This design comes from an exercise in tuning for a short achievable clock period and few clock cycles on the open sky130 flow, not from production work.
The RTL was checked by simulation tests, not by an equivalence proof against the original design.
Not every run is shown, and edits may drop behaviour that the tests do not exercise.

==> run_1/wire_density.png <==
24 x 24 tiles, from dark blue (low) to red (high), scaled to the fullest tile. Values are wire area over tile area, all layers added.
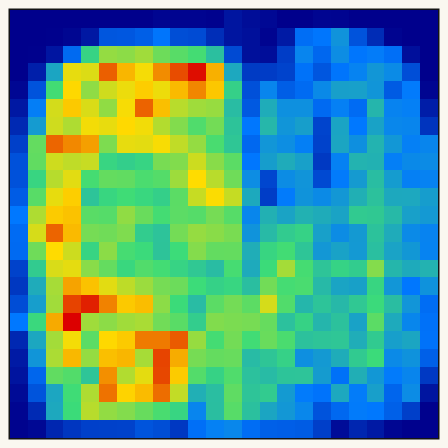
==> run_1/cell_classes.png <==
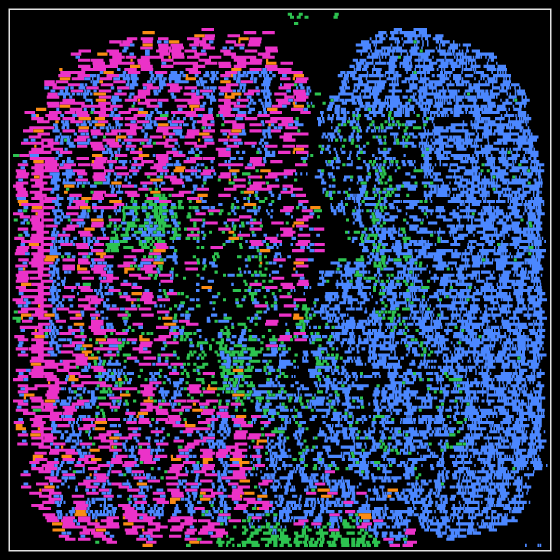
==> run_1/metal_stack.png <==
Scale bar: 100 um. Two of the layers only.
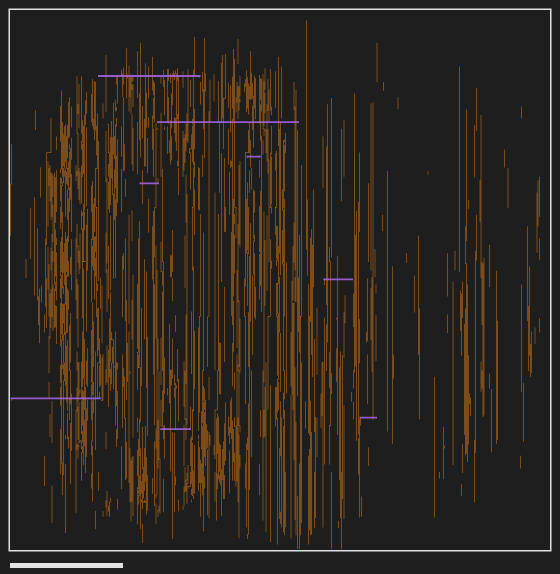
==> run_1/final_routing.png <==
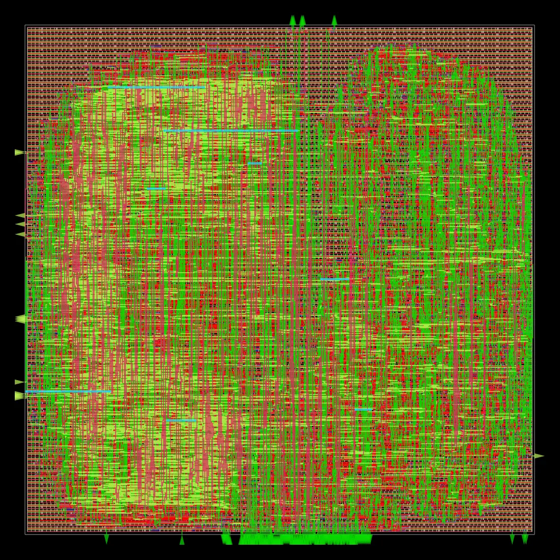
### run.sh
#!/bin/bash
# synth_recipe.tcl (not shown) runs the flow's synth.tcl, then flattens the netlist and writes it again
# the make line also repeats each setting of config.mk as NAME=value (left out here)
make -C /OpenROAD-flow-scripts/flow DESIGN_CONFIG=/design/flow/config.mk WORK_HOME=/design/flow/orfs CLKGATE_MAP_FILE= SYNTH_SCRIPT=/design/flow/synth_recipe.tcl finish
### config.mk
export PLATFORM = sky130hd
export DESIGN_NAME = Interface
export DESIGN_NICKNAME = Interface
export VERILOG_FILES = /design/flow/design.v
export SDC_FILE = /design/flow/constraint.sdc
export NUM_CORES = 4
export LEC_CHECK = 0
export CAP_MARGIN = 20
export CORE_MARGIN = 2
export CORE_UTILIZATION = 40
export SETUP_SLACK_MARGIN = 5
export SLEW_MARGIN = 20
### constraint.sdc
create_clock -name core_clock -period 28.0 [get_ports {clk}]
set_input_delay 5.6000 -clock core_clock [delete_from_list [all_inputs] [get_ports {clk}]]
set_output_delay 5.6000 -clock core_clock [all_outputs]
set_load 0.01 [all_outputs]
### design.v
module Adder_32bit (sum, overflow, data1, data2);
	output [31:0]sum;
	output overflow;
	input [31:0]data1,data2;
	wire  carry_out;
	wire [31:0] carry;
	genvar i;
   	generate 
		for(i=0; i<32; i=i+1)
			begin: Adder_32bit
				if(i==0) 
					half_adder f(sum[0], carry[0], data1[0], data2[0]);
				else
					full_adder f(sum[i], carry[i], data1[i], data2[i], carry[i-1]);
			end
   	endgenerate
	assign carry_out = carry[31];
	assign overflow=(data1[31]==1'b0 & data2[31]==1'b0 & sum[31]==1'b1)|(data1[31]==1'b1 & data2[31]==1'b1 & sum[31]==1'b0);
endmodule 
module half_adder(out, carry, in1, in2);
   output out, carry;
	input in1, in2;
   assign out = in1^in2;
   assign carry = in1&in2;
endmodule  
module full_adder(out, carry_out, in1, in2, carry_in);
   output out, carry_out;
	input in1, in2, carry_in;
	assign out = (in1^in2) ^ carry_in;
	assign carry_out = (in1&carry_in) | (in1&in2) | (in2&carry_in);
endmodule  
module Two_Complement(out, data);
	output [31:0]out;
	input [31:0]data;
	wire [31:0]one_complement;
	assign one_complement = ~data;
	Adder_32bit adder(out, overflow, one_complement, 32'd1);
endmodule 
module Multiply(
data1,data2,out,overflow
);
input [31:0]	data1,data2;
output [31:0]	out;
output 		overflow;
wire [63:0]	product;
wire [31:0]data1_m,data2_m;
wire [31:0]multiplier,multiplicant;
wire [31:0]product_m;
Two_Complement m1(data1_m,data1);
Two_Complement m2(data2_m,data2);
Two_Complement m3(product_m,product[31:0]);
assign multiplicant	=	(data1[31]==0) ? data1 : data1_m;
assign multiplier	=	(data2[31]==0) ? data2 : data2_m;
assign product = multiplicant * multiplier;
assign out = (data1[31]^data2[31]==0) ? product[31:0] : product_m;
assign overflow = (product[63:32]!=32'b0) ? 1'b1 : 1'b0;
endmodule
module ALU_Cal(ALU_out, Zero, overflow, ALUControl, read_data1, data2,data2_c);
	output [31:0] ALU_out;
	output Zero,overflow;
	input [31:0]read_data1;
	input [31:0]data2;
	input [3:0]ALUControl;
	output [31:0]data2_c;
	wire [31:0]sum,diff,product;
	wire overflow1,overflow2,overflow3;
	Two_Complement m1(data2_c,data2);
	Adder_32bit 	m2(sum,overflow1,read_data1,data2);
	Adder_32bit 	m3(diff,overflow2,read_data1,data2_c);
	Multiply 		m4(read_data1,data2,product,overflow3);
	assign ALU_out = 	(ALUControl == 4'b0010) ? sum :  
				(ALUControl == 4'b0110) ? diff :  
				(ALUControl == 4'b1000) ? product :  
				(ALUControl == 4'b0000) ? (read_data1 & data2) :  
				(ALUControl == 4'b0001) ? (read_data1 | data2) :  
				(read_data1 < data2);  
	assign Zero = (ALU_out == 0) ? 1 : 0;
	assign overflow = 	(ALUControl == 4'b0010) ? overflow1:
				(ALUControl == 4'b0110) ? overflow2:
				(ALUControl == 4'b1000) ? overflow3:
				1'b0;
endmodule	
module ALU_Control (ALUControl , function_code , ALUOp);
	output [3:0]ALUControl;
	input [5:0]function_code;
	input [1:0]ALUOp;
	assign ALUControl = 	(ALUOp == 2'b01) ? (4'b0110) :  
				(ALUOp == 2'b00) ? (4'b0010) :  
				(ALUOp	== 2'b11) ? (4'b0010) :  
			     	(function_code == 6'b100000) ? (4'b0010) :  
				(function_code == 6'b100010) ? (4'b0110) :  
				(function_code == 6'b011010) ? (4'b1111) :  
				(function_code == 6'b010010) ? (4'b1000) :  
				(function_code == 6'b100100) ? (4'b0000) :  
				(function_code == 6'b100101) ? (4'b0001) :  
				(function_code == 6'b101010) ? (4'b0111) :  
				4'b0010;  
endmodule						
module Add_Address_Branch(PC_in,offset,PC_out);
	output [31:0]PC_out;
	input [31:0]PC_in, offset;
	assign PC_out = PC_in + (offset << 2);
endmodule
module Add_PC(PC_in,PC_out);
	input [31:0]PC_in;
	output [31:0]PC_out;
	assign PC_out = PC_in+32'b100;
endmodule
module Exception_Handle(OPCode,ALU_out, ALUOp,rst, ALUControl,  OverFlow,read_data2, Enable);
input [3:0]ALUControl;
input [5:0]OPCode;
input [31:0]read_data2;
input [31:0]ALU_out;
input [1:0]ALUOp;
input OverFlow,rst;
output Enable;
assign Enable = (OPCode==6'b000010)? 0:
		(ALUOp==2'b00 & (ALU_out[0] | ALU_out[1])) ? 1:  
		(&ALUControl & ~|read_data2) ? 1:   
              	(OverFlow)? 1: 0;   
endmodule 
module JumpAddressing(PC_in,instruction,PC_out);
	input [3:0]PC_in;
	input [25:0]instruction;
	output [31:0]PC_out;
	wire [27:0]temp;
	assign PC_out={PC_in,instruction,2'b00};
endmodule
module Main_Control(Opcode,rst,Enable,RegDst,Branch,MemRead,MemtoReg,MemWrite,ALUSrc,RegWrite,Jump,ALUOp);
	input [5:0]Opcode;
	input rst;
	input Enable;	
	output reg RegDst,Branch,MemRead,MemtoReg,MemWrite,ALUSrc,RegWrite,Jump;
	output reg [1:0]ALUOp;
	always@(*)
	begin
		if(rst==1'b0 || Enable==1'b1)
			begin
			RegDst=1'b0;
			Branch=1'b0;
			MemRead=1'b0;
			MemtoReg=1'b0;
			MemWrite=1'b0;
			ALUSrc=1'b0;
			RegWrite=1'b0;
			ALUOp=2'b00;
			Jump=1'b0;
			end
		else begin
		case(Opcode)
		6'b000000:
					begin
					RegDst=1'b1;
					Branch=1'b0;
					MemRead=1'b0;
					MemtoReg=1'b0;
					MemWrite=1'b0;
					ALUSrc=1'b0;
					RegWrite=1'b1;
					ALUOp=2'b10;
					Jump=1'b0;
					end
		6'b100011:
					begin
					RegDst=1'b0;
					Branch=1'b0;
					MemRead=1'b1;
					MemtoReg=1'b1;
					MemWrite=1'b0;
					ALUSrc=1'b1;
					RegWrite=1'b1;
					ALUOp=2'b00;
					Jump=1'b0;
					end
		6'b101011:
					begin
					RegDst=1'bx; 
					Branch=1'b0;
					MemRead=1'b0;
					MemtoReg=1'bx; 
					MemWrite=1'b1;
					ALUSrc=1'b1;
					RegWrite=1'b0;
					ALUOp=2'b00;
					Jump=1'b0;
					end
		6'b000100:
					begin
					RegDst=1'bx; 
					Branch=1'b1;
					MemRead=1'b0;
					MemtoReg=1'bx; 
					MemWrite=1'b0;
					ALUSrc=1'b0;
					RegWrite=1'b0;
					ALUOp=2'b01;
					Jump=1'b0;
					end
		6'b001000:
					begin
					RegDst=1'b0;
					Branch=1'b0;
					MemRead=1'b0;
					MemtoReg=1'b0;
					MemWrite=1'b0;
					ALUSrc=1'b1;
					RegWrite=1'b1;
					ALUOp=2'b11;
					Jump=1'b0;
					end
		6'b000010:
					begin
					RegDst=1'b0;
					Branch=1'b0;
					MemRead=1'b0;
					MemtoReg=1'b0;
					MemWrite=1'b0;
					ALUSrc=1'b0;
					RegWrite=1'b0;
					ALUOp=2'b00;
					Jump=1'b1;
					end
		default:
					begin
					RegDst=1'b0;
					Branch=1'b0;
					MemRead=1'b0;
					MemtoReg=1'b0;
					MemWrite=1'b0;
					ALUSrc=1'b0;
					RegWrite=1'b0;
					ALUOp=2'b00;
					Jump=1'b0;
					end
		endcase
		end
	end
endmodule
module Mux_ALU(data_out, read_data2, sign_extend_data, ALUSrc);
	output [31:0]data_out;
	input [31:0]read_data2;
	input [31:0]sign_extend_data;
	input ALUSrc;
	assign data_out = (ALUSrc == 1'b0) ? read_data2 : sign_extend_data;
endmodule 
module Mux_Jump(PC_out,PC_jump,PC_other,Jump);
	output [31:0]PC_out;
	input [31:0]PC_jump,PC_other;
	input Jump;
	assign PC_out = (Jump==1'b1) ? PC_jump : PC_other;
endmodule 
module Mux_Memory(reg_write_data, read_data, ALU_out, MemtoReg);
	output [31:0]reg_write_data;
	input [31:0]read_data, ALU_out;
	input MemtoReg;
	assign reg_write_data = (MemtoReg==1'b1) ? read_data : ALU_out;
endmodule 
module Mux_PC(PC_out, PC_in_add4, PC_in_addim, Branch, Zero);
	output [31:0]PC_out;
	input [31:0]PC_in_add4,PC_in_addim;
	input Branch, Zero;
	assign PC_out = (Branch && Zero) ? PC_in_addim : PC_in_add4;
endmodule 	
module Mux_Register(RegDst,rt_register, rd_register, write_register);
	input RegDst;
	input [4:0]rt_register,rd_register;
	output [4:0] write_register;
	assign write_register = (RegDst == 1'b1) ? rd_register : rt_register;
endmodule
module PC(PC_in,PC_out,clk,Enable,rst);
	input [31:0]PC_in;
	input clk,rst,Enable;
	output reg [31:0]PC_out;
	always@(posedge clk  or negedge rst)
		begin
		if(!rst)
			PC_out<=32'b0;
		else if (!Enable)
			PC_out<=PC_in;
		end
endmodule
module Register_File(read_register1, read_register2 ,write_register, write_data, RegWrite, clk, rst, read_data1, read_data2);
	input [4:0]read_register1,read_register2,write_register;
	input [31:0]write_data;
	input RegWrite,clk,rst;
	output [31:0]read_data1,read_data2;
	wire [31:0]register[0:31];
	assign read_data1 = (!rst) ? 32'b0: register[read_register1];
	assign read_data2 = (!rst) ? 32'b0: register[read_register2];
	genvar g;
	generate
		for (g = 0; g < 32; g = g + 1) begin: regs
			reg [31:0] q;
			assign register[g] = q;
			if (g >= 16 && g <= 21) begin: with_reset
				always @(posedge clk or negedge rst)
				begin
					if(!rst)
						q <= g - 16;
					else if(RegWrite && write_register == g)
						q <= write_data;
				end
			end else begin: no_reset
				always @(posedge clk)
				begin
					if(rst && RegWrite && write_register == g)
						q <= write_data;
				end
			end
		end
	endgenerate
endmodule 
module Sign_Extend (sign_extend_in , sign_extend_out);
	input [15:0]sign_extend_in;
	output [31:0]sign_extend_out;
	wire [15:0]temp0=16'b0;
	wire [15:0]temp1=~temp0;
	assign sign_extend_out = (sign_extend_in[15]==1'b1) ? {temp1 , sign_extend_in[15:0]} : {temp0  , sign_extend_in[15:0]};
endmodule
module Interface(
clk,rst,imem_addr,imem_rdata,dmem_addr,dmem_wdata,dmem_we,dmem_rdata,halted,epc
);
	input 	clk,
	      	rst;
	input [31:0]	imem_rdata, 
			dmem_rdata; 
	output [31:0]	imem_addr, 
			dmem_wdata,
			epc; 
	output [4:0]	dmem_addr; 
	output		dmem_we,
			halted;
	wire [31:0] 	instruction,
			read_data1,
			read_data2,
			ALU_out,
			read_data_mem,
			sign_extend_out,
			PC_output,
			PC_input,
			reg_write_data,
			Add_PC_output,
			Add_Address_Branch_output,
			ALU_data2,
			PC_output_jump,
			PC_output_MUX_branch;			
	wire [4:0]	write_register;
	wire [3:0] 	ALUControl;
	wire [1:0]	ALUOp;
	wire 	Zero,
		OverFlow,
		RegDst,
		Branch,
		MemRead,
		MemtoReg,
		MemWrite,
		ALUSrc,
		RegWrite,
		Enable,
		Jump;
	reg	halted_q;
	assign instruction	= imem_rdata;
	assign read_data_mem	= MemRead ? dmem_rdata : 32'b0;
	assign imem_addr	= PC_output;
	assign dmem_addr	= ALU_out[6:2];
	assign dmem_wdata	= read_data2;
	assign dmem_we		= MemWrite & ~Enable;
	assign epc		= PC_output;
	assign halted		= halted_q;
	always @(posedge clk or negedge rst)
	begin
		if(!rst)
			halted_q <= 1'b0;
		else if(Enable)
			halted_q <= 1'b1;
	end
	Exception_Handle Exception(
			.OPCode(instruction[31:26]),
			.ALU_out(ALU_out),
			.ALUOp(ALUOp),
			.rst(rst),
			.ALUControl(ALUControl),
			.OverFlow(OverFlow),
			.read_data2(read_data2),
			.Enable(Enable)
			);
	PC module_PC(
			.Enable(Enable),
			.PC_in(PC_input),
			.clk(clk),
			.rst(rst),
			.PC_out(PC_output)
			);
	Add_PC module_Add_PC(
			.PC_in(PC_output),
			.PC_out(Add_PC_output)
			);
	Add_Address_Branch module_Add_Address_Branch(
			.PC_in(Add_PC_output),
			.offset(sign_extend_out),
			.PC_out(Add_Address_Branch_output)
			);
	Mux_PC module_Mux_PC(
			.PC_in_add4(Add_PC_output),
			.PC_in_addim(Add_Address_Branch_output),
			.Branch(Branch),
			.Zero(Zero),
			.PC_out(PC_output_MUX_branch)
			);
	JumpAddressing module_JumpAddressing(
			.PC_in(Add_PC_output[31:28]),
			.instruction(instruction[25:0]),
			.PC_out(PC_output_jump)
			);
	Mux_Jump module_MUX_Jump(
			.PC_jump(PC_output_jump),
			.PC_other(PC_output_MUX_branch),
			.Jump(Jump),
			.PC_out(PC_input)
			);
	Main_Control module_Main_Control(
			.Opcode(instruction[31:26]),
			.rst(rst),
			.Enable(1'b0),
			.RegDst(RegDst),
			.Branch(Branch),
			.MemRead(MemRead),
			.MemtoReg(MemtoReg),
			.MemWrite(MemWrite),
			.ALUSrc(ALUSrc),
			.RegWrite(RegWrite),
			.ALUOp(ALUOp),
			.Jump(Jump)
			);
	Mux_Register module_Mux_Register(
			.RegDst(RegDst),
			.rt_register(instruction[20:16]),
			.rd_register(instruction[15:11]),
			.write_register(write_register)
			);
	Register_File module_Register_File(
			.read_register1(instruction[25:21]),
			.read_register2(instruction[20:16]),
			.write_register(write_register),
			.write_data(reg_write_data),
			.RegWrite(RegWrite & ~Enable),
			.clk(clk),
			.rst(rst),
			.read_data1(read_data1),
			.read_data2(read_data2)
			);
	Sign_Extend module_Sign_Extend(
			.sign_extend_in(instruction[15:0]),
			.sign_extend_out(sign_extend_out)
			);
	Mux_ALU module_Mux_ALU(
			.read_data2(read_data2),
			.sign_extend_data(sign_extend_out),
			.ALUSrc(ALUSrc),
			.data_out(ALU_data2)
			);
	ALU_Control module_ALU_Control(
			.function_code(instruction[5:0]),  
			.ALUOp(ALUOp),
			.ALUControl(ALUControl)
			);
	ALU_Cal module_ALU_Cal(
			.read_data1(read_data1),
			.data2(ALU_data2),
			.ALUControl(ALUControl),
			.ALU_out(ALU_out),
			.Zero(Zero),
			.overflow(OverFlow)
			);
	Mux_Memory module_Mux_Memory(
			.read_data(read_data_mem),
			.ALU_out(ALU_out),
			.MemtoReg(MemtoReg),
			.reg_write_data(reg_write_data)
			);
endmodule
==> flow_summary.ini, run 1 <==
[layout]
multi_input_area_um2 = 55160
nets = 10940
area_delta_synth_final_pct = 19.99
drive_gt1_frac = 0.1849
fillers = 20840
final_cells = 12540

[synthesis]
yosysWarningCount = 5
synth_top_area_frac = 0.2776
syn_inst = 8679
synth_area_um2 = 90010
synth_flop_cell = edfxtp_1
netlist-cell-type-count = 105
avgSynthCellArea_um2 = 10.37
synthArstFlopShare = 0.2114
synth_edf_count = 832
synthTopCellsByArea = edfxtp_1, fa_1, ha_1
synth-seq-cells = 1055
yosys.area.top_type = edfxtp_1
synth-seq-area-share = 0.3397

[placement]
io_buffers = 164
place.gp.congestion = 1.060
placed_area_um2 = 101600
dp_hpwl_um = 337400
placed_cells = 12160

[clocking]
tritoncts = built
cts_buffers = 108
cts.sinks = 1055
clkLatencyLatePin_ps = 790

[die]
die-height_um = 478.4
die_x_um = 478.4
core_um2 = 224200
start_util = 0.4014
rows = 174
dieArea_um2 = 228800
io_pins = 169

[timing]
hold_viol_final = 0
slew_headroom = 0.1453
clock.fmax_mhz = 37.41
finalClockSkew_ps = 49.74
finalMaxSlewViolations = 0
fin_crit_sh = 0.9547
setup_viol = 0
layout_min_cycle_time_ps = 26730

[setup_path]
timing.rr.end = module_Register_File.regs[30].q[15]
critPathMostFrequentCell = fa_2
startpoint = imem_rdata[17]
rr_startpoint = module_Register_File.regs[11].q[0]
slowest_stage = o21ai_0
cp-start-kind = primary input
regToRegSetupSlack_ps = 9940
critical-path-max-stage-delay_ps = 770
cp.required_ps = 22400
rr_worst_depth = 57
cp_max_fo = 15
end_kind = output port
critPathArrivalTime_ps = 21130

[run_status]
status = complete, no violations

[detailed_routing]
firstDrtPassIters = 10
vias_per_cell = 6.459
ant_nets = 0

[hold_path]
holdCritPathClass = reg -> reg
hold_start = halted_q
hold_end = halted_q

[global_route]
grt-ovfl-total = 0
grt_pass1_wl_um = 646500
grt_max_degree = 95
grt_pass1_vias = 81150

[job]
drv_cap = 0
Testbench counts for the RTL of run 1, summed over its fixed seeds: cycles 27,468.
-- wire_density.png (at the start) --
fullest tile	0.90
mean over tiles	0.37
emptiest ninth of the die	north-east

-- cell_classes.png (at the start) --
class	color	cells
other buffers and delay cells	green	1195
flip-flops	magenta	1055
all other logic	blue	7076
clock drivers and dummy loads	orange	206

-- metal_stack.png (at the start) --
layer	color	wire length
met5	purple	383 um
met4	orange	40.8 mm
DR vias: 80990
Routed WL: 467200 um
WL per Instance: 37.26 um
GRT Util Overall: 0.4029

-- final_routing.png (at the start) --
met1 WL: 166100 um
uppermost layer routed: met5

## run 1: cell type report
cell class	count	area share
tap	2992	0.03466
sequential	1055	0.2831
timing repair buffer	1195	0.09744
clock inverter	63	0.007217
clock buffer	143	0.02806
inverter	1105	0.03852
antenna	15	0.0003475
multi-input combinational	5971	0.5107
## run 1: flip-flops by register name, summed over array words and instances, names as in the netlist
| register | flops |
|---|---|
| module_Register_File.regs.q | 1024 |
| module_PC.PC_out | 30 |
| halted_q | 1 |
## run 1: stage by stage
| step | hold slack (ps) | TNS [ps] | util | setup WS (ps) |
|---|---|---|---|---|
| floorplan | 478.3 | 0 | - | 1912 |
| global placement | 447.7 | -1102 | 0.4529 | -1102 |
| detailed placement | 452.8 | -1131 | 0.4530 | -1131 |
| CTS | 481.3 | 0 | 0.4782 | 1224 |
| global route | 531.4 | 0 | 0.4815 | 997.4 |
| finish | 482.4 | 0 | 0.4817 | 1269 |
## run 1: worst max-delay path by stage
| stage | endpoint | slack [ps] |
|---|---|---|
| after floorplan | dmem_we | 1910 |
| after global placement | dmem_we | -1100 |
| after detailed placement | dmem_we | -1130 |
| after CTS | dmem_we | 1220 |
| after global routing | dmem_we | 1000 |
| final | dmem_we | 1270 |
## run 1: synthesized netlist by cell type (all sizes together), types with 172 or more instances
cell,count
nand2,807
mux2,223
buf,172
a22o,217
nand4,172
fa,957
ha,482
dfrtp,216
edfxtp,832
a21oi,267
a22oi,457
nor2,803
o21ai,203
clkbuf,379
a221oi,213
inv,1102
nand3,200
## run 1: logic make-up (layout without fill, tap and decap cells)
group,count (synthesis),count (layout),share of synthesized area
flip-flops,1055,1055,0.3397
XOR/XNOR,95,95,0.009244
multiplexers,301,301,0.03657
AND/OR/NAND/NOR,2439,2439,0.1246
buffers and inverters,1656,2506,0.07370
AO/OA/AOI/OAI,1693,1693,0.1364
other,1,19,0.00004166
adder cells (fa/ha/maj),1439,1439,0.2798
## run 1: worst max-delay path: cells and delay by family
kind,cells,cell delay (ps)
AOI/OAI and AO/OA,4,1250
xor gates and xnor gates,1,170
adders and majority gates,31,11380
buffers and inverters,9,1170
muxes,2,440
and+or+nand+nor,6,1060
## run 1: routing by layer
layer,vias up,part of all wire,GRT usage
met5,-,0.00082,0.006092
met4,18,0.087,0.2683
met3,1928,0.12,0.1245
met2,6106,0.44,0.6167
met1,41040,0.36,0.4883
li1,31900,-,-
## run 1: layout by cell type, fill, tap and decap left out, types with 29 or more instances in the layout
cell and n:
inv_1 1087, o21ai_2 31, nand3_1 189, edfxtp_1 832, nor3_1 88, xnor2_1 69
mux2_1 160, a31oi_1 29, nor3_4 29, a221oi_1 205, a21oi_2 29, buf_6 51
o21ai_0 137, dfrtp_1 216, buf_4 910, nor2_4 66, nand4_1 171, ha_2 30
nand2_1 792, a22oi_1 436, a21o_1 41, fa_2 71, clkbuf_16 115, clkdlybuf4s50_1 152
and3_1 68, mux2i_1 63, nor2_1 721, and2_1 42, mux2_2 62, ha_1 435
fa_1 886, a22o_1 216, nor4_1 37, a21oi_1 231, buf_12 70
## run 1: what timing repair did
action / 4_1_cts / 5_1_grt
hold buffers: 0 / 0
resized for setup: 213 / 98
pin swaps: 146 / 123
cloned: 3 / 2
endpoints found under the setup margin: 1051 / 633
buffers inserted: 111 / 39
## Run 2: files that changed since run 1, shown whole
==> design.v <==
module Interface(
clk,rst,imem_addr,imem_rdata,dmem_addr,dmem_wdata,dmem_we,dmem_rdata,halted,epc
);
	input		clk, rst;
	input  [31:0]	imem_rdata, dmem_rdata;
	output [31:0]	imem_addr, dmem_wdata, epc;
	output [4:0]	dmem_addr;
	output		dmem_we, halted;
	parameter PRED_BEQ = 0;	 
	reg [31:0]	pc_f;		 
	reg [31:0]	ir;		 
	reg [31:0]	pc_d;		 
	reg		v_d;		 
	reg		halt_q;
	reg [31:0]	epc_q;
	reg		m_ld, m_mul;	 
	reg [4:0]	m_rd;
	reg		m_we;		 
	reg [4:0]	m_addr;
	reg [31:0]	m_wdata;
	reg [31:0]	m_a, m_b;	 
	reg [1:0]	x_st;		 
	reg [31:0]	x_a, x_b;	 
	reg [31:0]	x_ll, x_lh, x_hl, x_hh;
	assign imem_addr  = pc_f;
	assign dmem_addr  = m_addr;
	assign dmem_wdata = m_wdata;
	assign dmem_we    = m_we;
	assign halted     = halt_q;
	assign epc        = epc_q;
	wire [31:0]	rf [0:31];
	wire		wr_e;		 
	wire [4:0]	wa_e;
	wire [31:0]	wd_e;
	wire		wr_l = m_ld | m_mul;	 
	wire [31:0]	wd_l;
	genvar g;
	generate
		for (g = 0; g < 32; g = g + 1) begin: regs
			reg [31:0] q;
			assign rf[g] = q;
			if (g >= 16 && g <= 21) begin: with_reset
				always @(posedge clk or negedge rst)
					if (!rst)
						q <= g - 16;
					else if (wr_e && wa_e == g)
						q <= wd_e;
					else if (wr_l && m_rd == g)
						q <= wd_l;
			end else begin: no_reset
				always @(posedge clk)
					if (wr_e && wa_e == g)
						q <= wd_e;
					else if (wr_l && m_rd == g)
						q <= wd_l;
			end
		end
	endgenerate
	wire [5:0]	op = ir[31:26];
	wire [5:0]	fn = ir[5:0];
	wire [4:0]	rs = ir[25:21];
	wire [4:0]	rt = ir[20:16];
	wire [4:0]	rd = ir[15:11];
	wire [31:0]	simm = {{16{ir[15]}}, ir[15:0]};
	wire is_r    = op == 6'b000000;
	wire is_lw   = op == 6'b100011;
	wire is_sw   = op == 6'b101011;
	wire is_addi = op == 6'b001000;
	wire is_beq  = op == 6'b000100;
	wire is_j    = op == 6'b000010;
	wire is_oth  = !(is_r | is_lw | is_sw | is_addi | is_beq | is_j);
	wire f_sub = is_r & (fn == 6'b100010);
	wire f_and = is_r & (fn == 6'b100100);
	wire f_or  = is_r & (fn == 6'b100101);
	wire f_slt = is_r & (fn == 6'b101010);
	wire f_div = is_r & (fn == 6'b011010);
	wire f_mul = is_r & (fn == 6'b010010);
	wire f_add = is_r & !(f_sub | f_and | f_or | f_slt | f_div | f_mul);
	wire use_rs = !is_j;
	wire use_rt = is_r | is_beq | is_sw | is_oth;
	wire [31:0]	a = rf[rs];
	wire [31:0]	b = rf[rt];
	wire [31:0]	y   = (is_lw | is_sw | is_addi) ? simm : b;
	wire [31:0]	sum = a + y;
	wire		ovf_add = (a[31] == y[31]) & (sum[31] != a[31]);
	wire [31:0]	dif = a + ~b + 32'd1;
	wire		bc31 = (b[30:0] == 31'd0) ? b[31] : ~b[31];
	wire		ovf_sub = (a[31] == bc31) & (dif[31] != a[31]);
	wire		ltu = a < b;
	wire		eq  = a == b;
	wire [31:0]	an = a ^ {32{a[31]}};
	wire [31:0]	bn = b ^ {32{b[31]}};
	wire [31:0]	ta, tb;		 
	genvar k;
	generate
		for (k = 0; k < 32; k = k + 1) begin: smear
			assign ta[k] = |an[31:k];
			assign tb[k] = |bn[31:k];
		end
	endgenerate
	wire [30:0]	t32, t33;
	generate
		for (k = 0; k < 31; k = k + 1) begin: pairs
			assign t32[k] = ta[k] & tb[30-k];
			assign t33[k] = ta[k] & tb[31-k];
		end
	endgenerate
	wire		ge32 = |t32;
	wire		ge33 = |t33;
	wire		mul_sure = !ge32 | (!ge33 & !(a[31] & b[31]));
	wire [33:0]	x_mid = {2'b00, x_lh} + {2'b00, x_hl} + {18'd0, x_ll[31:16]};
	wire		x_ovf = (x_hh != 32'd0) | (x_mid[33:16] != 18'd0);
	wire		haz_m = (m_ld | m_mul) & ((use_rs & (m_rd == rs)) | (use_rt & (m_rd == rt)));
	wire		mul_wait = f_mul & !mul_sure & (x_st != 2'd2);
	wire		stall = v_d & (haz_m | mul_wait);
	wire		fault =
		((f_add | is_addi | is_lw | is_sw | is_oth) & ovf_add) |
		((is_lw | is_sw | is_oth) & (sum[1:0] != 2'b00)) |
		((f_sub | is_beq) & ovf_sub) |
		(f_div & (b == 32'd0)) |
		(f_mul & !mul_sure & x_ovf);
	wire		go = v_d & !stall;		 
	wire		commit = go & !fault;
	wire		flt = go & fault;
	wire [31:0]	res =
		f_sub ? dif :
		f_and ? (a & b) :
		f_or  ? (a | b) :
		(f_slt | f_div) ? {31'd0, ltu} :
		sum;
	assign wr_e = commit & ((is_r & !f_mul) | is_addi);
	assign wa_e = is_r ? rd : rt;
	assign wd_e = res;
	wire [31:0]	mul_lo = m_a * m_b;
	assign wd_l = m_ld ? dmem_rdata : mul_lo;
	always @(posedge clk or negedge rst)
		if (!rst) begin
			m_ld  <= 1'b0;
			m_mul <= 1'b0;
			m_we  <= 1'b0;
		end else begin
			m_ld  <= commit & is_lw;
			m_mul <= commit & f_mul;
			m_we  <= commit & is_sw;
		end
	always @(posedge clk) begin
		m_rd    <= is_lw ? rt : rd;
		m_addr  <= sum[6:2];
		m_wdata <= b;
		m_a     <= a;
		m_b     <= b;
	end
	always @(posedge clk or negedge rst)
		if (!rst)
			x_st <= 2'd0;
		else if (go)
			x_st <= 2'd0;
		else if (v_d & f_mul & !haz_m & !mul_sure & x_st != 2'd2)
			x_st <= x_st + 2'd1;
	always @(posedge clk) begin
		if (x_st == 2'd0) begin
			x_a <= a[31] ? -a : a;
			x_b <= b[31] ? -b : b;
		end
		x_ll <= x_a[15:0]  * x_b[15:0];
		x_lh <= x_a[15:0]  * x_b[31:16];
		x_hl <= x_a[31:16] * x_b[15:0];
		x_hh <= x_a[31:16] * x_b[31:16];
	end
	wire [31:0]	pc4_f = pc_f + 32'd4;
	wire		fj = imem_rdata[31:26] == 6'b000010;
	wire		fb = PRED_BEQ && (imem_rdata[31:26] == 6'b000100) &&
			     (imem_rdata[25:21] == imem_rdata[20:16]);
	wire [31:0]	fj_tgt = {pc4_f[31:28], imem_rdata[25:0], 2'b00};
	wire [31:0]	fb_tgt = pc4_f + {{14{imem_rdata[15]}}, imem_rdata[15:0], 2'b00};
	wire [31:0]	br_tgt = pc_d + 32'd4 + {simm[29:0], 2'b00};
	wire		redirect = go & is_beq & eq & !(PRED_BEQ && rs == rt);
	always @(posedge clk or negedge rst)
		if (!rst) begin
			pc_f   <= 32'd0;
			v_d    <= 1'b0;
			halt_q <= 1'b0;
		end else begin
			if (flt)
				halt_q <= 1'b1;
			if (redirect)
				pc_f <= br_tgt;
			else if (!stall)
				pc_f <= fj ? fj_tgt : fb ? fb_tgt : pc4_f;
			if (!stall)
				v_d <= !halt_q & !flt & !redirect;
		end
	always @(posedge clk) begin
		if (!stall) begin
			ir   <= imem_rdata;
			pc_d <= pc_f;
		end
		if (flt)
			epc_q <= pc_d;
	end
endmodule
==> run_2/final_routing.png <==
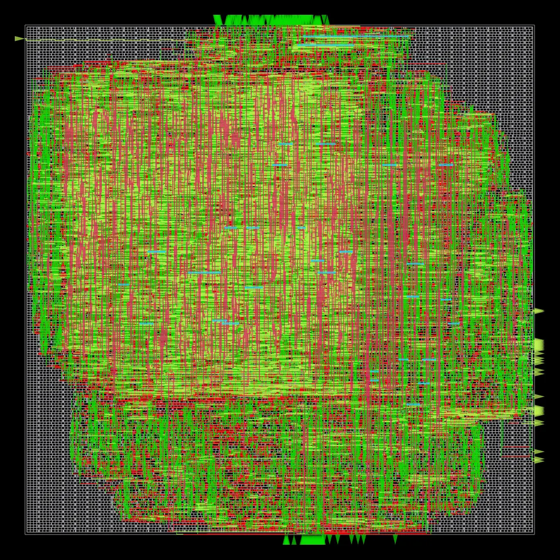
Routed WL: 697700 um
GRT Util Overall: 0.4094
DR vias: 124000

==> run_2/metal_stack.png <==
Scale bar: 200 um. Two of the layers only.
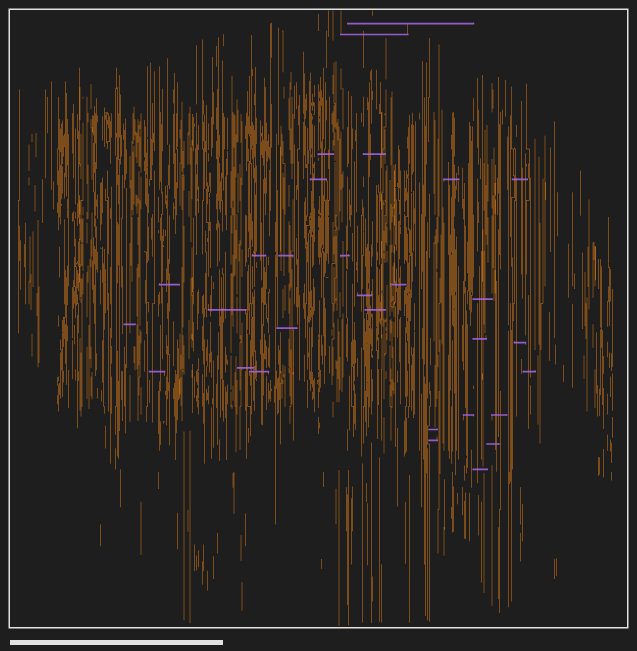
layer	color	wire length
met5	purple	573 um
met4	orange	63.1 mm
WL per Instance: 36.86 um

==> run_2/wire_density.png <==
29 x 29 tiles, from dark blue (low) to red (high), scaled to the fullest tile. Values are wire area over tile area, all layers added.
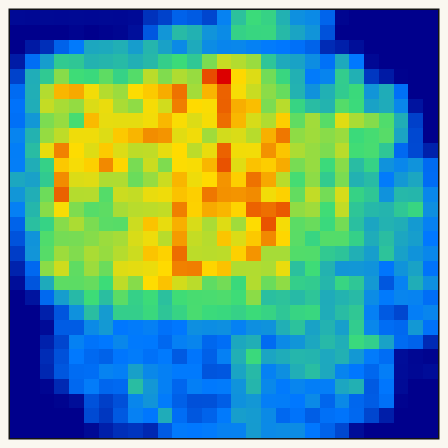
nearly empty tiles	11%
fullest tile	0.94
densest ninth of the die	center
tiles over half the peak	36%

==> run_2/cell_classes.png <==
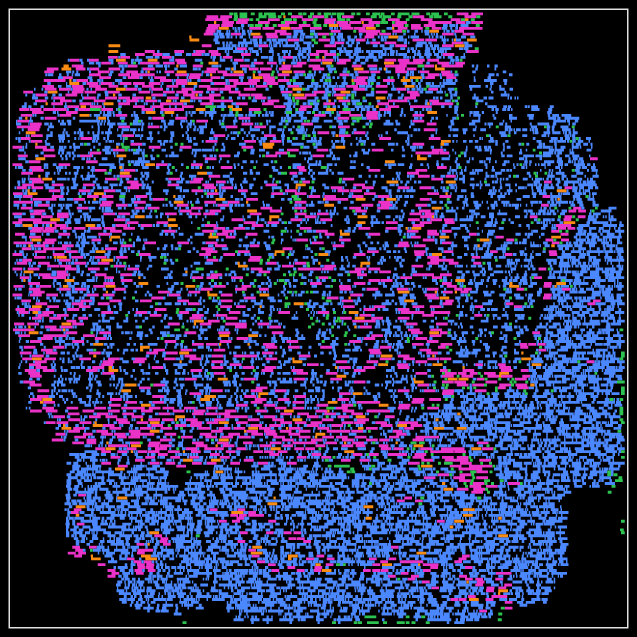
class	color	cells
all other logic	blue	12091
clock drivers and dummy loads	orange	325
flip-flops	magenta	1409
other buffers and delay cells	green	646

==> flow_summary.ini, run 2 <==
[synthesis]
netlist-cell-type-count = 110
syn_inst = 14690
yosysWarningCount = 1
synth_top_area_frac = 0.2253
synth-seq-cells = 1409
yosys.area.top_type = edfxtp_1
avgSynthCellArea_um2 = 9.000
synthTopCellsByArea = edfxtp_1, fa_1, ha_1

[layout]
area_delta_synth_final_pct = 9.736
drive_gt1_frac = 0.07380
fillers = 32120
regMostFlops = regs.q
layout_common_cells = inv_1, nand2_1, fa_1, nor2_1, a21oi_1
final_common_cell = inv_1
largest_reg_flops = 1024

[setup_path]
critical-path-max-stage-delay_ps = 890
cp_top_family = simple AND/OR/NAND/NOR gates
cp-start-kind = register
end_kind = register
slowest_stage = or3_1
critical_path_buf_inv_count = 8

[placement]
dp_hpwl_um = 479100
io_buffers = 168
placed_cells = 18510
post-place-ws_ps = 17290

[global_route]
grt_max_degree = 101
grt_pass1_vias = 116900
grt-ovfl-total = 0

[clocking]
cts_hold_buf = 0
cts_resized = 0
cts_setup_buffers = 0

[die]
start_util = 0.4009
die_x_um = 578.9
core_um2 = 329700
dieArea_um2 = 335100
rows = 211

[timing]
clock.fmax_mhz = 85.42
hold_viol_final = 0
layout_min_cycle_time_ps = 11710
fin_tns_setup_ps = 0
setup_viol = 0

[run_status]
status = complete, no violations

[job]
drv_cap = 0

[hold_path]
holdCritPathClass = reg -> reg

[detailed_routing]
firstDrtPassIters = 10
Testbench counts for the RTL of run 2, summed over its fixed seeds: cycles 28,740.
==> run 2: final timing paths <==
kind / start / endpoint / slack, ps / depth (start not counted)
hold / removal: pc_d[1] / epc_q[1] / 450 / 0
setup reg to reg: ir[19] / regs[9].q[3] / 16290 / 28
hold reg to reg: pc_d[1] / epc_q[1] / 450 / 0
setup / recovery: ir[19] / regs[9].q[3] / 16290 / 28
min in group asynchronous: rst / pc_f[12] / 4600 / 1
max in group asynchronous: rst / regs[19].q[24] / 21340 / 3
==> run 2: metrics by stage <==
| step | cell area, um^2 | hold slack (ps) | utilization |
|---|---|---|---|
| 4_1_cts | 144700 | 449.7 | 0.4387 |
| 2_1_floorplan | 132200 | 426.2 | - |
| 5_1_grt | 144900 | 458.4 | 0.4395 |
| 3_3_place_gp | 139000 | 434.7 | 0.4214 |
| 3_5_place_dp | 139000 | 440.2 | 0.4216 |
| 6_report | 145100 | 451.8 | 0.4400 |
==> run 2: worst register-to-register path: cells and delay by family (launching register included) <==
kind / cells / cell delay [ps]
muxes: 1 / 290
DFF: 1 / 730
adders and majority gates: 1 / 270
and+or+nand+nor: 9 / 3800
AOI/OAI and AO/OA: 9 / 3010
buffers and inverters: 8 / 3150
==> run 2: metal layers <==
metal	vias up	part of all wire	GRT usage
li1	49710	-	-
met1	61520	0.37	0.5084
met2	9910	0.40	0.5726
met3	2817	0.14	0.1575
met4	60	0.090	0.3074
met5	-	0.00082	0.003829
==> run 2: cell families after synthesis <==
family / share of synthesized area
and+or+nand+nor: 0.2122
buffers and inverters: 0.07865
adders and majority gates: 0.2550
xor gates and xnor gates: 0.02392
AOI/OAI and AO/OA: 0.1237
muxes: 0.009246
DFF: 0.2973
==> run 2: cell type report <==
class                           instances  area [um^2]  area share
Antenna cell                           90        225.2    0.001552
Tap cell                             4366         5463     0.03765
Clock buffer                          235         4758     0.03280
Clock inverter                         90        905.9    0.006244
Timing Repair Buffer                  646         5430     0.03743
Sequential cell                      1409        39310      0.2710
Multi-Input combinational cell      10670        83630      0.5764
Inverter                             1426         5354     0.03690
==> run 3: too many edits to list; what changed since run 2 <==
design.v: 201 -> 2897 lines; modules unchanged: 0
  mul32lo_p: new, 1999 lines
  mul16x16: new, 683 lines
  Interface: edited, 201 -> 215 lines
==> module Interface as of run 3 <==
module Interface(
clk,rst,imem_addr,imem_rdata,dmem_addr,dmem_wdata,dmem_we,dmem_rdata,halted,epc
);
	input		clk, rst;
	input  [31:0]	imem_rdata, dmem_rdata;
	output [31:0]	imem_addr, dmem_wdata, epc;
	output [4:0]	dmem_addr;
	output		dmem_we, halted;
	reg [31:0]	pc_f;		 
	reg [31:0]	ir;		 
	reg [31:0]	rs_oh, rt_oh;	 
	reg [31:0]	pc_d;		 
	reg		v_d;		 
	reg		halt_q;
	reg [31:0]	epc_q;
	reg		w_alu, w_ld, w_mul;	 
	reg [4:0]	w_rd;
	reg [31:0]	w_oh;		 
	reg [31:0]	w_res;
	reg		m_we;		 
	reg [4:0]	m_addr;
	reg [31:0]	m_wdata;
	reg [1:0]	x_st;		 
	reg [31:0]	x_a, x_b;	 
	reg [31:0]	x_ll, x_lh, x_hl, x_hh;
	assign imem_addr  = pc_f;
	assign dmem_addr  = m_addr;
	assign dmem_wdata = m_wdata;
	assign dmem_we    = m_we;
	assign halted     = halt_q;
	assign epc        = epc_q;
	wire [31:0]	rf [0:31];
	wire [31:0]	mul_lo;
	wire [31:0]	wd = w_ld ? dmem_rdata : w_mul ? mul_lo : w_res;
	genvar g;
	generate
		for (g = 0; g < 32; g = g + 1) begin: regs
			reg [31:0] q;
			assign rf[g] = q;
			if (g >= 16 && g <= 21) begin: with_reset
				always @(posedge clk or negedge rst)
					if (!rst)
						q <= g - 16;
					else if (w_oh[g])
						q <= wd;
			end else begin: no_reset
				always @(posedge clk)
					if (w_oh[g])
						q <= wd;
			end
		end
	endgenerate
	reg [31:0]	a_rf, b_rf;
	integer i;
	always @(*) begin
		a_rf = 32'd0;
		b_rf = 32'd0;
		for (i = 0; i < 32; i = i + 1) begin
			a_rf = a_rf | (rf[i] & {32{rs_oh[i]}});
			b_rf = b_rf | (rf[i] & {32{rt_oh[i]}});
		end
	end
	wire [5:0]	op = ir[31:26];
	wire [5:0]	fn = ir[5:0];
	wire [4:0]	rs = ir[25:21];
	wire [4:0]	rt = ir[20:16];
	wire [4:0]	rd = ir[15:11];
	wire [31:0]	simm = {{16{ir[15]}}, ir[15:0]};
	wire is_r    = op == 6'b000000;
	wire is_lw   = op == 6'b100011;
	wire is_sw   = op == 6'b101011;
	wire is_addi = op == 6'b001000;
	wire is_beq  = op == 6'b000100;
	wire is_j    = op == 6'b000010;
	wire is_oth  = !(is_r | is_lw | is_sw | is_addi | is_beq | is_j);
	wire f_sub = is_r & (fn == 6'b100010);
	wire f_and = is_r & (fn == 6'b100100);
	wire f_or  = is_r & (fn == 6'b100101);
	wire f_slt = is_r & (fn == 6'b101010);
	wire f_div = is_r & (fn == 6'b011010);
	wire f_mul = is_r & (fn == 6'b010010);
	wire f_add = is_r & !(f_sub | f_and | f_or | f_slt | f_div | f_mul);
	wire use_rs = !is_j;
	wire use_rt = is_r | is_beq | is_sw | is_oth;
	wire		byp_a = w_alu & (w_rd == rs);
	wire		byp_b = w_alu & (w_rd == rt);
	wire [31:0]	a = byp_a ? w_res : a_rf;
	wire [31:0]	b = byp_b ? w_res : b_rf;
	wire [31:0]	y   = (is_lw | is_sw | is_addi) ? simm : b;
	wire [31:0]	sum = a + y;
	wire		ovf_add = (a[31] == y[31]) & (sum[31] != a[31]);
	wire [31:0]	dif = a + ~b + 32'd1;
	wire		bc31 = (b[30:0] == 31'd0) ? b[31] : ~b[31];
	wire		ovf_sub = (a[31] == bc31) & (dif[31] != a[31]);
	wire		ltu = a < b;
	wire		eq  = a == b;
	wire [31:0]	an = a ^ {32{a[31]}};
	wire [31:0]	bn = b ^ {32{b[31]}};
	wire [31:0]	ta, tb;		 
	genvar k;
	generate
		for (k = 0; k < 32; k = k + 1) begin: smear
			assign ta[k] = |an[31:k];
			assign tb[k] = |bn[31:k];
		end
	endgenerate
	wire [30:0]	t32, t33;
	generate
		for (k = 0; k < 31; k = k + 1) begin: pairs
			assign t32[k] = ta[k] & tb[30-k];
			assign t33[k] = ta[k] & tb[31-k];
		end
	endgenerate
	wire		ge32 = |t32;
	wire		ge33 = |t33;
	wire		mul_sure = !ge32 | (!ge33 & !(a[31] & b[31]));
	wire [33:0]	x_mid = {2'b00, x_lh} + {2'b00, x_hl} + {18'd0, x_ll[31:16]};
	wire		x_ovf = (x_hh != 32'd0) | (x_mid[33:16] != 18'd0);
	wire		haz = (w_ld | w_mul) & ((use_rs & (w_rd == rs)) | (use_rt & (w_rd == rt)));
	wire		stall = v_d & haz;
	wire		replay = v_d & !haz & f_mul & !mul_sure & (x_st != 2'd2);
	wire		fault =
		((f_add | is_addi | is_lw | is_sw | is_oth) & ovf_add) |
		((is_lw | is_sw | is_oth) & (sum[1:0] != 2'b00)) |
		((f_sub | is_beq) & ovf_sub) |
		(f_div & (b == 32'd0)) |
		(f_mul & !mul_sure & x_ovf);
	wire		go = v_d & !stall & !replay;	 
	wire		commit = go & !fault;
	wire		flt = go & fault;
	wire [31:0]	res =
		f_sub ? dif :
		f_and ? (a & b) :
		f_or  ? (a | b) :
		(f_slt | f_div) ? {31'd0, ltu} :
		sum;
	wire		wr_alu = (is_r & !f_mul) | is_addi;
	wire		wr_any = wr_alu | is_lw | f_mul;
	wire [4:0]	dst = is_r ? rd : rt;
	mul32lo_p mul(.clk(clk), .a(a), .b(b), .p(mul_lo));
	always @(posedge clk or negedge rst)
		if (!rst) begin
			w_alu <= 1'b0;
			w_ld  <= 1'b0;
			w_mul <= 1'b0;
			w_oh  <= 32'd0;
			m_we  <= 1'b0;
		end else begin
			w_alu <= commit & wr_alu;
			w_ld  <= commit & is_lw;
			w_mul <= commit & f_mul;
			w_oh  <= (commit & wr_any) ? (32'd1 << dst) : 32'd0;
			m_we  <= commit & is_sw;
		end
	always @(posedge clk) begin
		w_rd    <= dst;
		w_res   <= res;
		m_addr  <= sum[6:2];
		m_wdata <= b;
	end
	always @(posedge clk or negedge rst)
		if (!rst)
			x_st <= 2'd0;
		else if (replay | x_st == 2'd1)
			x_st <= x_st + 2'd1;
		else if (go)
			x_st <= 2'd0;
	always @(posedge clk) begin
		if (x_st == 2'd0) begin
			x_a <= a[31] ? -a : a;
			x_b <= b[31] ? -b : b;
		end
		x_ll <= p_ll;
		x_lh <= p_lh;
		x_hl <= p_hl;
		x_hh <= p_hh;
	end
	wire [31:0]	p_ll, p_lh, p_hl, p_hh;
	mul16x16 m_ll(.a(x_a[15:0]),  .b(x_b[15:0]),  .p(p_ll));
	mul16x16 m_lh(.a(x_a[15:0]),  .b(x_b[31:16]), .p(p_lh));
	mul16x16 m_hl(.a(x_a[31:16]), .b(x_b[15:0]),  .p(p_hl));
	mul16x16 m_hh(.a(x_a[31:16]), .b(x_b[31:16]), .p(p_hh));
	wire [31:0]	pc4_f = pc_f + 32'd4;
	wire		fj = imem_rdata[31:26] == 6'b000010;
	wire [31:0]	fj_tgt = {pc4_f[31:28], imem_rdata[25:0], 2'b00};
	wire [31:0]	br_tgt = pc_d + 32'd4 + {simm[29:0], 2'b00};
	wire		redirect = go & is_beq & eq;
	always @(posedge clk or negedge rst)
		if (!rst) begin
			pc_f   <= 32'd0;
			v_d    <= 1'b0;
			halt_q <= 1'b0;
		end else begin
			if (flt)
				halt_q <= 1'b1;
			if (redirect)
				pc_f <= br_tgt;
			else if (replay)
				pc_f <= pc_d;
			else if (!stall)
				pc_f <= fj ? fj_tgt : pc4_f;
			if (!stall)
				v_d <= !halt_q & !flt & !redirect & !replay;
		end
	always @(posedge clk) begin
		if (!stall) begin
			ir    <= imem_rdata;
			rs_oh <= 32'd1 << imem_rdata[25:21];
			rt_oh <= 32'd1 << imem_rdata[20:16];
			pc_d  <= pc_f;
		end
		if (!halt_q)
			epc_q <= pc_d;
	end
endmodule
==> flow/run.sh (new file) <==
#!/bin/bash
# The standard layout, with the timing repairs aimed at a much shorter
# period than the 28 ns constraint (which the design meets many times over):
# a setup margin of MARGIN ns makes repair_timing work until every path has
# that much slack. The constraints themselves are unchanged.
set -euo pipefail
MARGIN=21.5
bash standard.sh SETUP_SLACK_MARGIN=$MARGIN finish > standard_flow.log 2>&1
==> standard.sh (new file) <==
#!/bin/bash
# synth_recipe.tcl (not shown) runs the flow's synth.tcl, then flattens the netlist and writes it again
# the make line also repeats each setting of config.mk as NAME=value (left out here)
make -C /OpenROAD-flow-scripts/flow DESIGN_CONFIG=/design/flow/config.mk WORK_HOME=/design/flow/orfs CLKGATE_MAP_FILE= SYNTH_SCRIPT=/design/flow/synth_recipe.tcl "${@:-finish}"
removed: run.sh
==> run_3/metal_stack.png <==
Scale bar: 200 um. Two of the layers only.
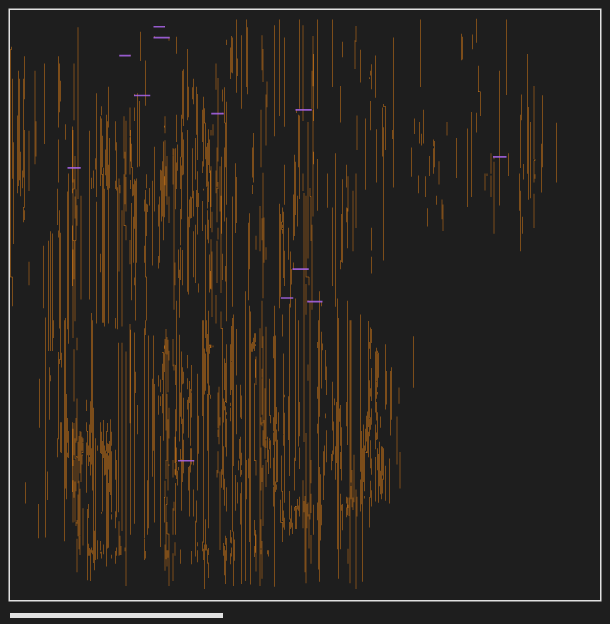
layer	color	wire length
met5	purple	143 um
met4	orange	36.2 mm

==> run_3/wire_density.png <==
28 x 28 tiles, from dark blue (low) to red (high), scaled to the fullest tile. Values are wire area over tile area, all layers added.
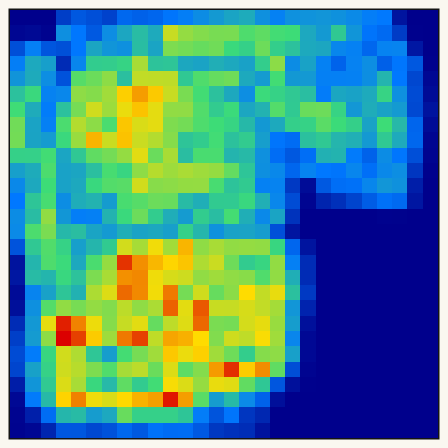
tiles over half the peak	32%
nearly empty tiles	20%
fullest tile	0.84
emptiest ninth of the die	south-east
mean over tiles	0.30
WL per Instance: 32.33 um
DR vias: 98980

==> run_3/cell_classes.png <==
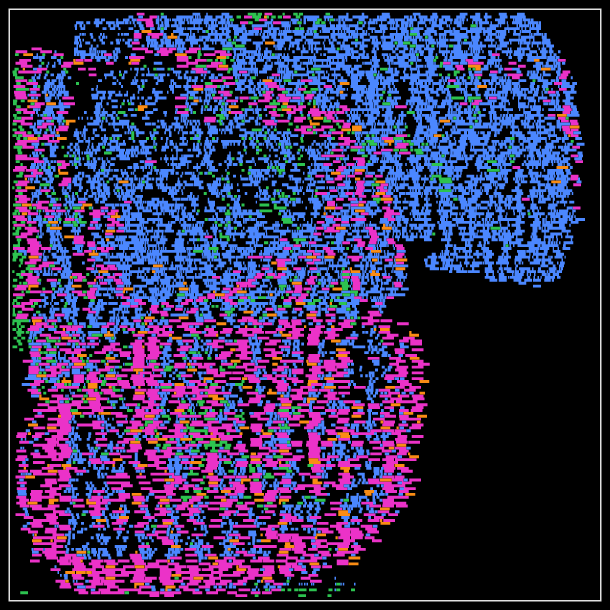
class	color	cells
flip-flops	magenta	1683
other buffers and delay cells	green	809
clock drivers and dummy loads	orange	347
all other logic	blue	9130
core area: 302300 um^2
Post-Layout Inst Area: 141300 um^2
Core Util, Final: 0.4675
Seq/total area: 0.3239
row count: 202

==> run_3/final_routing.png <==
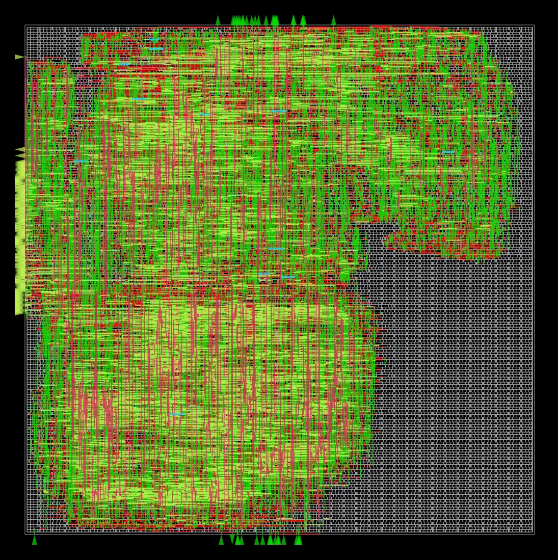
Routed WL: 516700 um
met2 routed WL: 215800 um
GRT Util Overall: 0.3256
met1 WL: 192900 um
Met3 Wirelength: 71550 um

==> flow_summary.ini, run 3 <==
[placement]
place.gp.congestion = 1.028
dp_hpwl_um = 334400
io_buffers = 168

[setup_path]
rr_worst_depth = 27
crit_chain = buf_6
critical-path-max-stage-delay_ps = 440
cp-start-kind = register
slowest_stage = dfrtp_2
cp.depth = 1
cp_top_family = flip-flops
critical_path_buf_inv_count = 1
crit_type = reg -> out
end_kind = output port
critPathArrivalTime_ps = 1470
cp.required_ps = 22400
cp_max_fo = 2

[layout]
final_common_cell = inv_1
drive_gt1_frac = 0.1516
layout_common_cells = inv_1, fa_1, edfxtp_1, a22oi_1, and2_1
regMostFlops = regs.q
nets = 13560
area_delta_synth_final_pct = 16.50
largest_reg_flops = 1024

[synthesis]
avgSynthCellArea_um2 = 10.60
synth-seq-area-share = 0.3759
yosysWarningCount = 2
muxShareOfSynthArea = 0.02588
yosys.area.top_type = edfxtp_1
ys_top_cells_by_count = inv_1, fa_1, edfxtp_1
synth-adder-area-share = 0.2482
synth_flop_cell = edfxtp_1
synthArstFlopShare = 0.1569
yosysMostFrequentCell = inv_1
synth_top_family_by_area = adder cells
syn_inst = 11440
synth_edf_count = 1056
yosys.area_share.simple = 0.1316
synthXorXnorAreaFrac = 0.02578
synth_top_area_frac = 0.2614
synthTopCellsByArea = edfxtp_1, fa_1, a22oi_1
synth_compound_area_frac = 0.1149
netlist-cell-type-count = 109
synth_area_um2 = 121300
synth-seq-cells = 1683

[timing]
hold_viol_final = 0
fin_crit_sh = 0.2526
clock.fmax_mhz = 141.4
tightestPinTransition_ps = 1272
slew_headroom = 0.1488
rsz0062_at_grt = yes
finalMaxSlewViolations = 0
finalClockSkew_ps = 119.1
setup_viol = 0
fin_tns_setup_ps = 0
hold_slack_ps = 465.7
layout_min_cycle_time_ps = 7072

[detailed_routing]
vias_per_cell = 6.192
firstDrtPassIters = 10
drc_errors = 0
ant_nets = 0

[die]
die-height_um = 554.7
io_pins = 169
start_util = 0.4013
die_x_um = 554.7
dieArea_um2 = 307700

[clocking]
cts_buffer_depth = 4
cts.sinks = 1683
tritoncts = built
cts_buffers = 188
clk_pin_slew_ps = 70
clkLatencyLatePin_ps = 930
root_buffer = clkbuf_16

[job]
drv_cap = 0

[global_route]
grt-ovfl-total = 0
grt_max_degree = 89
grt_pass1_vias = 98980
grt_pass1_wl_um = 720000

[hold_path]
min_path_cells = 0
holdCritPathClass = reg -> reg

[run_status]
status = complete, no violations
Testbench counts for the RTL of run 3, summed over its fixed seeds: cycles 28,740.
==> run 3: changes by cell type after synthesis, sizes merged, moves of 416 or more <==
cell | before | now
a22oi | 140 | 1031
nand3 | 902 | 121
a21oi | 1083 | 330
nand2 | 1320 | 568
and3 | 524 | 41
clkbuf | 803 | 387
==> run 3: worst reg2reg max path, cell delays in order, from the launching register on <==
cell,delay (ps)
edfxtp_1,440
buf_12,170
buf_12,130
and2_4,160
fa_1,490
fa_1,540
inv_1,60
fa_2,340
fa_1,500
inv_2,40
fa_1,470
inv_1,50
fa_1,490
inv_2,50
ha_4,280
nand4_1,130
buf_4,170
o21ai_1,110
o211ai_1,180
a21oi_2,250
o41ai_4,110
o21ai_2,240
nor4_4,70
nor4_4,310
o21a_1,200
o21ai_2,80
buf_4,140
a21oi_4,330
==> run 3: final cells by class <==
class,instances,area (um^2)
sequential,1683,45770
clock buffer,252,5328
tap,3978,4977
fill,27600,161000
clock inverter,95,999.7
antenna,38,95.09
inverter,1711,6571
multi-input combinational,7419,68840
timing repair buffer,809,8730
==> run 3: worst paths after layout <==
path / slack, ps / end / startpoint
max in group asynchronous: 21700 / regs[19].q[7] / rst
worst max register to register: 21330 / x_lh[31] / x_a[12]
min in group asynchronous: 4600 / regs[21].q[24] / rst
worst max-delay path: 20930 / imem_addr[25] / pc_f[25]
worst min register to register: 470 / epc_q[0] / pc_d[0]
worst min-delay path: 470 / epc_q[0] / pc_d[0]
==> run 3: routing by layer <==
layer	share of wire	GRT usage	wire length [um]
met1	0.37	0.4224	192900
met2	0.42	0.4752	215800
met3	0.14	0.1109	71550
met4	0.070	0.1801	36250
met5	0.00027	0.0009376	142
==> run 3: cell families after synthesis <==
logic type                 count (synthesis)
AOI/OAI and AO/OA                       1998
xor gates and xnor gates                 357
muxes                                    282
adders and majority gates               1681
and+or+nand+nor                         3098
DFF                                     1683
buffers and inverters                   2339
==> run 3: per-stage QoR <==
step	area (um^2)	setup slack [ps]	cells	utilization
2_1_floorplan	121500	21040	11440	-
3_3_place_gp	127900	19260	15270	0.4232
3_5_place_dp	128000	19270	15270	0.4233
4_1_cts	137400	20900	15760	0.4544
5_1_grt	141200	20910	15950	0.4672
6_report	141300	20930	15990	0.4675
==> run 3: what timing repair did <==
action	4_1_cts	5_1_grt
buffers inserted	133	165
gates resized for setup	960	431
setup endpoints to repair	413	360
cloned	14	21
hold buffers	0	0
pin swaps	66	110
==> inputs of run 4 (changes only) <==
--- a/design.v
+++ b/design.v
@@ -2698,6 +2698,7 @@
 	reg		w_alu, w_ld, w_mul;	 
 	reg [4:0]	w_rd;
 	reg [31:0]	w_oh;		 
+	reg		w_kill;		 
 	reg [31:0]	w_res;
 	reg		m_we;		 
 	reg [4:0]	m_addr;
@@ -2723,11 +2724,11 @@
 				always @(posedge clk or negedge rst)
 					if (!rst)
 						q <= g - 16;
-					else if (w_oh[g])
+					else if (w_oh[g] & !w_kill)
 						q <= wd;
 			end else begin: no_reset
 				always @(posedge clk)
-					if (w_oh[g])
+					if (w_oh[g] & !w_kill)
 						q <= wd;
 			end
 		end
@@ -2776,26 +2777,23 @@
 	wire		ovf_sub = (a[31] == bc31) & (dif[31] != a[31]);
 	wire		ltu = a < b;
 	wire		eq  = a == b;
-	wire [31:0]	an = a ^ {32{a[31]}};
-	wire [31:0]	bn = b ^ {32{b[31]}};
+	wire [31:0]	am = a[31] ? -a : a;
+	wire [31:0]	bm = b[31] ? -b : b;
 	wire [31:0]	ta, tb;		 
 	genvar k;
 	generate
 		for (k = 0; k < 32; k = k + 1) begin: smear
-			assign ta[k] = |an[31:k];
-			assign tb[k] = |bn[31:k];
+			assign ta[k] = |am[31:k];
+			assign tb[k] = |bm[31:k];
 		end
 	endgenerate
-	wire [30:0]	t32, t33;
+	wire [31:0]	t33;
 	generate
-		for (k = 0; k < 31; k = k + 1) begin: pairs
-			assign t32[k] = ta[k] & tb[30-k];
+		for (k = 0; k < 32; k = k + 1) begin: pairs
 			assign t33[k] = ta[k] & tb[31-k];
 		end
 	endgenerate
-	wire		ge32 = |t32;
-	wire		ge33 = |t33;
-	wire		mul_sure = !ge32 | (!ge33 & !(a[31] & b[31]));
+	wire		mul_sure = !(|t33);
 	wire [33:0]	x_mid = {2'b00, x_lh} + {2'b00, x_hl} + {18'd0, x_ll[31:16]};
 	wire		x_ovf = (x_hh != 32'd0) | (x_mid[33:16] != 18'd0);
 	wire		haz = (w_ld | w_mul) & ((use_rs & (w_rd == rs)) | (use_rt & (w_rd == rt)));
@@ -2828,13 +2826,14 @@
 			w_oh  <= 32'd0;
 			m_we  <= 1'b0;
 		end else begin
-			w_alu <= commit & wr_alu;
-			w_ld  <= commit & is_lw;
-			w_mul <= commit & f_mul;
-			w_oh  <= (commit & wr_any) ? (32'd1 << dst) : 32'd0;
+			w_alu <= go & wr_alu;
+			w_ld  <= go & is_lw;
+			w_mul <= go & f_mul;
+			w_oh  <= (go & wr_any) ? (32'd1 << dst) : 32'd0;
 			m_we  <= commit & is_sw;
 		end
 	always @(posedge clk) begin
+		w_kill  <= fault;
 		w_rd    <= dst;
 		w_res   <= res;
 		m_addr  <= sum[6:2];
@@ -2849,8 +2848,8 @@
 			x_st <= 2'd0;
 	always @(posedge clk) begin
 		if (x_st == 2'd0) begin
-			x_a <= a[31] ? -a : a;
-			x_b <= b[31] ? -b : b;
+			x_a <= am;
+			x_b <= bm;
 		end
 		x_ll <= p_ll;
 		x_lh <= p_lh;
@@ -2862,11 +2861,14 @@
 	mul16x16 m_lh(.a(x_a[15:0]),  .b(x_b[31:16]), .p(p_lh));
 	mul16x16 m_hl(.a(x_a[31:16]), .b(x_b[15:0]),  .p(p_hl));
 	mul16x16 m_hh(.a(x_a[31:16]), .b(x_b[31:16]), .p(p_hh));
-	wire [31:0]	pc4_f = pc_f + 32'd4;
-	wire		fj = imem_rdata[31:26] == 6'b000010;
-	wire [31:0]	fj_tgt = {pc4_f[31:28], imem_rdata[25:0], 2'b00};
+	wire [31:0]	pc4_f;
+	wire [24:0]	hi, hi_p1, hi_m1;
+	pc_plus pcp(.pc(pc_f), .pc4(pc4_f), .hi(hi), .hi_p1(hi_p1), .hi_m1(hi_m1));
+	wire [31:0]	f_next;
+	fetch_next fnx(.ins(imem_rdata), .pc4(pc4_f), .hi(hi), .hi_p1(hi_p1), .hi_m1(hi_m1), .next(f_next));
 	wire [31:0]	br_tgt = pc_d + 32'd4 + {simm[29:0], 2'b00};
-	wire		redirect = go & is_beq & eq;
+	wire		d_short = (ir[15:4] == 12'd0) | (ir[15:4] == 12'hfff);
+	wire		redirect = go & is_beq & eq & !((rs == rt) & d_short);
 	always @(posedge clk or negedge rst)
 		if (!rst) begin
 			pc_f   <= 32'd0;
@@ -2880,7 +2882,7 @@
 			else if (replay)
 				pc_f <= pc_d;
 			else if (!stall)
-				pc_f <= fj ? fj_tgt : pc4_f;
+				pc_f <= f_next;
 			if (!stall)
 				v_d <= !halt_q & !flt & !redirect & !replay;
 		end
@@ -2895,3 +2897,26 @@
 			epc_q <= pc_d;
 	end
 endmodule
+module pc_plus(pc, pc4, hi, hi_p1, hi_m1);
+	input  [31:0]	pc;
+	output [31:0]	pc4;
+	output [24:0]	hi, hi_p1, hi_m1;
+	assign pc4   = pc + 32'd4;
+	assign hi    = pc4[31:7];
+	assign hi_p1 = hi + 25'd1;
+	assign hi_m1 = hi - 25'd1;
+endmodule
+module fetch_next(ins, pc4, hi, hi_p1, hi_m1, next);
+	input  [31:0]	ins, pc4;
+	input  [24:0]	hi, hi_p1, hi_m1;
+	output [31:0]	next;
+	wire		fj = ins[31:26] == 6'b000010;
+	wire		f_short = (ins[15:4] == 12'd0) | (ins[15:4] == 12'hfff);
+	wire		fb = (ins[31:26] == 6'b000100) & (ins[25:21] == ins[20:16]) & f_short;
+	wire [5:0]	lo = {1'b0, pc4[6:2]} + {1'b0, ins[4:0]};
+	wire [31:0]	fj_tgt = {pc4[31:28], ins[25:0], 2'b00};
+	wire [31:0]	fb_c0 = {ins[4] ? hi_m1 : hi, lo[4:0], 2'b00};
+	wire [31:0]	fb_c1 = {ins[4] ? hi : hi_p1, lo[4:0], 2'b00};
+	wire [31:0]	fb_tgt = lo[5] ? fb_c1 : fb_c0;
+	assign next = fj ? fj_tgt : fb ? fb_tgt : pc4;
+endmodule
==> flow/run.sh (replaced) <==
#!/bin/bash
# The standard layout, with the timing repairs aimed at a much shorter
# period than the 28 ns constraint (which the design meets many times over):
# a setup margin of MARGIN ns makes repair_timing work until every path has
# that much slack. Resizing may change a cell's footprint, and the port
# buffers are buf_6 cells. The constraints themselves are unchanged.
set -euo pipefail
MARGIN=21.5
bash standard.sh SETUP_SLACK_MARGIN=$MARGIN MATCH_CELL_FOOTPRINT=0 \
	"BUFFER_PORTS_ARGS=-buffer_cell sky130_fd_sc_hd__buf_6" \
	finish > standard_flow.log 2>&1
--- a/config.mk
+++ b/config.mk
@@ -10,3 +10,4 @@
 export CORE_UTILIZATION = 40
 export SETUP_SLACK_MARGIN = 5
 export SLEW_MARGIN = 20
+export SYNTH_HIERARCHICAL = 1
==> run_4/wire_density.png <==
28 x 28 tiles, from dark blue (low) to red (high), scaled to the fullest tile. Values are wire area over tile area, all layers added.
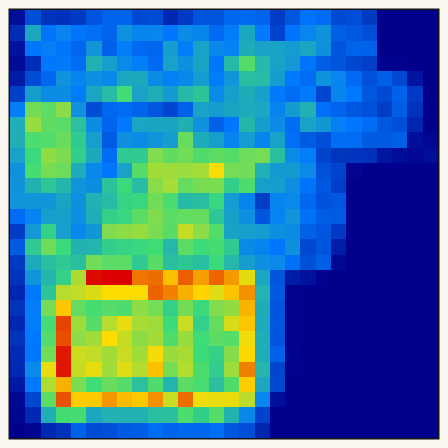
nearly empty tiles	23%
emptiest ninth of the die	south-east
fullest tile	1.0
tiles over half the peak	23%
Routed WL: 520900 um
WL per Instance: 31.07 um

==> run_4/final_routing.png <==
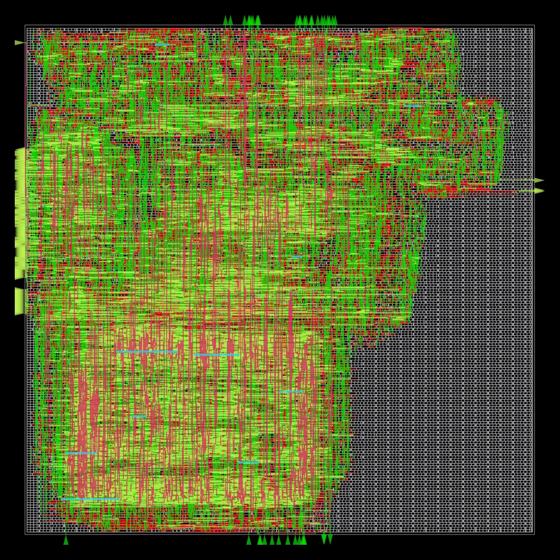
met1 WL: 197000 um
met2 routed WL: 207900 um

==> flow_summary.ini, run 4 <==
[run_status]
status = complete, no violations

[setup_path]
cp-start-kind = register
critical_path_buf_inv_count = 1
critical-path-max-stage-delay_ps = 510
critPathArrivalTime_ps = 1540
cp.required_ps = 22400
cp_top_family = flip-flops
cp_max_fo = 1
end_kind = output port
slowest_stage = edfxtp_1
crit_type = reg -> out
crit_chain = buf_6
startpoint = epc_q[7]
rr_startpoint = rt_oh[27]

[hold_path]
holdCritPathClass = reg -> reg
hold_start = pc_d[1]

[synthesis]
synth_area_um2 = 125400
yosysWarningCount = 8
syn_inst = 12220
avgSynthCellArea_um2 = 10.27

[timing]
rsz0062_at_grt = yes
finalClockSkew_ps = 170.3
fin_tns_setup_ps = 0
hold_viol_final = 0
clock.fmax_mhz = 140.1
layout_min_cycle_time_ps = 7136
fin_ws_ps = 20860
setup_viol = 0
slew_headroom = 0.06133
finalMaxSlewViolations = 0
fin_crit_sh = 0.2549
tightestPinTransition_ps = 1406

[layout]
regMostFlops = regs.q
layout_common_cells = inv_1, fa_1, nand2_1, edfxtp_1, and2_1
largest_reg_flops = 1024
drive_gt1_frac = 0.1240
nets = 14210
area_delta_synth_final_pct = 15.22
final_common_cell = inv_1

[placement]
dp_hpwl_um = 314400
post-place-ws_ps = 19290
place.gp.congestion = 0.9561
io_buffers = 168

[die]
start_util = 0.4021
die-height_um = 564.0
io_pins = 169
die_x_um = 564.0
dieArea_um2 = 318100
core_um2 = 311900
rows = 205

[global_route]
grt_max_degree = 100
grt_pass1_vias = 102000
grt_usage = 0.3186
grt-ovfl-total = 0
antenna_found_initial = 39
grt_pass1_wl_um = 733000

[clocking]
cts.sinks = 1684
clk_pin_slew_ps = 60
clkLatencyLatePin_ps = 950
cts_buffers = 187
cts.htree.levels = 4
cts_buffer_depth = 4
tritoncts = built
root_buffer = clkbuf_16

[detailed_routing]
drc_errors = 0
ant_nets = 0
firstDrtPassIters = 14
vias = 105200
vias_per_cell = 6.274
drtIter0Drc = 17640

[job]
drv_cap = 0
Testbench counts for the RTL of run 4, summed over its fixed seeds: cycles 27,839.
==> run_4/cell_classes.png <==
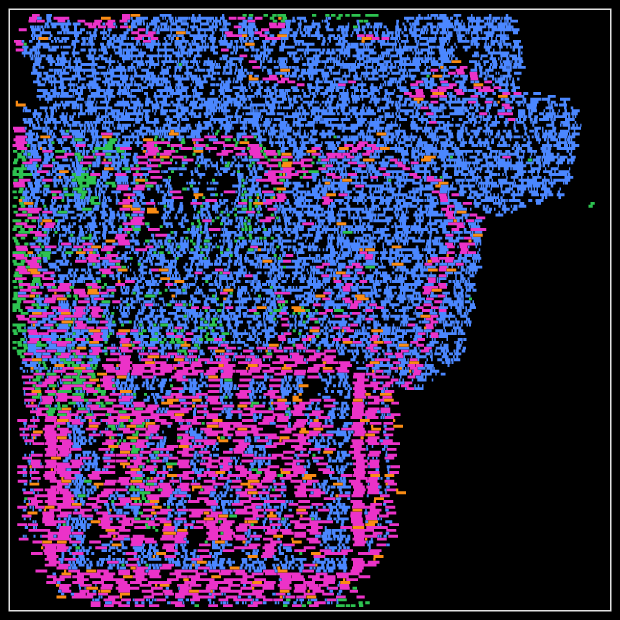
class	color	cells
all other logic	blue	9894
flip-flops	magenta	1684
other buffers and delay cells	green	684
clock drivers and dummy loads	orange	340

==> run_4/metal_stack.png <==
Scale bar: 200 um. Two of the layers only.
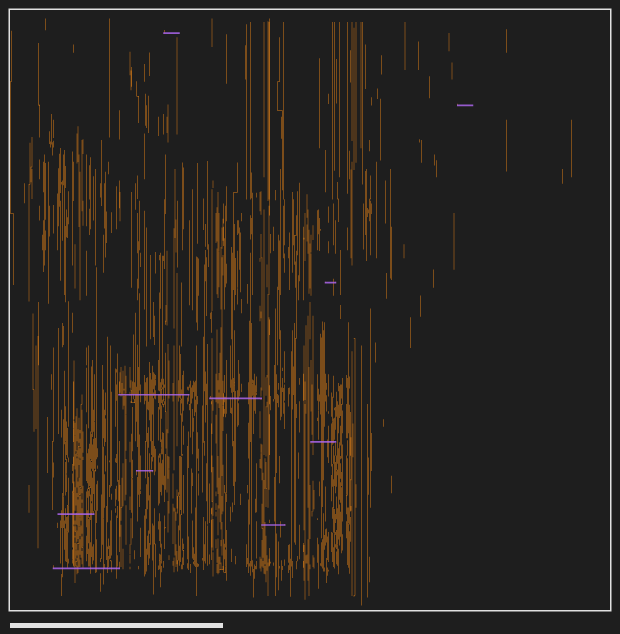
layer	color	wire length
met5	purple	304 um
met4	orange	39.6 mm

run 4: repair_timing:
| action | 4_1_cts | 5_1_grt |
|---|---|---|
| hold buffers | 0 | 0 |
| buffers inserted | 146 | 74 |
| cloned | 30 | 25 |
| gates resized for setup | 452 | 313 |
| setup endpoints to repair | 364 | 567 |
| pin swaps | 70 | 123 |
run 4: through the flow:
step / util / std cells / hold slack (ps) / instance area, um^2
2_1_floorplan: - / 12220 / 419.5 / 125600
6_report: 0.4633 / 16770 / 452.3 / 144500
3_5_place_dp: 0.4243 / 16130 / 432.6 / 132300
5_1_grt: 0.4632 / 16750 / 471.8 / 144500
4_1_cts: 0.4552 / 16640 / 458.8 / 142000
3_3_place_gp: 0.4242 / 16130 / 441.9 / 132300
run 4: metal layers:
layer,vias to the layer above,share of wire,global-route usage
li1,42500,-,-
met1,52010,0.38,0.4235
met2,8406,0.40,0.4470
met3,2259,0.15,0.1132
met4,20,0.076,0.1820
met5,-,0.00058,0.001637
run 4: final timing paths:
check                                      end  cells past startpoint  slack (ps)
worst max-delay path                    epc[7]                      1       20860
worst min-delay path                  epc_q[1]                      0         450
worst max register to register         pc_f[4]                     21       21210
worst min register to register        epc_q[1]                      0         450
max in group asynchronous       regs[18].q[25]                      3       21690
min in group asynchronous                 w_ld                      1        4680
run 4: cell type report:
cell class | count | area [um^2]
Inverter | 1629 | 6292
Tap cell | 4140 | 5180
Clock buffer | 229 | 5072
Multi-Input combinational cell | 8246 | 73490
Sequential cell | 1684 | 45770
Timing Repair Buffer | 684 | 7267
Fill cell | 29080 | 167400
Antenna cell | 25 | 62.56
Timing Repair inverter | 19 | 123.9
Clock inverter | 111 | 1245
==> inputs of run 5 (changes only) <==
--- a/design.v
+++ b/design.v
@@ -2893,9 +2893,12 @@
 			rt_oh <= 32'd1 << imem_rdata[20:16];
 			pc_d  <= pc_f;
 		end
-		if (!halt_q)
-			epc_q <= pc_d;
 	end
+	always @(posedge clk or negedge rst)
+		if (!rst)
+			epc_q <= 32'd0;
+		else if (!halt_q)
+			epc_q <= pc_d;
 endmodule
 module pc_plus(pc, pc4, hi, hi_p1, hi_m1);
 	input  [31:0]	pc;
==> run_5/wire_density.png <==
28 x 28 tiles, from dark blue (low) to red (high), scaled to the fullest tile. Values are wire area over tile area, all layers added.
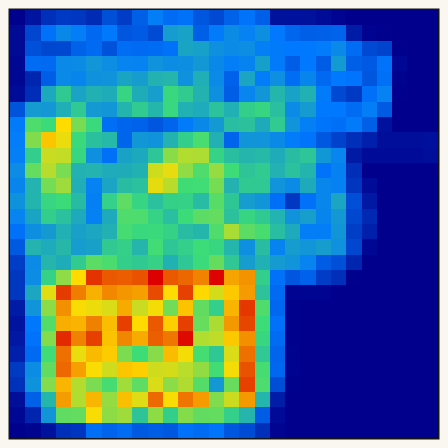
emptiest ninth of the die	south-east
nearly empty tiles	22%
mean over tiles	0.30
fullest tile	0.94
tiles over half the peak	22%
WL per Instance: 30.86 um
Routed WL: 520200 um
DR vias: 105500

==> run_5/metal_stack.png <==
Scale bar: 200 um. Two of the layers only.
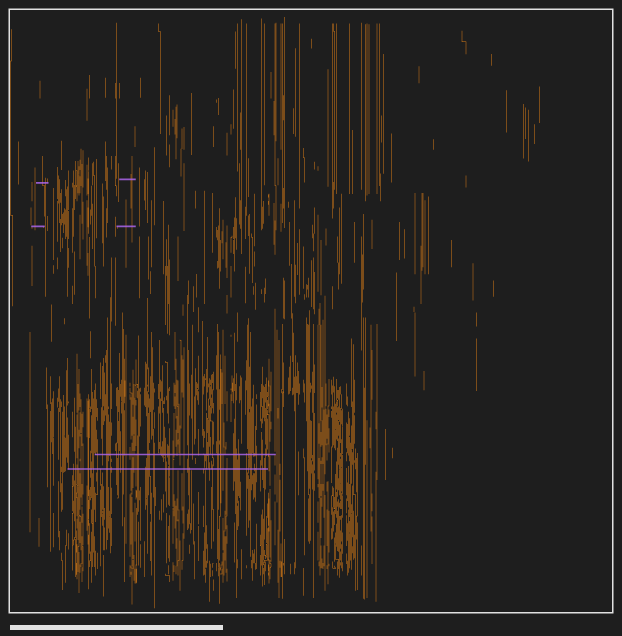
layer	color	wire length
met4	orange	40.7 mm
met5	purple	407 um
GRT Util Overall: 0.3118

==> flow_summary.ini, run 5 <==
[layout]
multi_input_area_um2 = 73370
layout_common_cells = inv_1, fa_1, nand2_1, edfxtp_1, and2_1
regMostFlops = regs.q
area_delta_synth_final_pct = 15.30
regArea_um2 = 45620
nets = 14280
largest_reg_flops = 1024
fillers = 29060
drive_gt1_frac = 0.1321
final_common_cell = inv_1

[timing]
rsz0062_at_grt = yes
clock.fmax_mhz = 140.0
finalClockSkew_ps = 117.1
slew_headroom = 0.2019
hold_viol_final = 0
finalMaxSlewViolations = 0
fin_crit_sh = 0.2552
tightestPinTransition_ps = 1182
hold_slack_ps = 464.6
setup_viol = 0
layout_min_cycle_time_ps = 7144
fin_tns_setup_ps = 0

[clocking]
root_buffer = clkbuf_16
clkLatencyLatePin_ps = 940
cts_buffers = 185
tritoncts = built
cts.htree.levels = 4
cts_buffer_depth = 4
cts.sinks = 1684
clk_pin_slew_ps = 60

[detailed_routing]
ant_nets = 0
vias_per_cell = 6.257
drtIter0Drc = 17180
drc_errors = 0
firstDrtPassIters = 11

[placement]
dp_hpwl_um = 304500
place.gp.congestion = 0.9334
io_buffers = 168

[setup_path]
cp.required_ps = 22400
crit_type = reg -> out
critPathArrivalTime_ps = 1540
crit_chain = buf_8 -> buf_6
end_kind = output port
cp_max_fo = 2
critical-path-max-stage-delay_ps = 400
rr_startpoint = rt_oh[4]
rr_worst_depth = 25
cp-start-kind = register
slowest_stage = dfrtp_1
timing.rr.end = pc_f[19]
regToRegSetupSlack_ps = 21490

[die]
die_x_um = 565.3
dieArea_um2 = 319600
die-height_um = 565.3
start_util = 0.4012
io_pins = 169

[synthesis]
synth_area_um2 = 126000
yosysWarningCount = 8
avgSynthCellArea_um2 = 10.32
syn_inst = 12210

[global_route]
grt_max_degree = 135
antenna_found_initial = 28
grt-ovfl-total = 0
grt_pass1_wl_um = 722500
grt_pass1_vias = 102300

[hold_path]
hold_end = epc_q[1]
min_path_cells = 1
holdCritPathClass = reg -> reg
hold_start = pc_d[1]

[job]
drv_cap = 0

[run_status]
status = complete, no violations
Testbench counts for the RTL of run 5, summed over its fixed seeds: cycles 27,839.
==> run_5/cell_classes.png <==
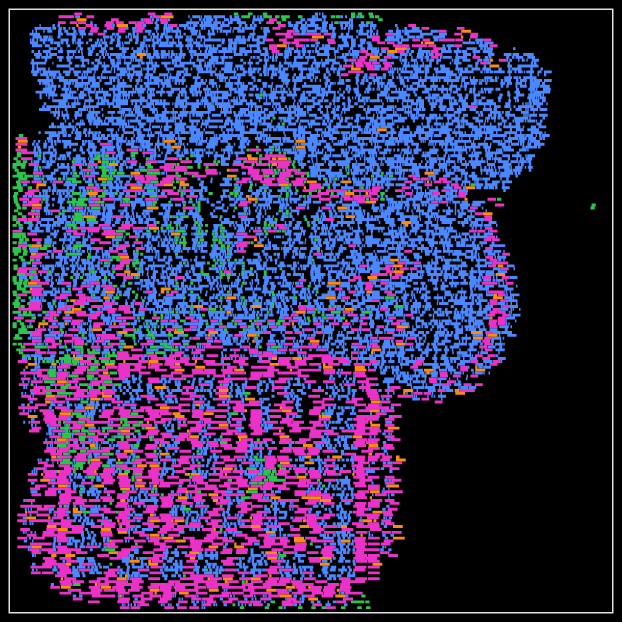
class	color	cells
all other logic	blue	9868
clock drivers and dummy loads	orange	336
flip-flops	magenta	1684
other buffers and delay cells	green	783
Seq/total area: 0.3139
Core Util, Final: 0.4625
core area: 314200 um^2
row count: 206

==> run_5/final_routing.png <==
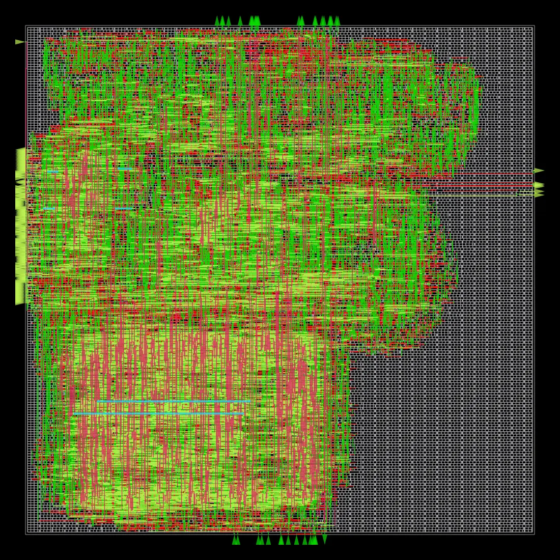
Met3 Wirelength: 75510 um
met2 routed WL: 210300 um
met1 WL: 193300 um

==> run 5: worst max-delay path, delay by kind of cell, from the launching register on <==
kind | cells | cell delay (ps)
DFF | 1 | 400
buffers and inverters | 2 | 250
==> run 5: how the worst max path moves through the flow <==
stage / start / end / cells after the start
floorplan: imem_rdata[3] / pc_f[18] / 9
global placement: imem_rdata[4] / pc_f[16] / 10
detailed placement: imem_rdata[4] / pc_f[14] / 10
CTS: pc_f[8] / imem_addr[8] / 2
global route: pc_f[8] / imem_addr[8] / 2
finish: pc_f[14] / imem_addr[14] / 2
==> run 5: final cells by class <==
cell class / instances / share of cell area
repair inverters: 6 / 0.0002927
flip-flops and latches: 1684 / 0.3139
multi-input cells: 8239 / 0.5049
repair buffers: 783 / 0.05929
diodes: 25 / 0.0004305
inverters: 1623 / 0.04302
clock buffers: 241 / 0.03547
clock inverters: 95 / 0.006888
well taps: 4160 / 0.03582
==> run 5: what timing repair did <==
item | 4_1_cts | 5_1_grt
cloned | 24 | 38
hold buffers | 0 | 0
pin swaps | 76 | 142
buffers inserted | 116 | 177
setup endpoints to repair | 237 | 478
gates resized for setup | 395 | 426
==> run 5: per-layer routing <==
layer	vias up	part of all wire	GRT usage	wire length, um
li1	42590	-	-	-
met4	12	0.078	0.1836	40730
met5	-	0.00078	0.002381	406
met1	52110	0.37	0.4121	193300
met3	2259	0.15	0.09720	75510
met2	8495	0.40	0.4480	210300
==> run 5: metrics by stage <==
step	utilization	worst slack [ps]	cells	instance area (um^2)
floorplan	-	20580	12210	126200
global placement	0.4217	19350	16140	132500
detailed placement	0.4217	19270	16140	132500
CTS	0.4503	20820	16610	141500
global route	0.4623	20830	16830	145300
finish	0.4625	20860	16860	145300
==> inputs of run 6 (changes only) <==
--- a/config.mk
+++ b/config.mk
@@ -7,7 +7,8 @@
 export LEC_CHECK = 0
 export CAP_MARGIN = 20
 export CORE_MARGIN = 2
-export CORE_UTILIZATION = 40
+export CORE_UTILIZATION = 45
+export PLACE_DENSITY = 0.6
 export SETUP_SLACK_MARGIN = 5
 export SLEW_MARGIN = 20
 export SYNTH_HIERARCHICAL = 1
==> run_6/final_routing.png <==
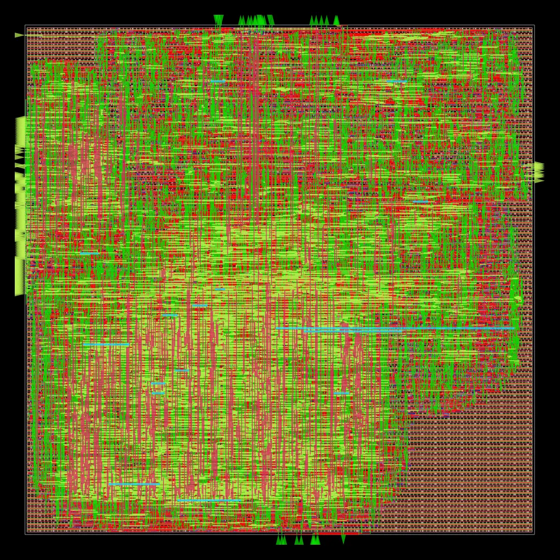
met1 WL: 213100 um
Met3 Wirelength: 85180 um

==> run_6/metal_stack.png <==
Scale bar: 200 um. Two of the layers only.
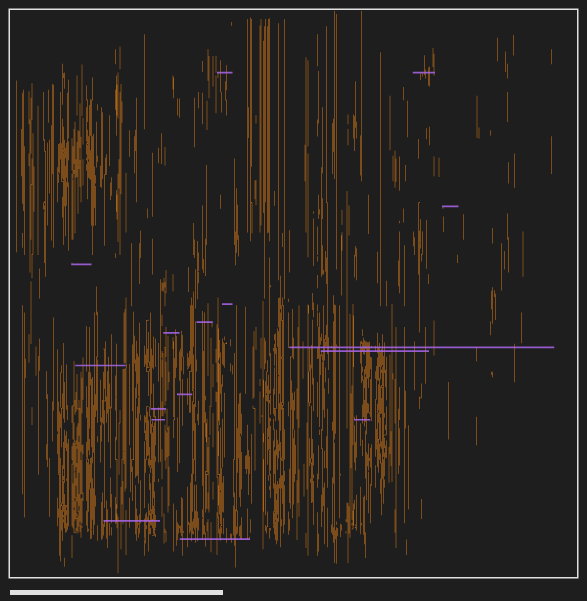
layer	color	wire length
met4	orange	40.3 mm
met5	purple	660 um
WL per Instance: 34.15 um
DR vias: 107600
GRT Util Overall: 0.3836

==> flow_summary.ini, run 6 <==
[run_status]
status = complete, no violations

[timing]
tightestPinTransition_ps = 1377
layout_min_cycle_time_ps = 7096
finalClockSkew_ps = 138.8
hold_viol_final = 0
clock.fmax_mhz = 140.9
fin_tns_setup_ps = 0
finalMaxSlewViolations = 0
rsz0062_at_grt = yes
slew_headroom = 0.07989
fin_crit_sh = 0.2534

[layout]
largest_reg_flops = 1024
fillers = 24410
area_delta_synth_final_pct = 16.59
nets = 14380
regMostFlops = regs.q
layout_common_cells = inv_1, fa_1, nand2_1, edfxtp_1, and2_1
drive_gt1_frac = 0.1465

[detailed_routing]
wl_um = 564300
vias_per_cell = 6.508
drc_errors = 0
firstDrtPassIters = 14
drtIter0Drc = 18670
ant_nets = 0

[global_route]
grt_pass1_wl_um = 782500
grt_pass1_vias = 106100

[setup_path]
end_kind = output port
critPathArrivalTime_ps = 1500
cp-start-kind = register
cp.required_ps = 22400
cp_max_fo = 2
crit_chain = buf_6
regToRegSetupSlack_ps = 21350

[clocking]
clkLatencyLatePin_ps = 950
clk_pin_slew_ps = 60
cts_buffer_depth = 4
tritoncts = built

[die]
start_util = 0.4519
core_um2 = 278900
die_x_um = 533.2
io_pins = 169
dieArea_um2 = 284300
rows = 194

[placement]
place.gp.congestion = 1.002
io_buffers = 168
post-place-ws_ps = 18600

[hold_path]
holdCritPathClass = reg -> reg

[job]
drv_cap = 0

[synthesis]
yosysWarningCount = 8
==> run_6/wire_density.png <==
27 x 27 tiles, from dark blue (low) to red (high), scaled to the fullest tile. Values are wire area over tile area, all layers added.
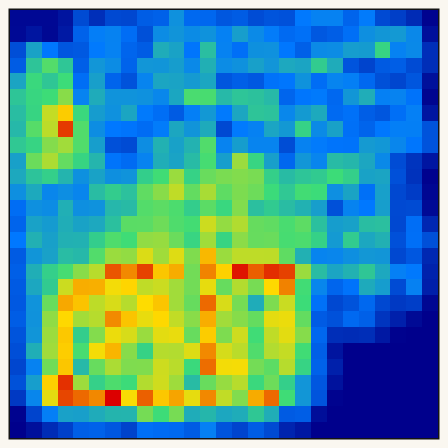
nearly empty tiles	7.8%
tiles over half the peak	30%
mean over tiles	0.36
fullest tile	0.97
emptiest ninth of the die	south-east

==> run_6/cell_classes.png <==
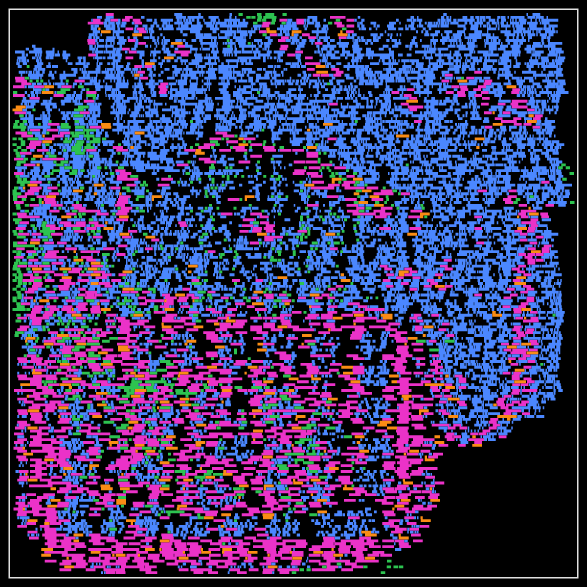
class	color	cells
clock drivers and dummy loads	orange	355
flip-flops	magenta	1684
all other logic	blue	9881
other buffers and delay cells	green	862

run 6: worst paths after layout:
path,start,end,depth (start not counted)
worst min register to register,regs[20].q[2],regs[20].q[2],2
worst max register to register,rs_oh[27],pc_f[17],22
max in group asynchronous,rst,pc_f[20],2
worst max-delay path,pc_f[24],imem_addr[24],1
min in group asynchronous,rst,w_oh[1],1
worst min-delay path,regs[20].q[2],regs[20].q[2],2
run 6: cell type report:
class / instances / area [um^2] / area share
Antenna cell: 21 / 52.55 / 0.0003576
Clock buffer: 254 / 5419 / 0.03688
Clock inverter: 101 / 1295 / 0.008812
Inverter: 1623 / 6315 / 0.04297
Multi-Input combinational cell: 8239 / 73790 / 0.5021
Sequential cell: 1684 / 45600 / 0.3103
Tap cell: 3724 / 4659 / 0.03171
Timing Repair Buffer: 862 / 9699 / 0.06600
Timing Repair inverter: 19 / 123.9 / 0.0008429
run 6: routing by layer:
metal | routed length, um | GRT usage
met5 | 659 | 0.002165
met3 | 85180 | 0.1437
met2 | 225100 | 0.5356
met1 | 213100 | 0.5119
met4 | 40310 | 0.2113
run 6: what timing repair did:
| action | CTS | global route |
|---|---|---|
| hold buffers | 0 | 0 |
| pin swaps | 119 | 118 |
| endpoints found under the setup margin | 571 | 621 |
| resized for setup | 554 | 421 |
| buffers inserted | 176 | 156 |
| cloned | 31 | 35 |
run 6: metrics by stage:
| step | instance area, um^2 | utilization | hold WS (ps) | std cells |
|---|---|---|---|---|
| floorplan | 126200 | - | 467.3 | 12210 |
| global placement | 132300 | 0.4744 | 478.9 | 15750 |
| detailed placement | 132400 | 0.4746 | 496.8 | 15750 |
| CTS | 143200 | 0.5135 | 500.8 | 16320 |
| global route | 146900 | 0.5267 | 529.0 | 16510 |
| finish | 147000 | 0.5269 | 506.4 | 16530 |
==> inputs of run 7 (changes only) <==
--- a/config.mk
+++ b/config.mk
@@ -7,8 +7,8 @@
 export LEC_CHECK = 0
 export CAP_MARGIN = 20
 export CORE_MARGIN = 2
-export CORE_UTILIZATION = 45
-export PLACE_DENSITY = 0.6
+export CORE_UTILIZATION = 50
+export PLACE_DENSITY = 0.64
 export SETUP_SLACK_MARGIN = 5
 export SLEW_MARGIN = 20
 export SYNTH_HIERARCHICAL = 1
==> run_7/cell_classes.png <==
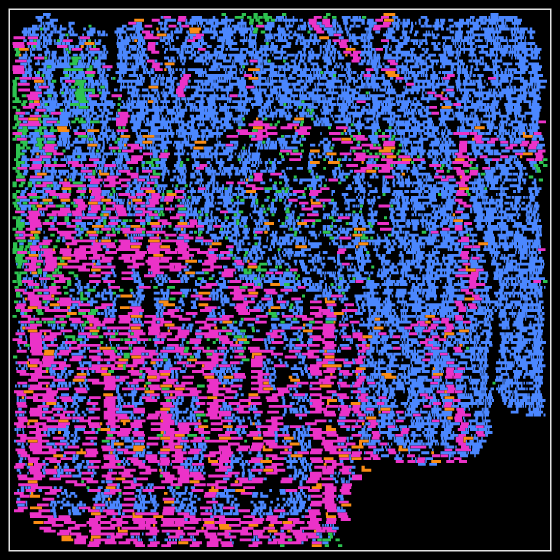
class	color	cells
all other logic	blue	9869
other buffers and delay cells	green	658
clock drivers and dummy loads	orange	346
flip-flops	magenta	1684

==> run_7/metal_stack.png <==
Scale bar: 200 um. Two of the layers only.
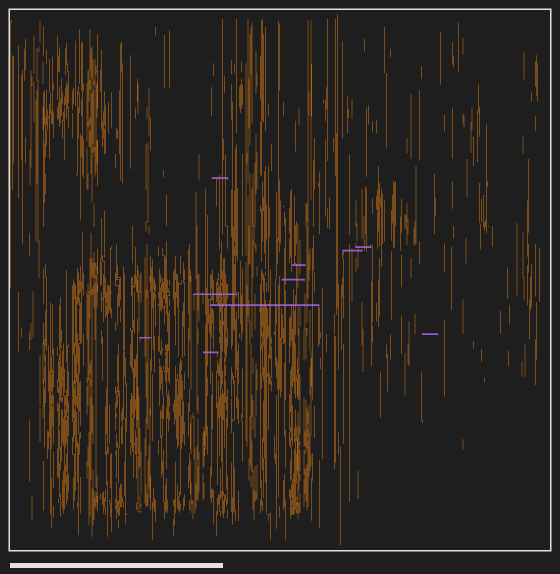
layer	color	wire length
met4	orange	42.2 mm
met5	purple	253 um
GRT Util Overall: 0.4108
WL per Instance: 33.75 um
Routed WL: 537200 um
DR vias: 106800

==> run_7/final_routing.png <==
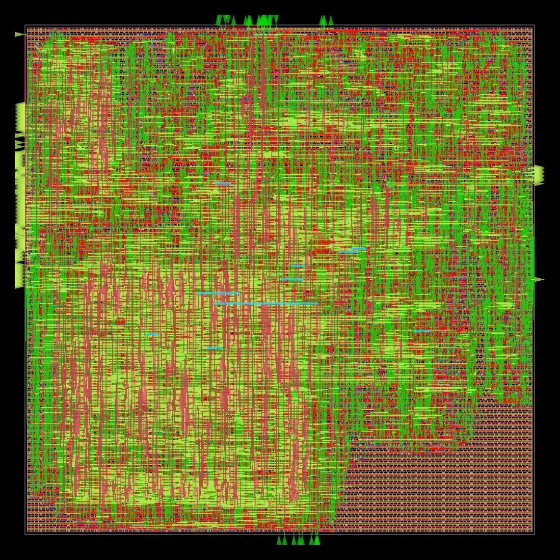
met2 routed WL: 221200 um
met1 WL: 193200 um
Met3 Wirelength: 80450 um

==> run_7/wire_density.png <==
25 x 25 tiles, from dark blue (low) to red (high), scaled to the fullest tile. Values are wire area over tile area, all layers added.
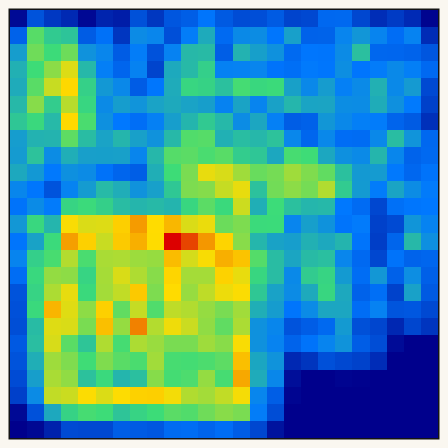
tiles over half the peak	28%
emptiest ninth of the die	south-east
fullest tile	1.0
densest ninth of the die	center

==> flow_summary.ini, run 7 <==
[global_route]
grt_pass1_wl_um = 758900
grt-ovfl-total = 0
top_usage_layer = met2
grt_max_degree = 127
grtUsageMet3 = 0.1598
grt_pass1_vias = 106700
grtUsageMet1 = 0.5241
use_met2 = 0.5918
antenna_found_initial = 23

[timing]
fin_crit_sh = 0.2547
hold_viol_final = 0
clock.fmax_mhz = 140.2
rsz0062_at_grt = yes
fin_tns_setup_ps = 0
setup_viol = 0
tightestPinTransition_ps = 1220
finalMaxSlewViolations = 0
finalClockSkew_ps = 124.2
layout_min_cycle_time_ps = 7133
slew_headroom = 0.1790

[placement]
placed_cells = 15330
place.gp.congestion = 1.051
placed_area_um2 = 131500
io_buffers = 168
dp_hpwl_um = 337900

[die]
die-height_um = 506.1
start_util = 0.5023
dieArea_um2 = 256100
die_x_um = 506.1
io_pins = 169
core_um2 = 250900
rows = 184

[clocking]
cts.htree.levels = 4
tritoncts = built
clk_pin_slew_ps = 60
cts_hold_buf = 0
clkLatencyLatePin_ps = 940
cts_buffers = 183
root_buffer = clkbuf_16
cts.sinks = 1684
cts_buffer_depth = 3

[hold_path]
hold_start = regs[19].q[0]
min_path_cells = 2
holdCritPathClass = reg -> reg
hold_end = regs[19].q[0]

[setup_path]
crit_type = reg -> out
end_kind = output port
timing.rr.end = pc_f[2]
rr_startpoint = rt_oh[3]
cp.required_ps = 22400
critPathArrivalTime_ps = 1530
regToRegSetupSlack_ps = 21240
rr_worst_depth = 19
cp-start-kind = register
cp_max_fo = 2

[synthesis]
synth_area_um2 = 126000
syn_inst = 12210
yosysWarningCount = 8
avgSynthCellArea_um2 = 10.32

[detailed_routing]
firstDrtPassIters = 12
drtIter0Drc = 17290
drc_errors = 0
ant_nets = 0
vias_per_cell = 6.711

[job]
drv_cap = 0

[layout]
area_delta_synth_final_pct = 12.96
layout_common_cells = inv_1, fa_1, nand2_1, edfxtp_1, a22oi_1
drive_gt1_frac = 0.1200
regMostFlops = regs.q
final_cells = 15920
fin_area_um2 = 142400
nets = 14150
final_common_cell = inv_1
largest_reg_flops = 1024
fillers = 21460

[run_status]
status = complete, no violations
run 7: changes by cell type in the layout (fill, tap and decap cells not counted), moves of 13 or more:
cell       delta
a21oi_1      +18
a21oi_2      -20
a22oi_1      +35
a22oi_2      -35
buf_12       -57
buf_16       -17
buf_4       -114
clkbuf_1     +14
clkbuf_16    -36
inv_1        +15
nor2_1       +14
nor2_2       -13
run 7: per-layer routing:
metal,up-vias,share of wire
li1,42330,-
met1,52870,0.36
met2,9060,0.41
met3,2534,0.15
met4,20,0.079
met5,-,0.00047
run 7: layout make-up:
cell class	instances	area, um^2	area share
repair inverters	8	52.55	0.0003691
diodes	11	27.53	0.0001933
repair buffers	658	6803	0.04778
inverters	1623	6217	0.04367
clock inverters	97	1354	0.009509
clock buffers	249	5010	0.03519
well taps	3348	4189	0.02942
multi-input cells	8238	73120	0.5136
flip-flops and latches	1684	45600	0.3203
run 7: worst max-delay path: stages (launching register included):
cell	delay [ps]
dfrtp_2	420
buf_12	140
buf_6	120
run 7: repair_timing:
| item | CTS | global route |
|---|---|---|
| resized for setup | 340 | 252 |
| endpoints found under the setup margin | 313 | 452 |
| cloned | 24 | 12 |
| pin swaps | 70 | 93 |
| buffers inserted | 137 | 53 |
run 7: how the worst max path moves through the flow:
| stage | startpoint | to | slack, ps | depth (start not counted) |
|---|---|---|---|---|
| after CTS | halt_q | halted | 20830 | 2 |
| after global routing | halt_q | halted | 20830 | 2 |
| after detailed placement | rs_oh[15] | m_we | 18970 | 21 |
| after global placement | rs_oh[15] | m_we | 19180 | 21 |
| final | halt_q | halted | 20870 | 2 |
| after floorplan | imem_rdata[3] | pc_f[18] | 20580 | 9 |
run 7: stage by stage:
stage / utilization / hold WS, ps / worst slack, ps
after floorplan: - / 467.3 / 20580
final: 0.5674 / 519.9 / 20870
after global routing: 0.5673 / 531.0 / 20830
after CTS: 0.5608 / 516.4 / 20830
after global placement: 0.5241 / 482.6 / 19180
after detailed placement: 0.5242 / 503.0 / 18970

## afterwards: timing with drivers on the ports
No port has a modelled driver above. Below, the same layouts with a new extraction and two added sets of constraints. Step 1 assumes that a clkbuf_16 drives the clock port and a buf_2 every other input. Step 2, shift: input delay + t, output delay - t, t = (earliest + latest rising clock arrival at the registers) / 2. This alone moves slack from input paths to output paths. Three values: no drivers, after step 1, after step 2; two values: the first two.
run | t (ns) | setup slack, ns | latest minus earliest clock arrival (ns)
run 1 | 0.835 | 1.269 / 1.078 / 1.078 | 0.050 / 0.050
run 2 | 1.022 | 16.293 / 16.293 / 16.293 | 0.116 / 0.116
run 3 | 0.979 | 20.928 / 20.821 / 20.520 | 0.119 / 0.119
run 4 | 0.972 | 20.864 / 20.759 / 19.973 | 0.170 / 0.170
run 5 | 0.979 | 20.856 / 20.756 / 19.976 | 0.122 / 0.122
run 6 | 0.985 | 20.904 / 20.793 / 20.000 | 0.146 / 0.146
run 7 | 0.985 | 20.867 / 20.757 / 19.984 | 0.125 / 0.124
After both steps every run listed still meets setup and hold. For run 6, which loses most, drivers alone change the setup slack by -0.111 ns; drivers and shift together by -0.904 ns.
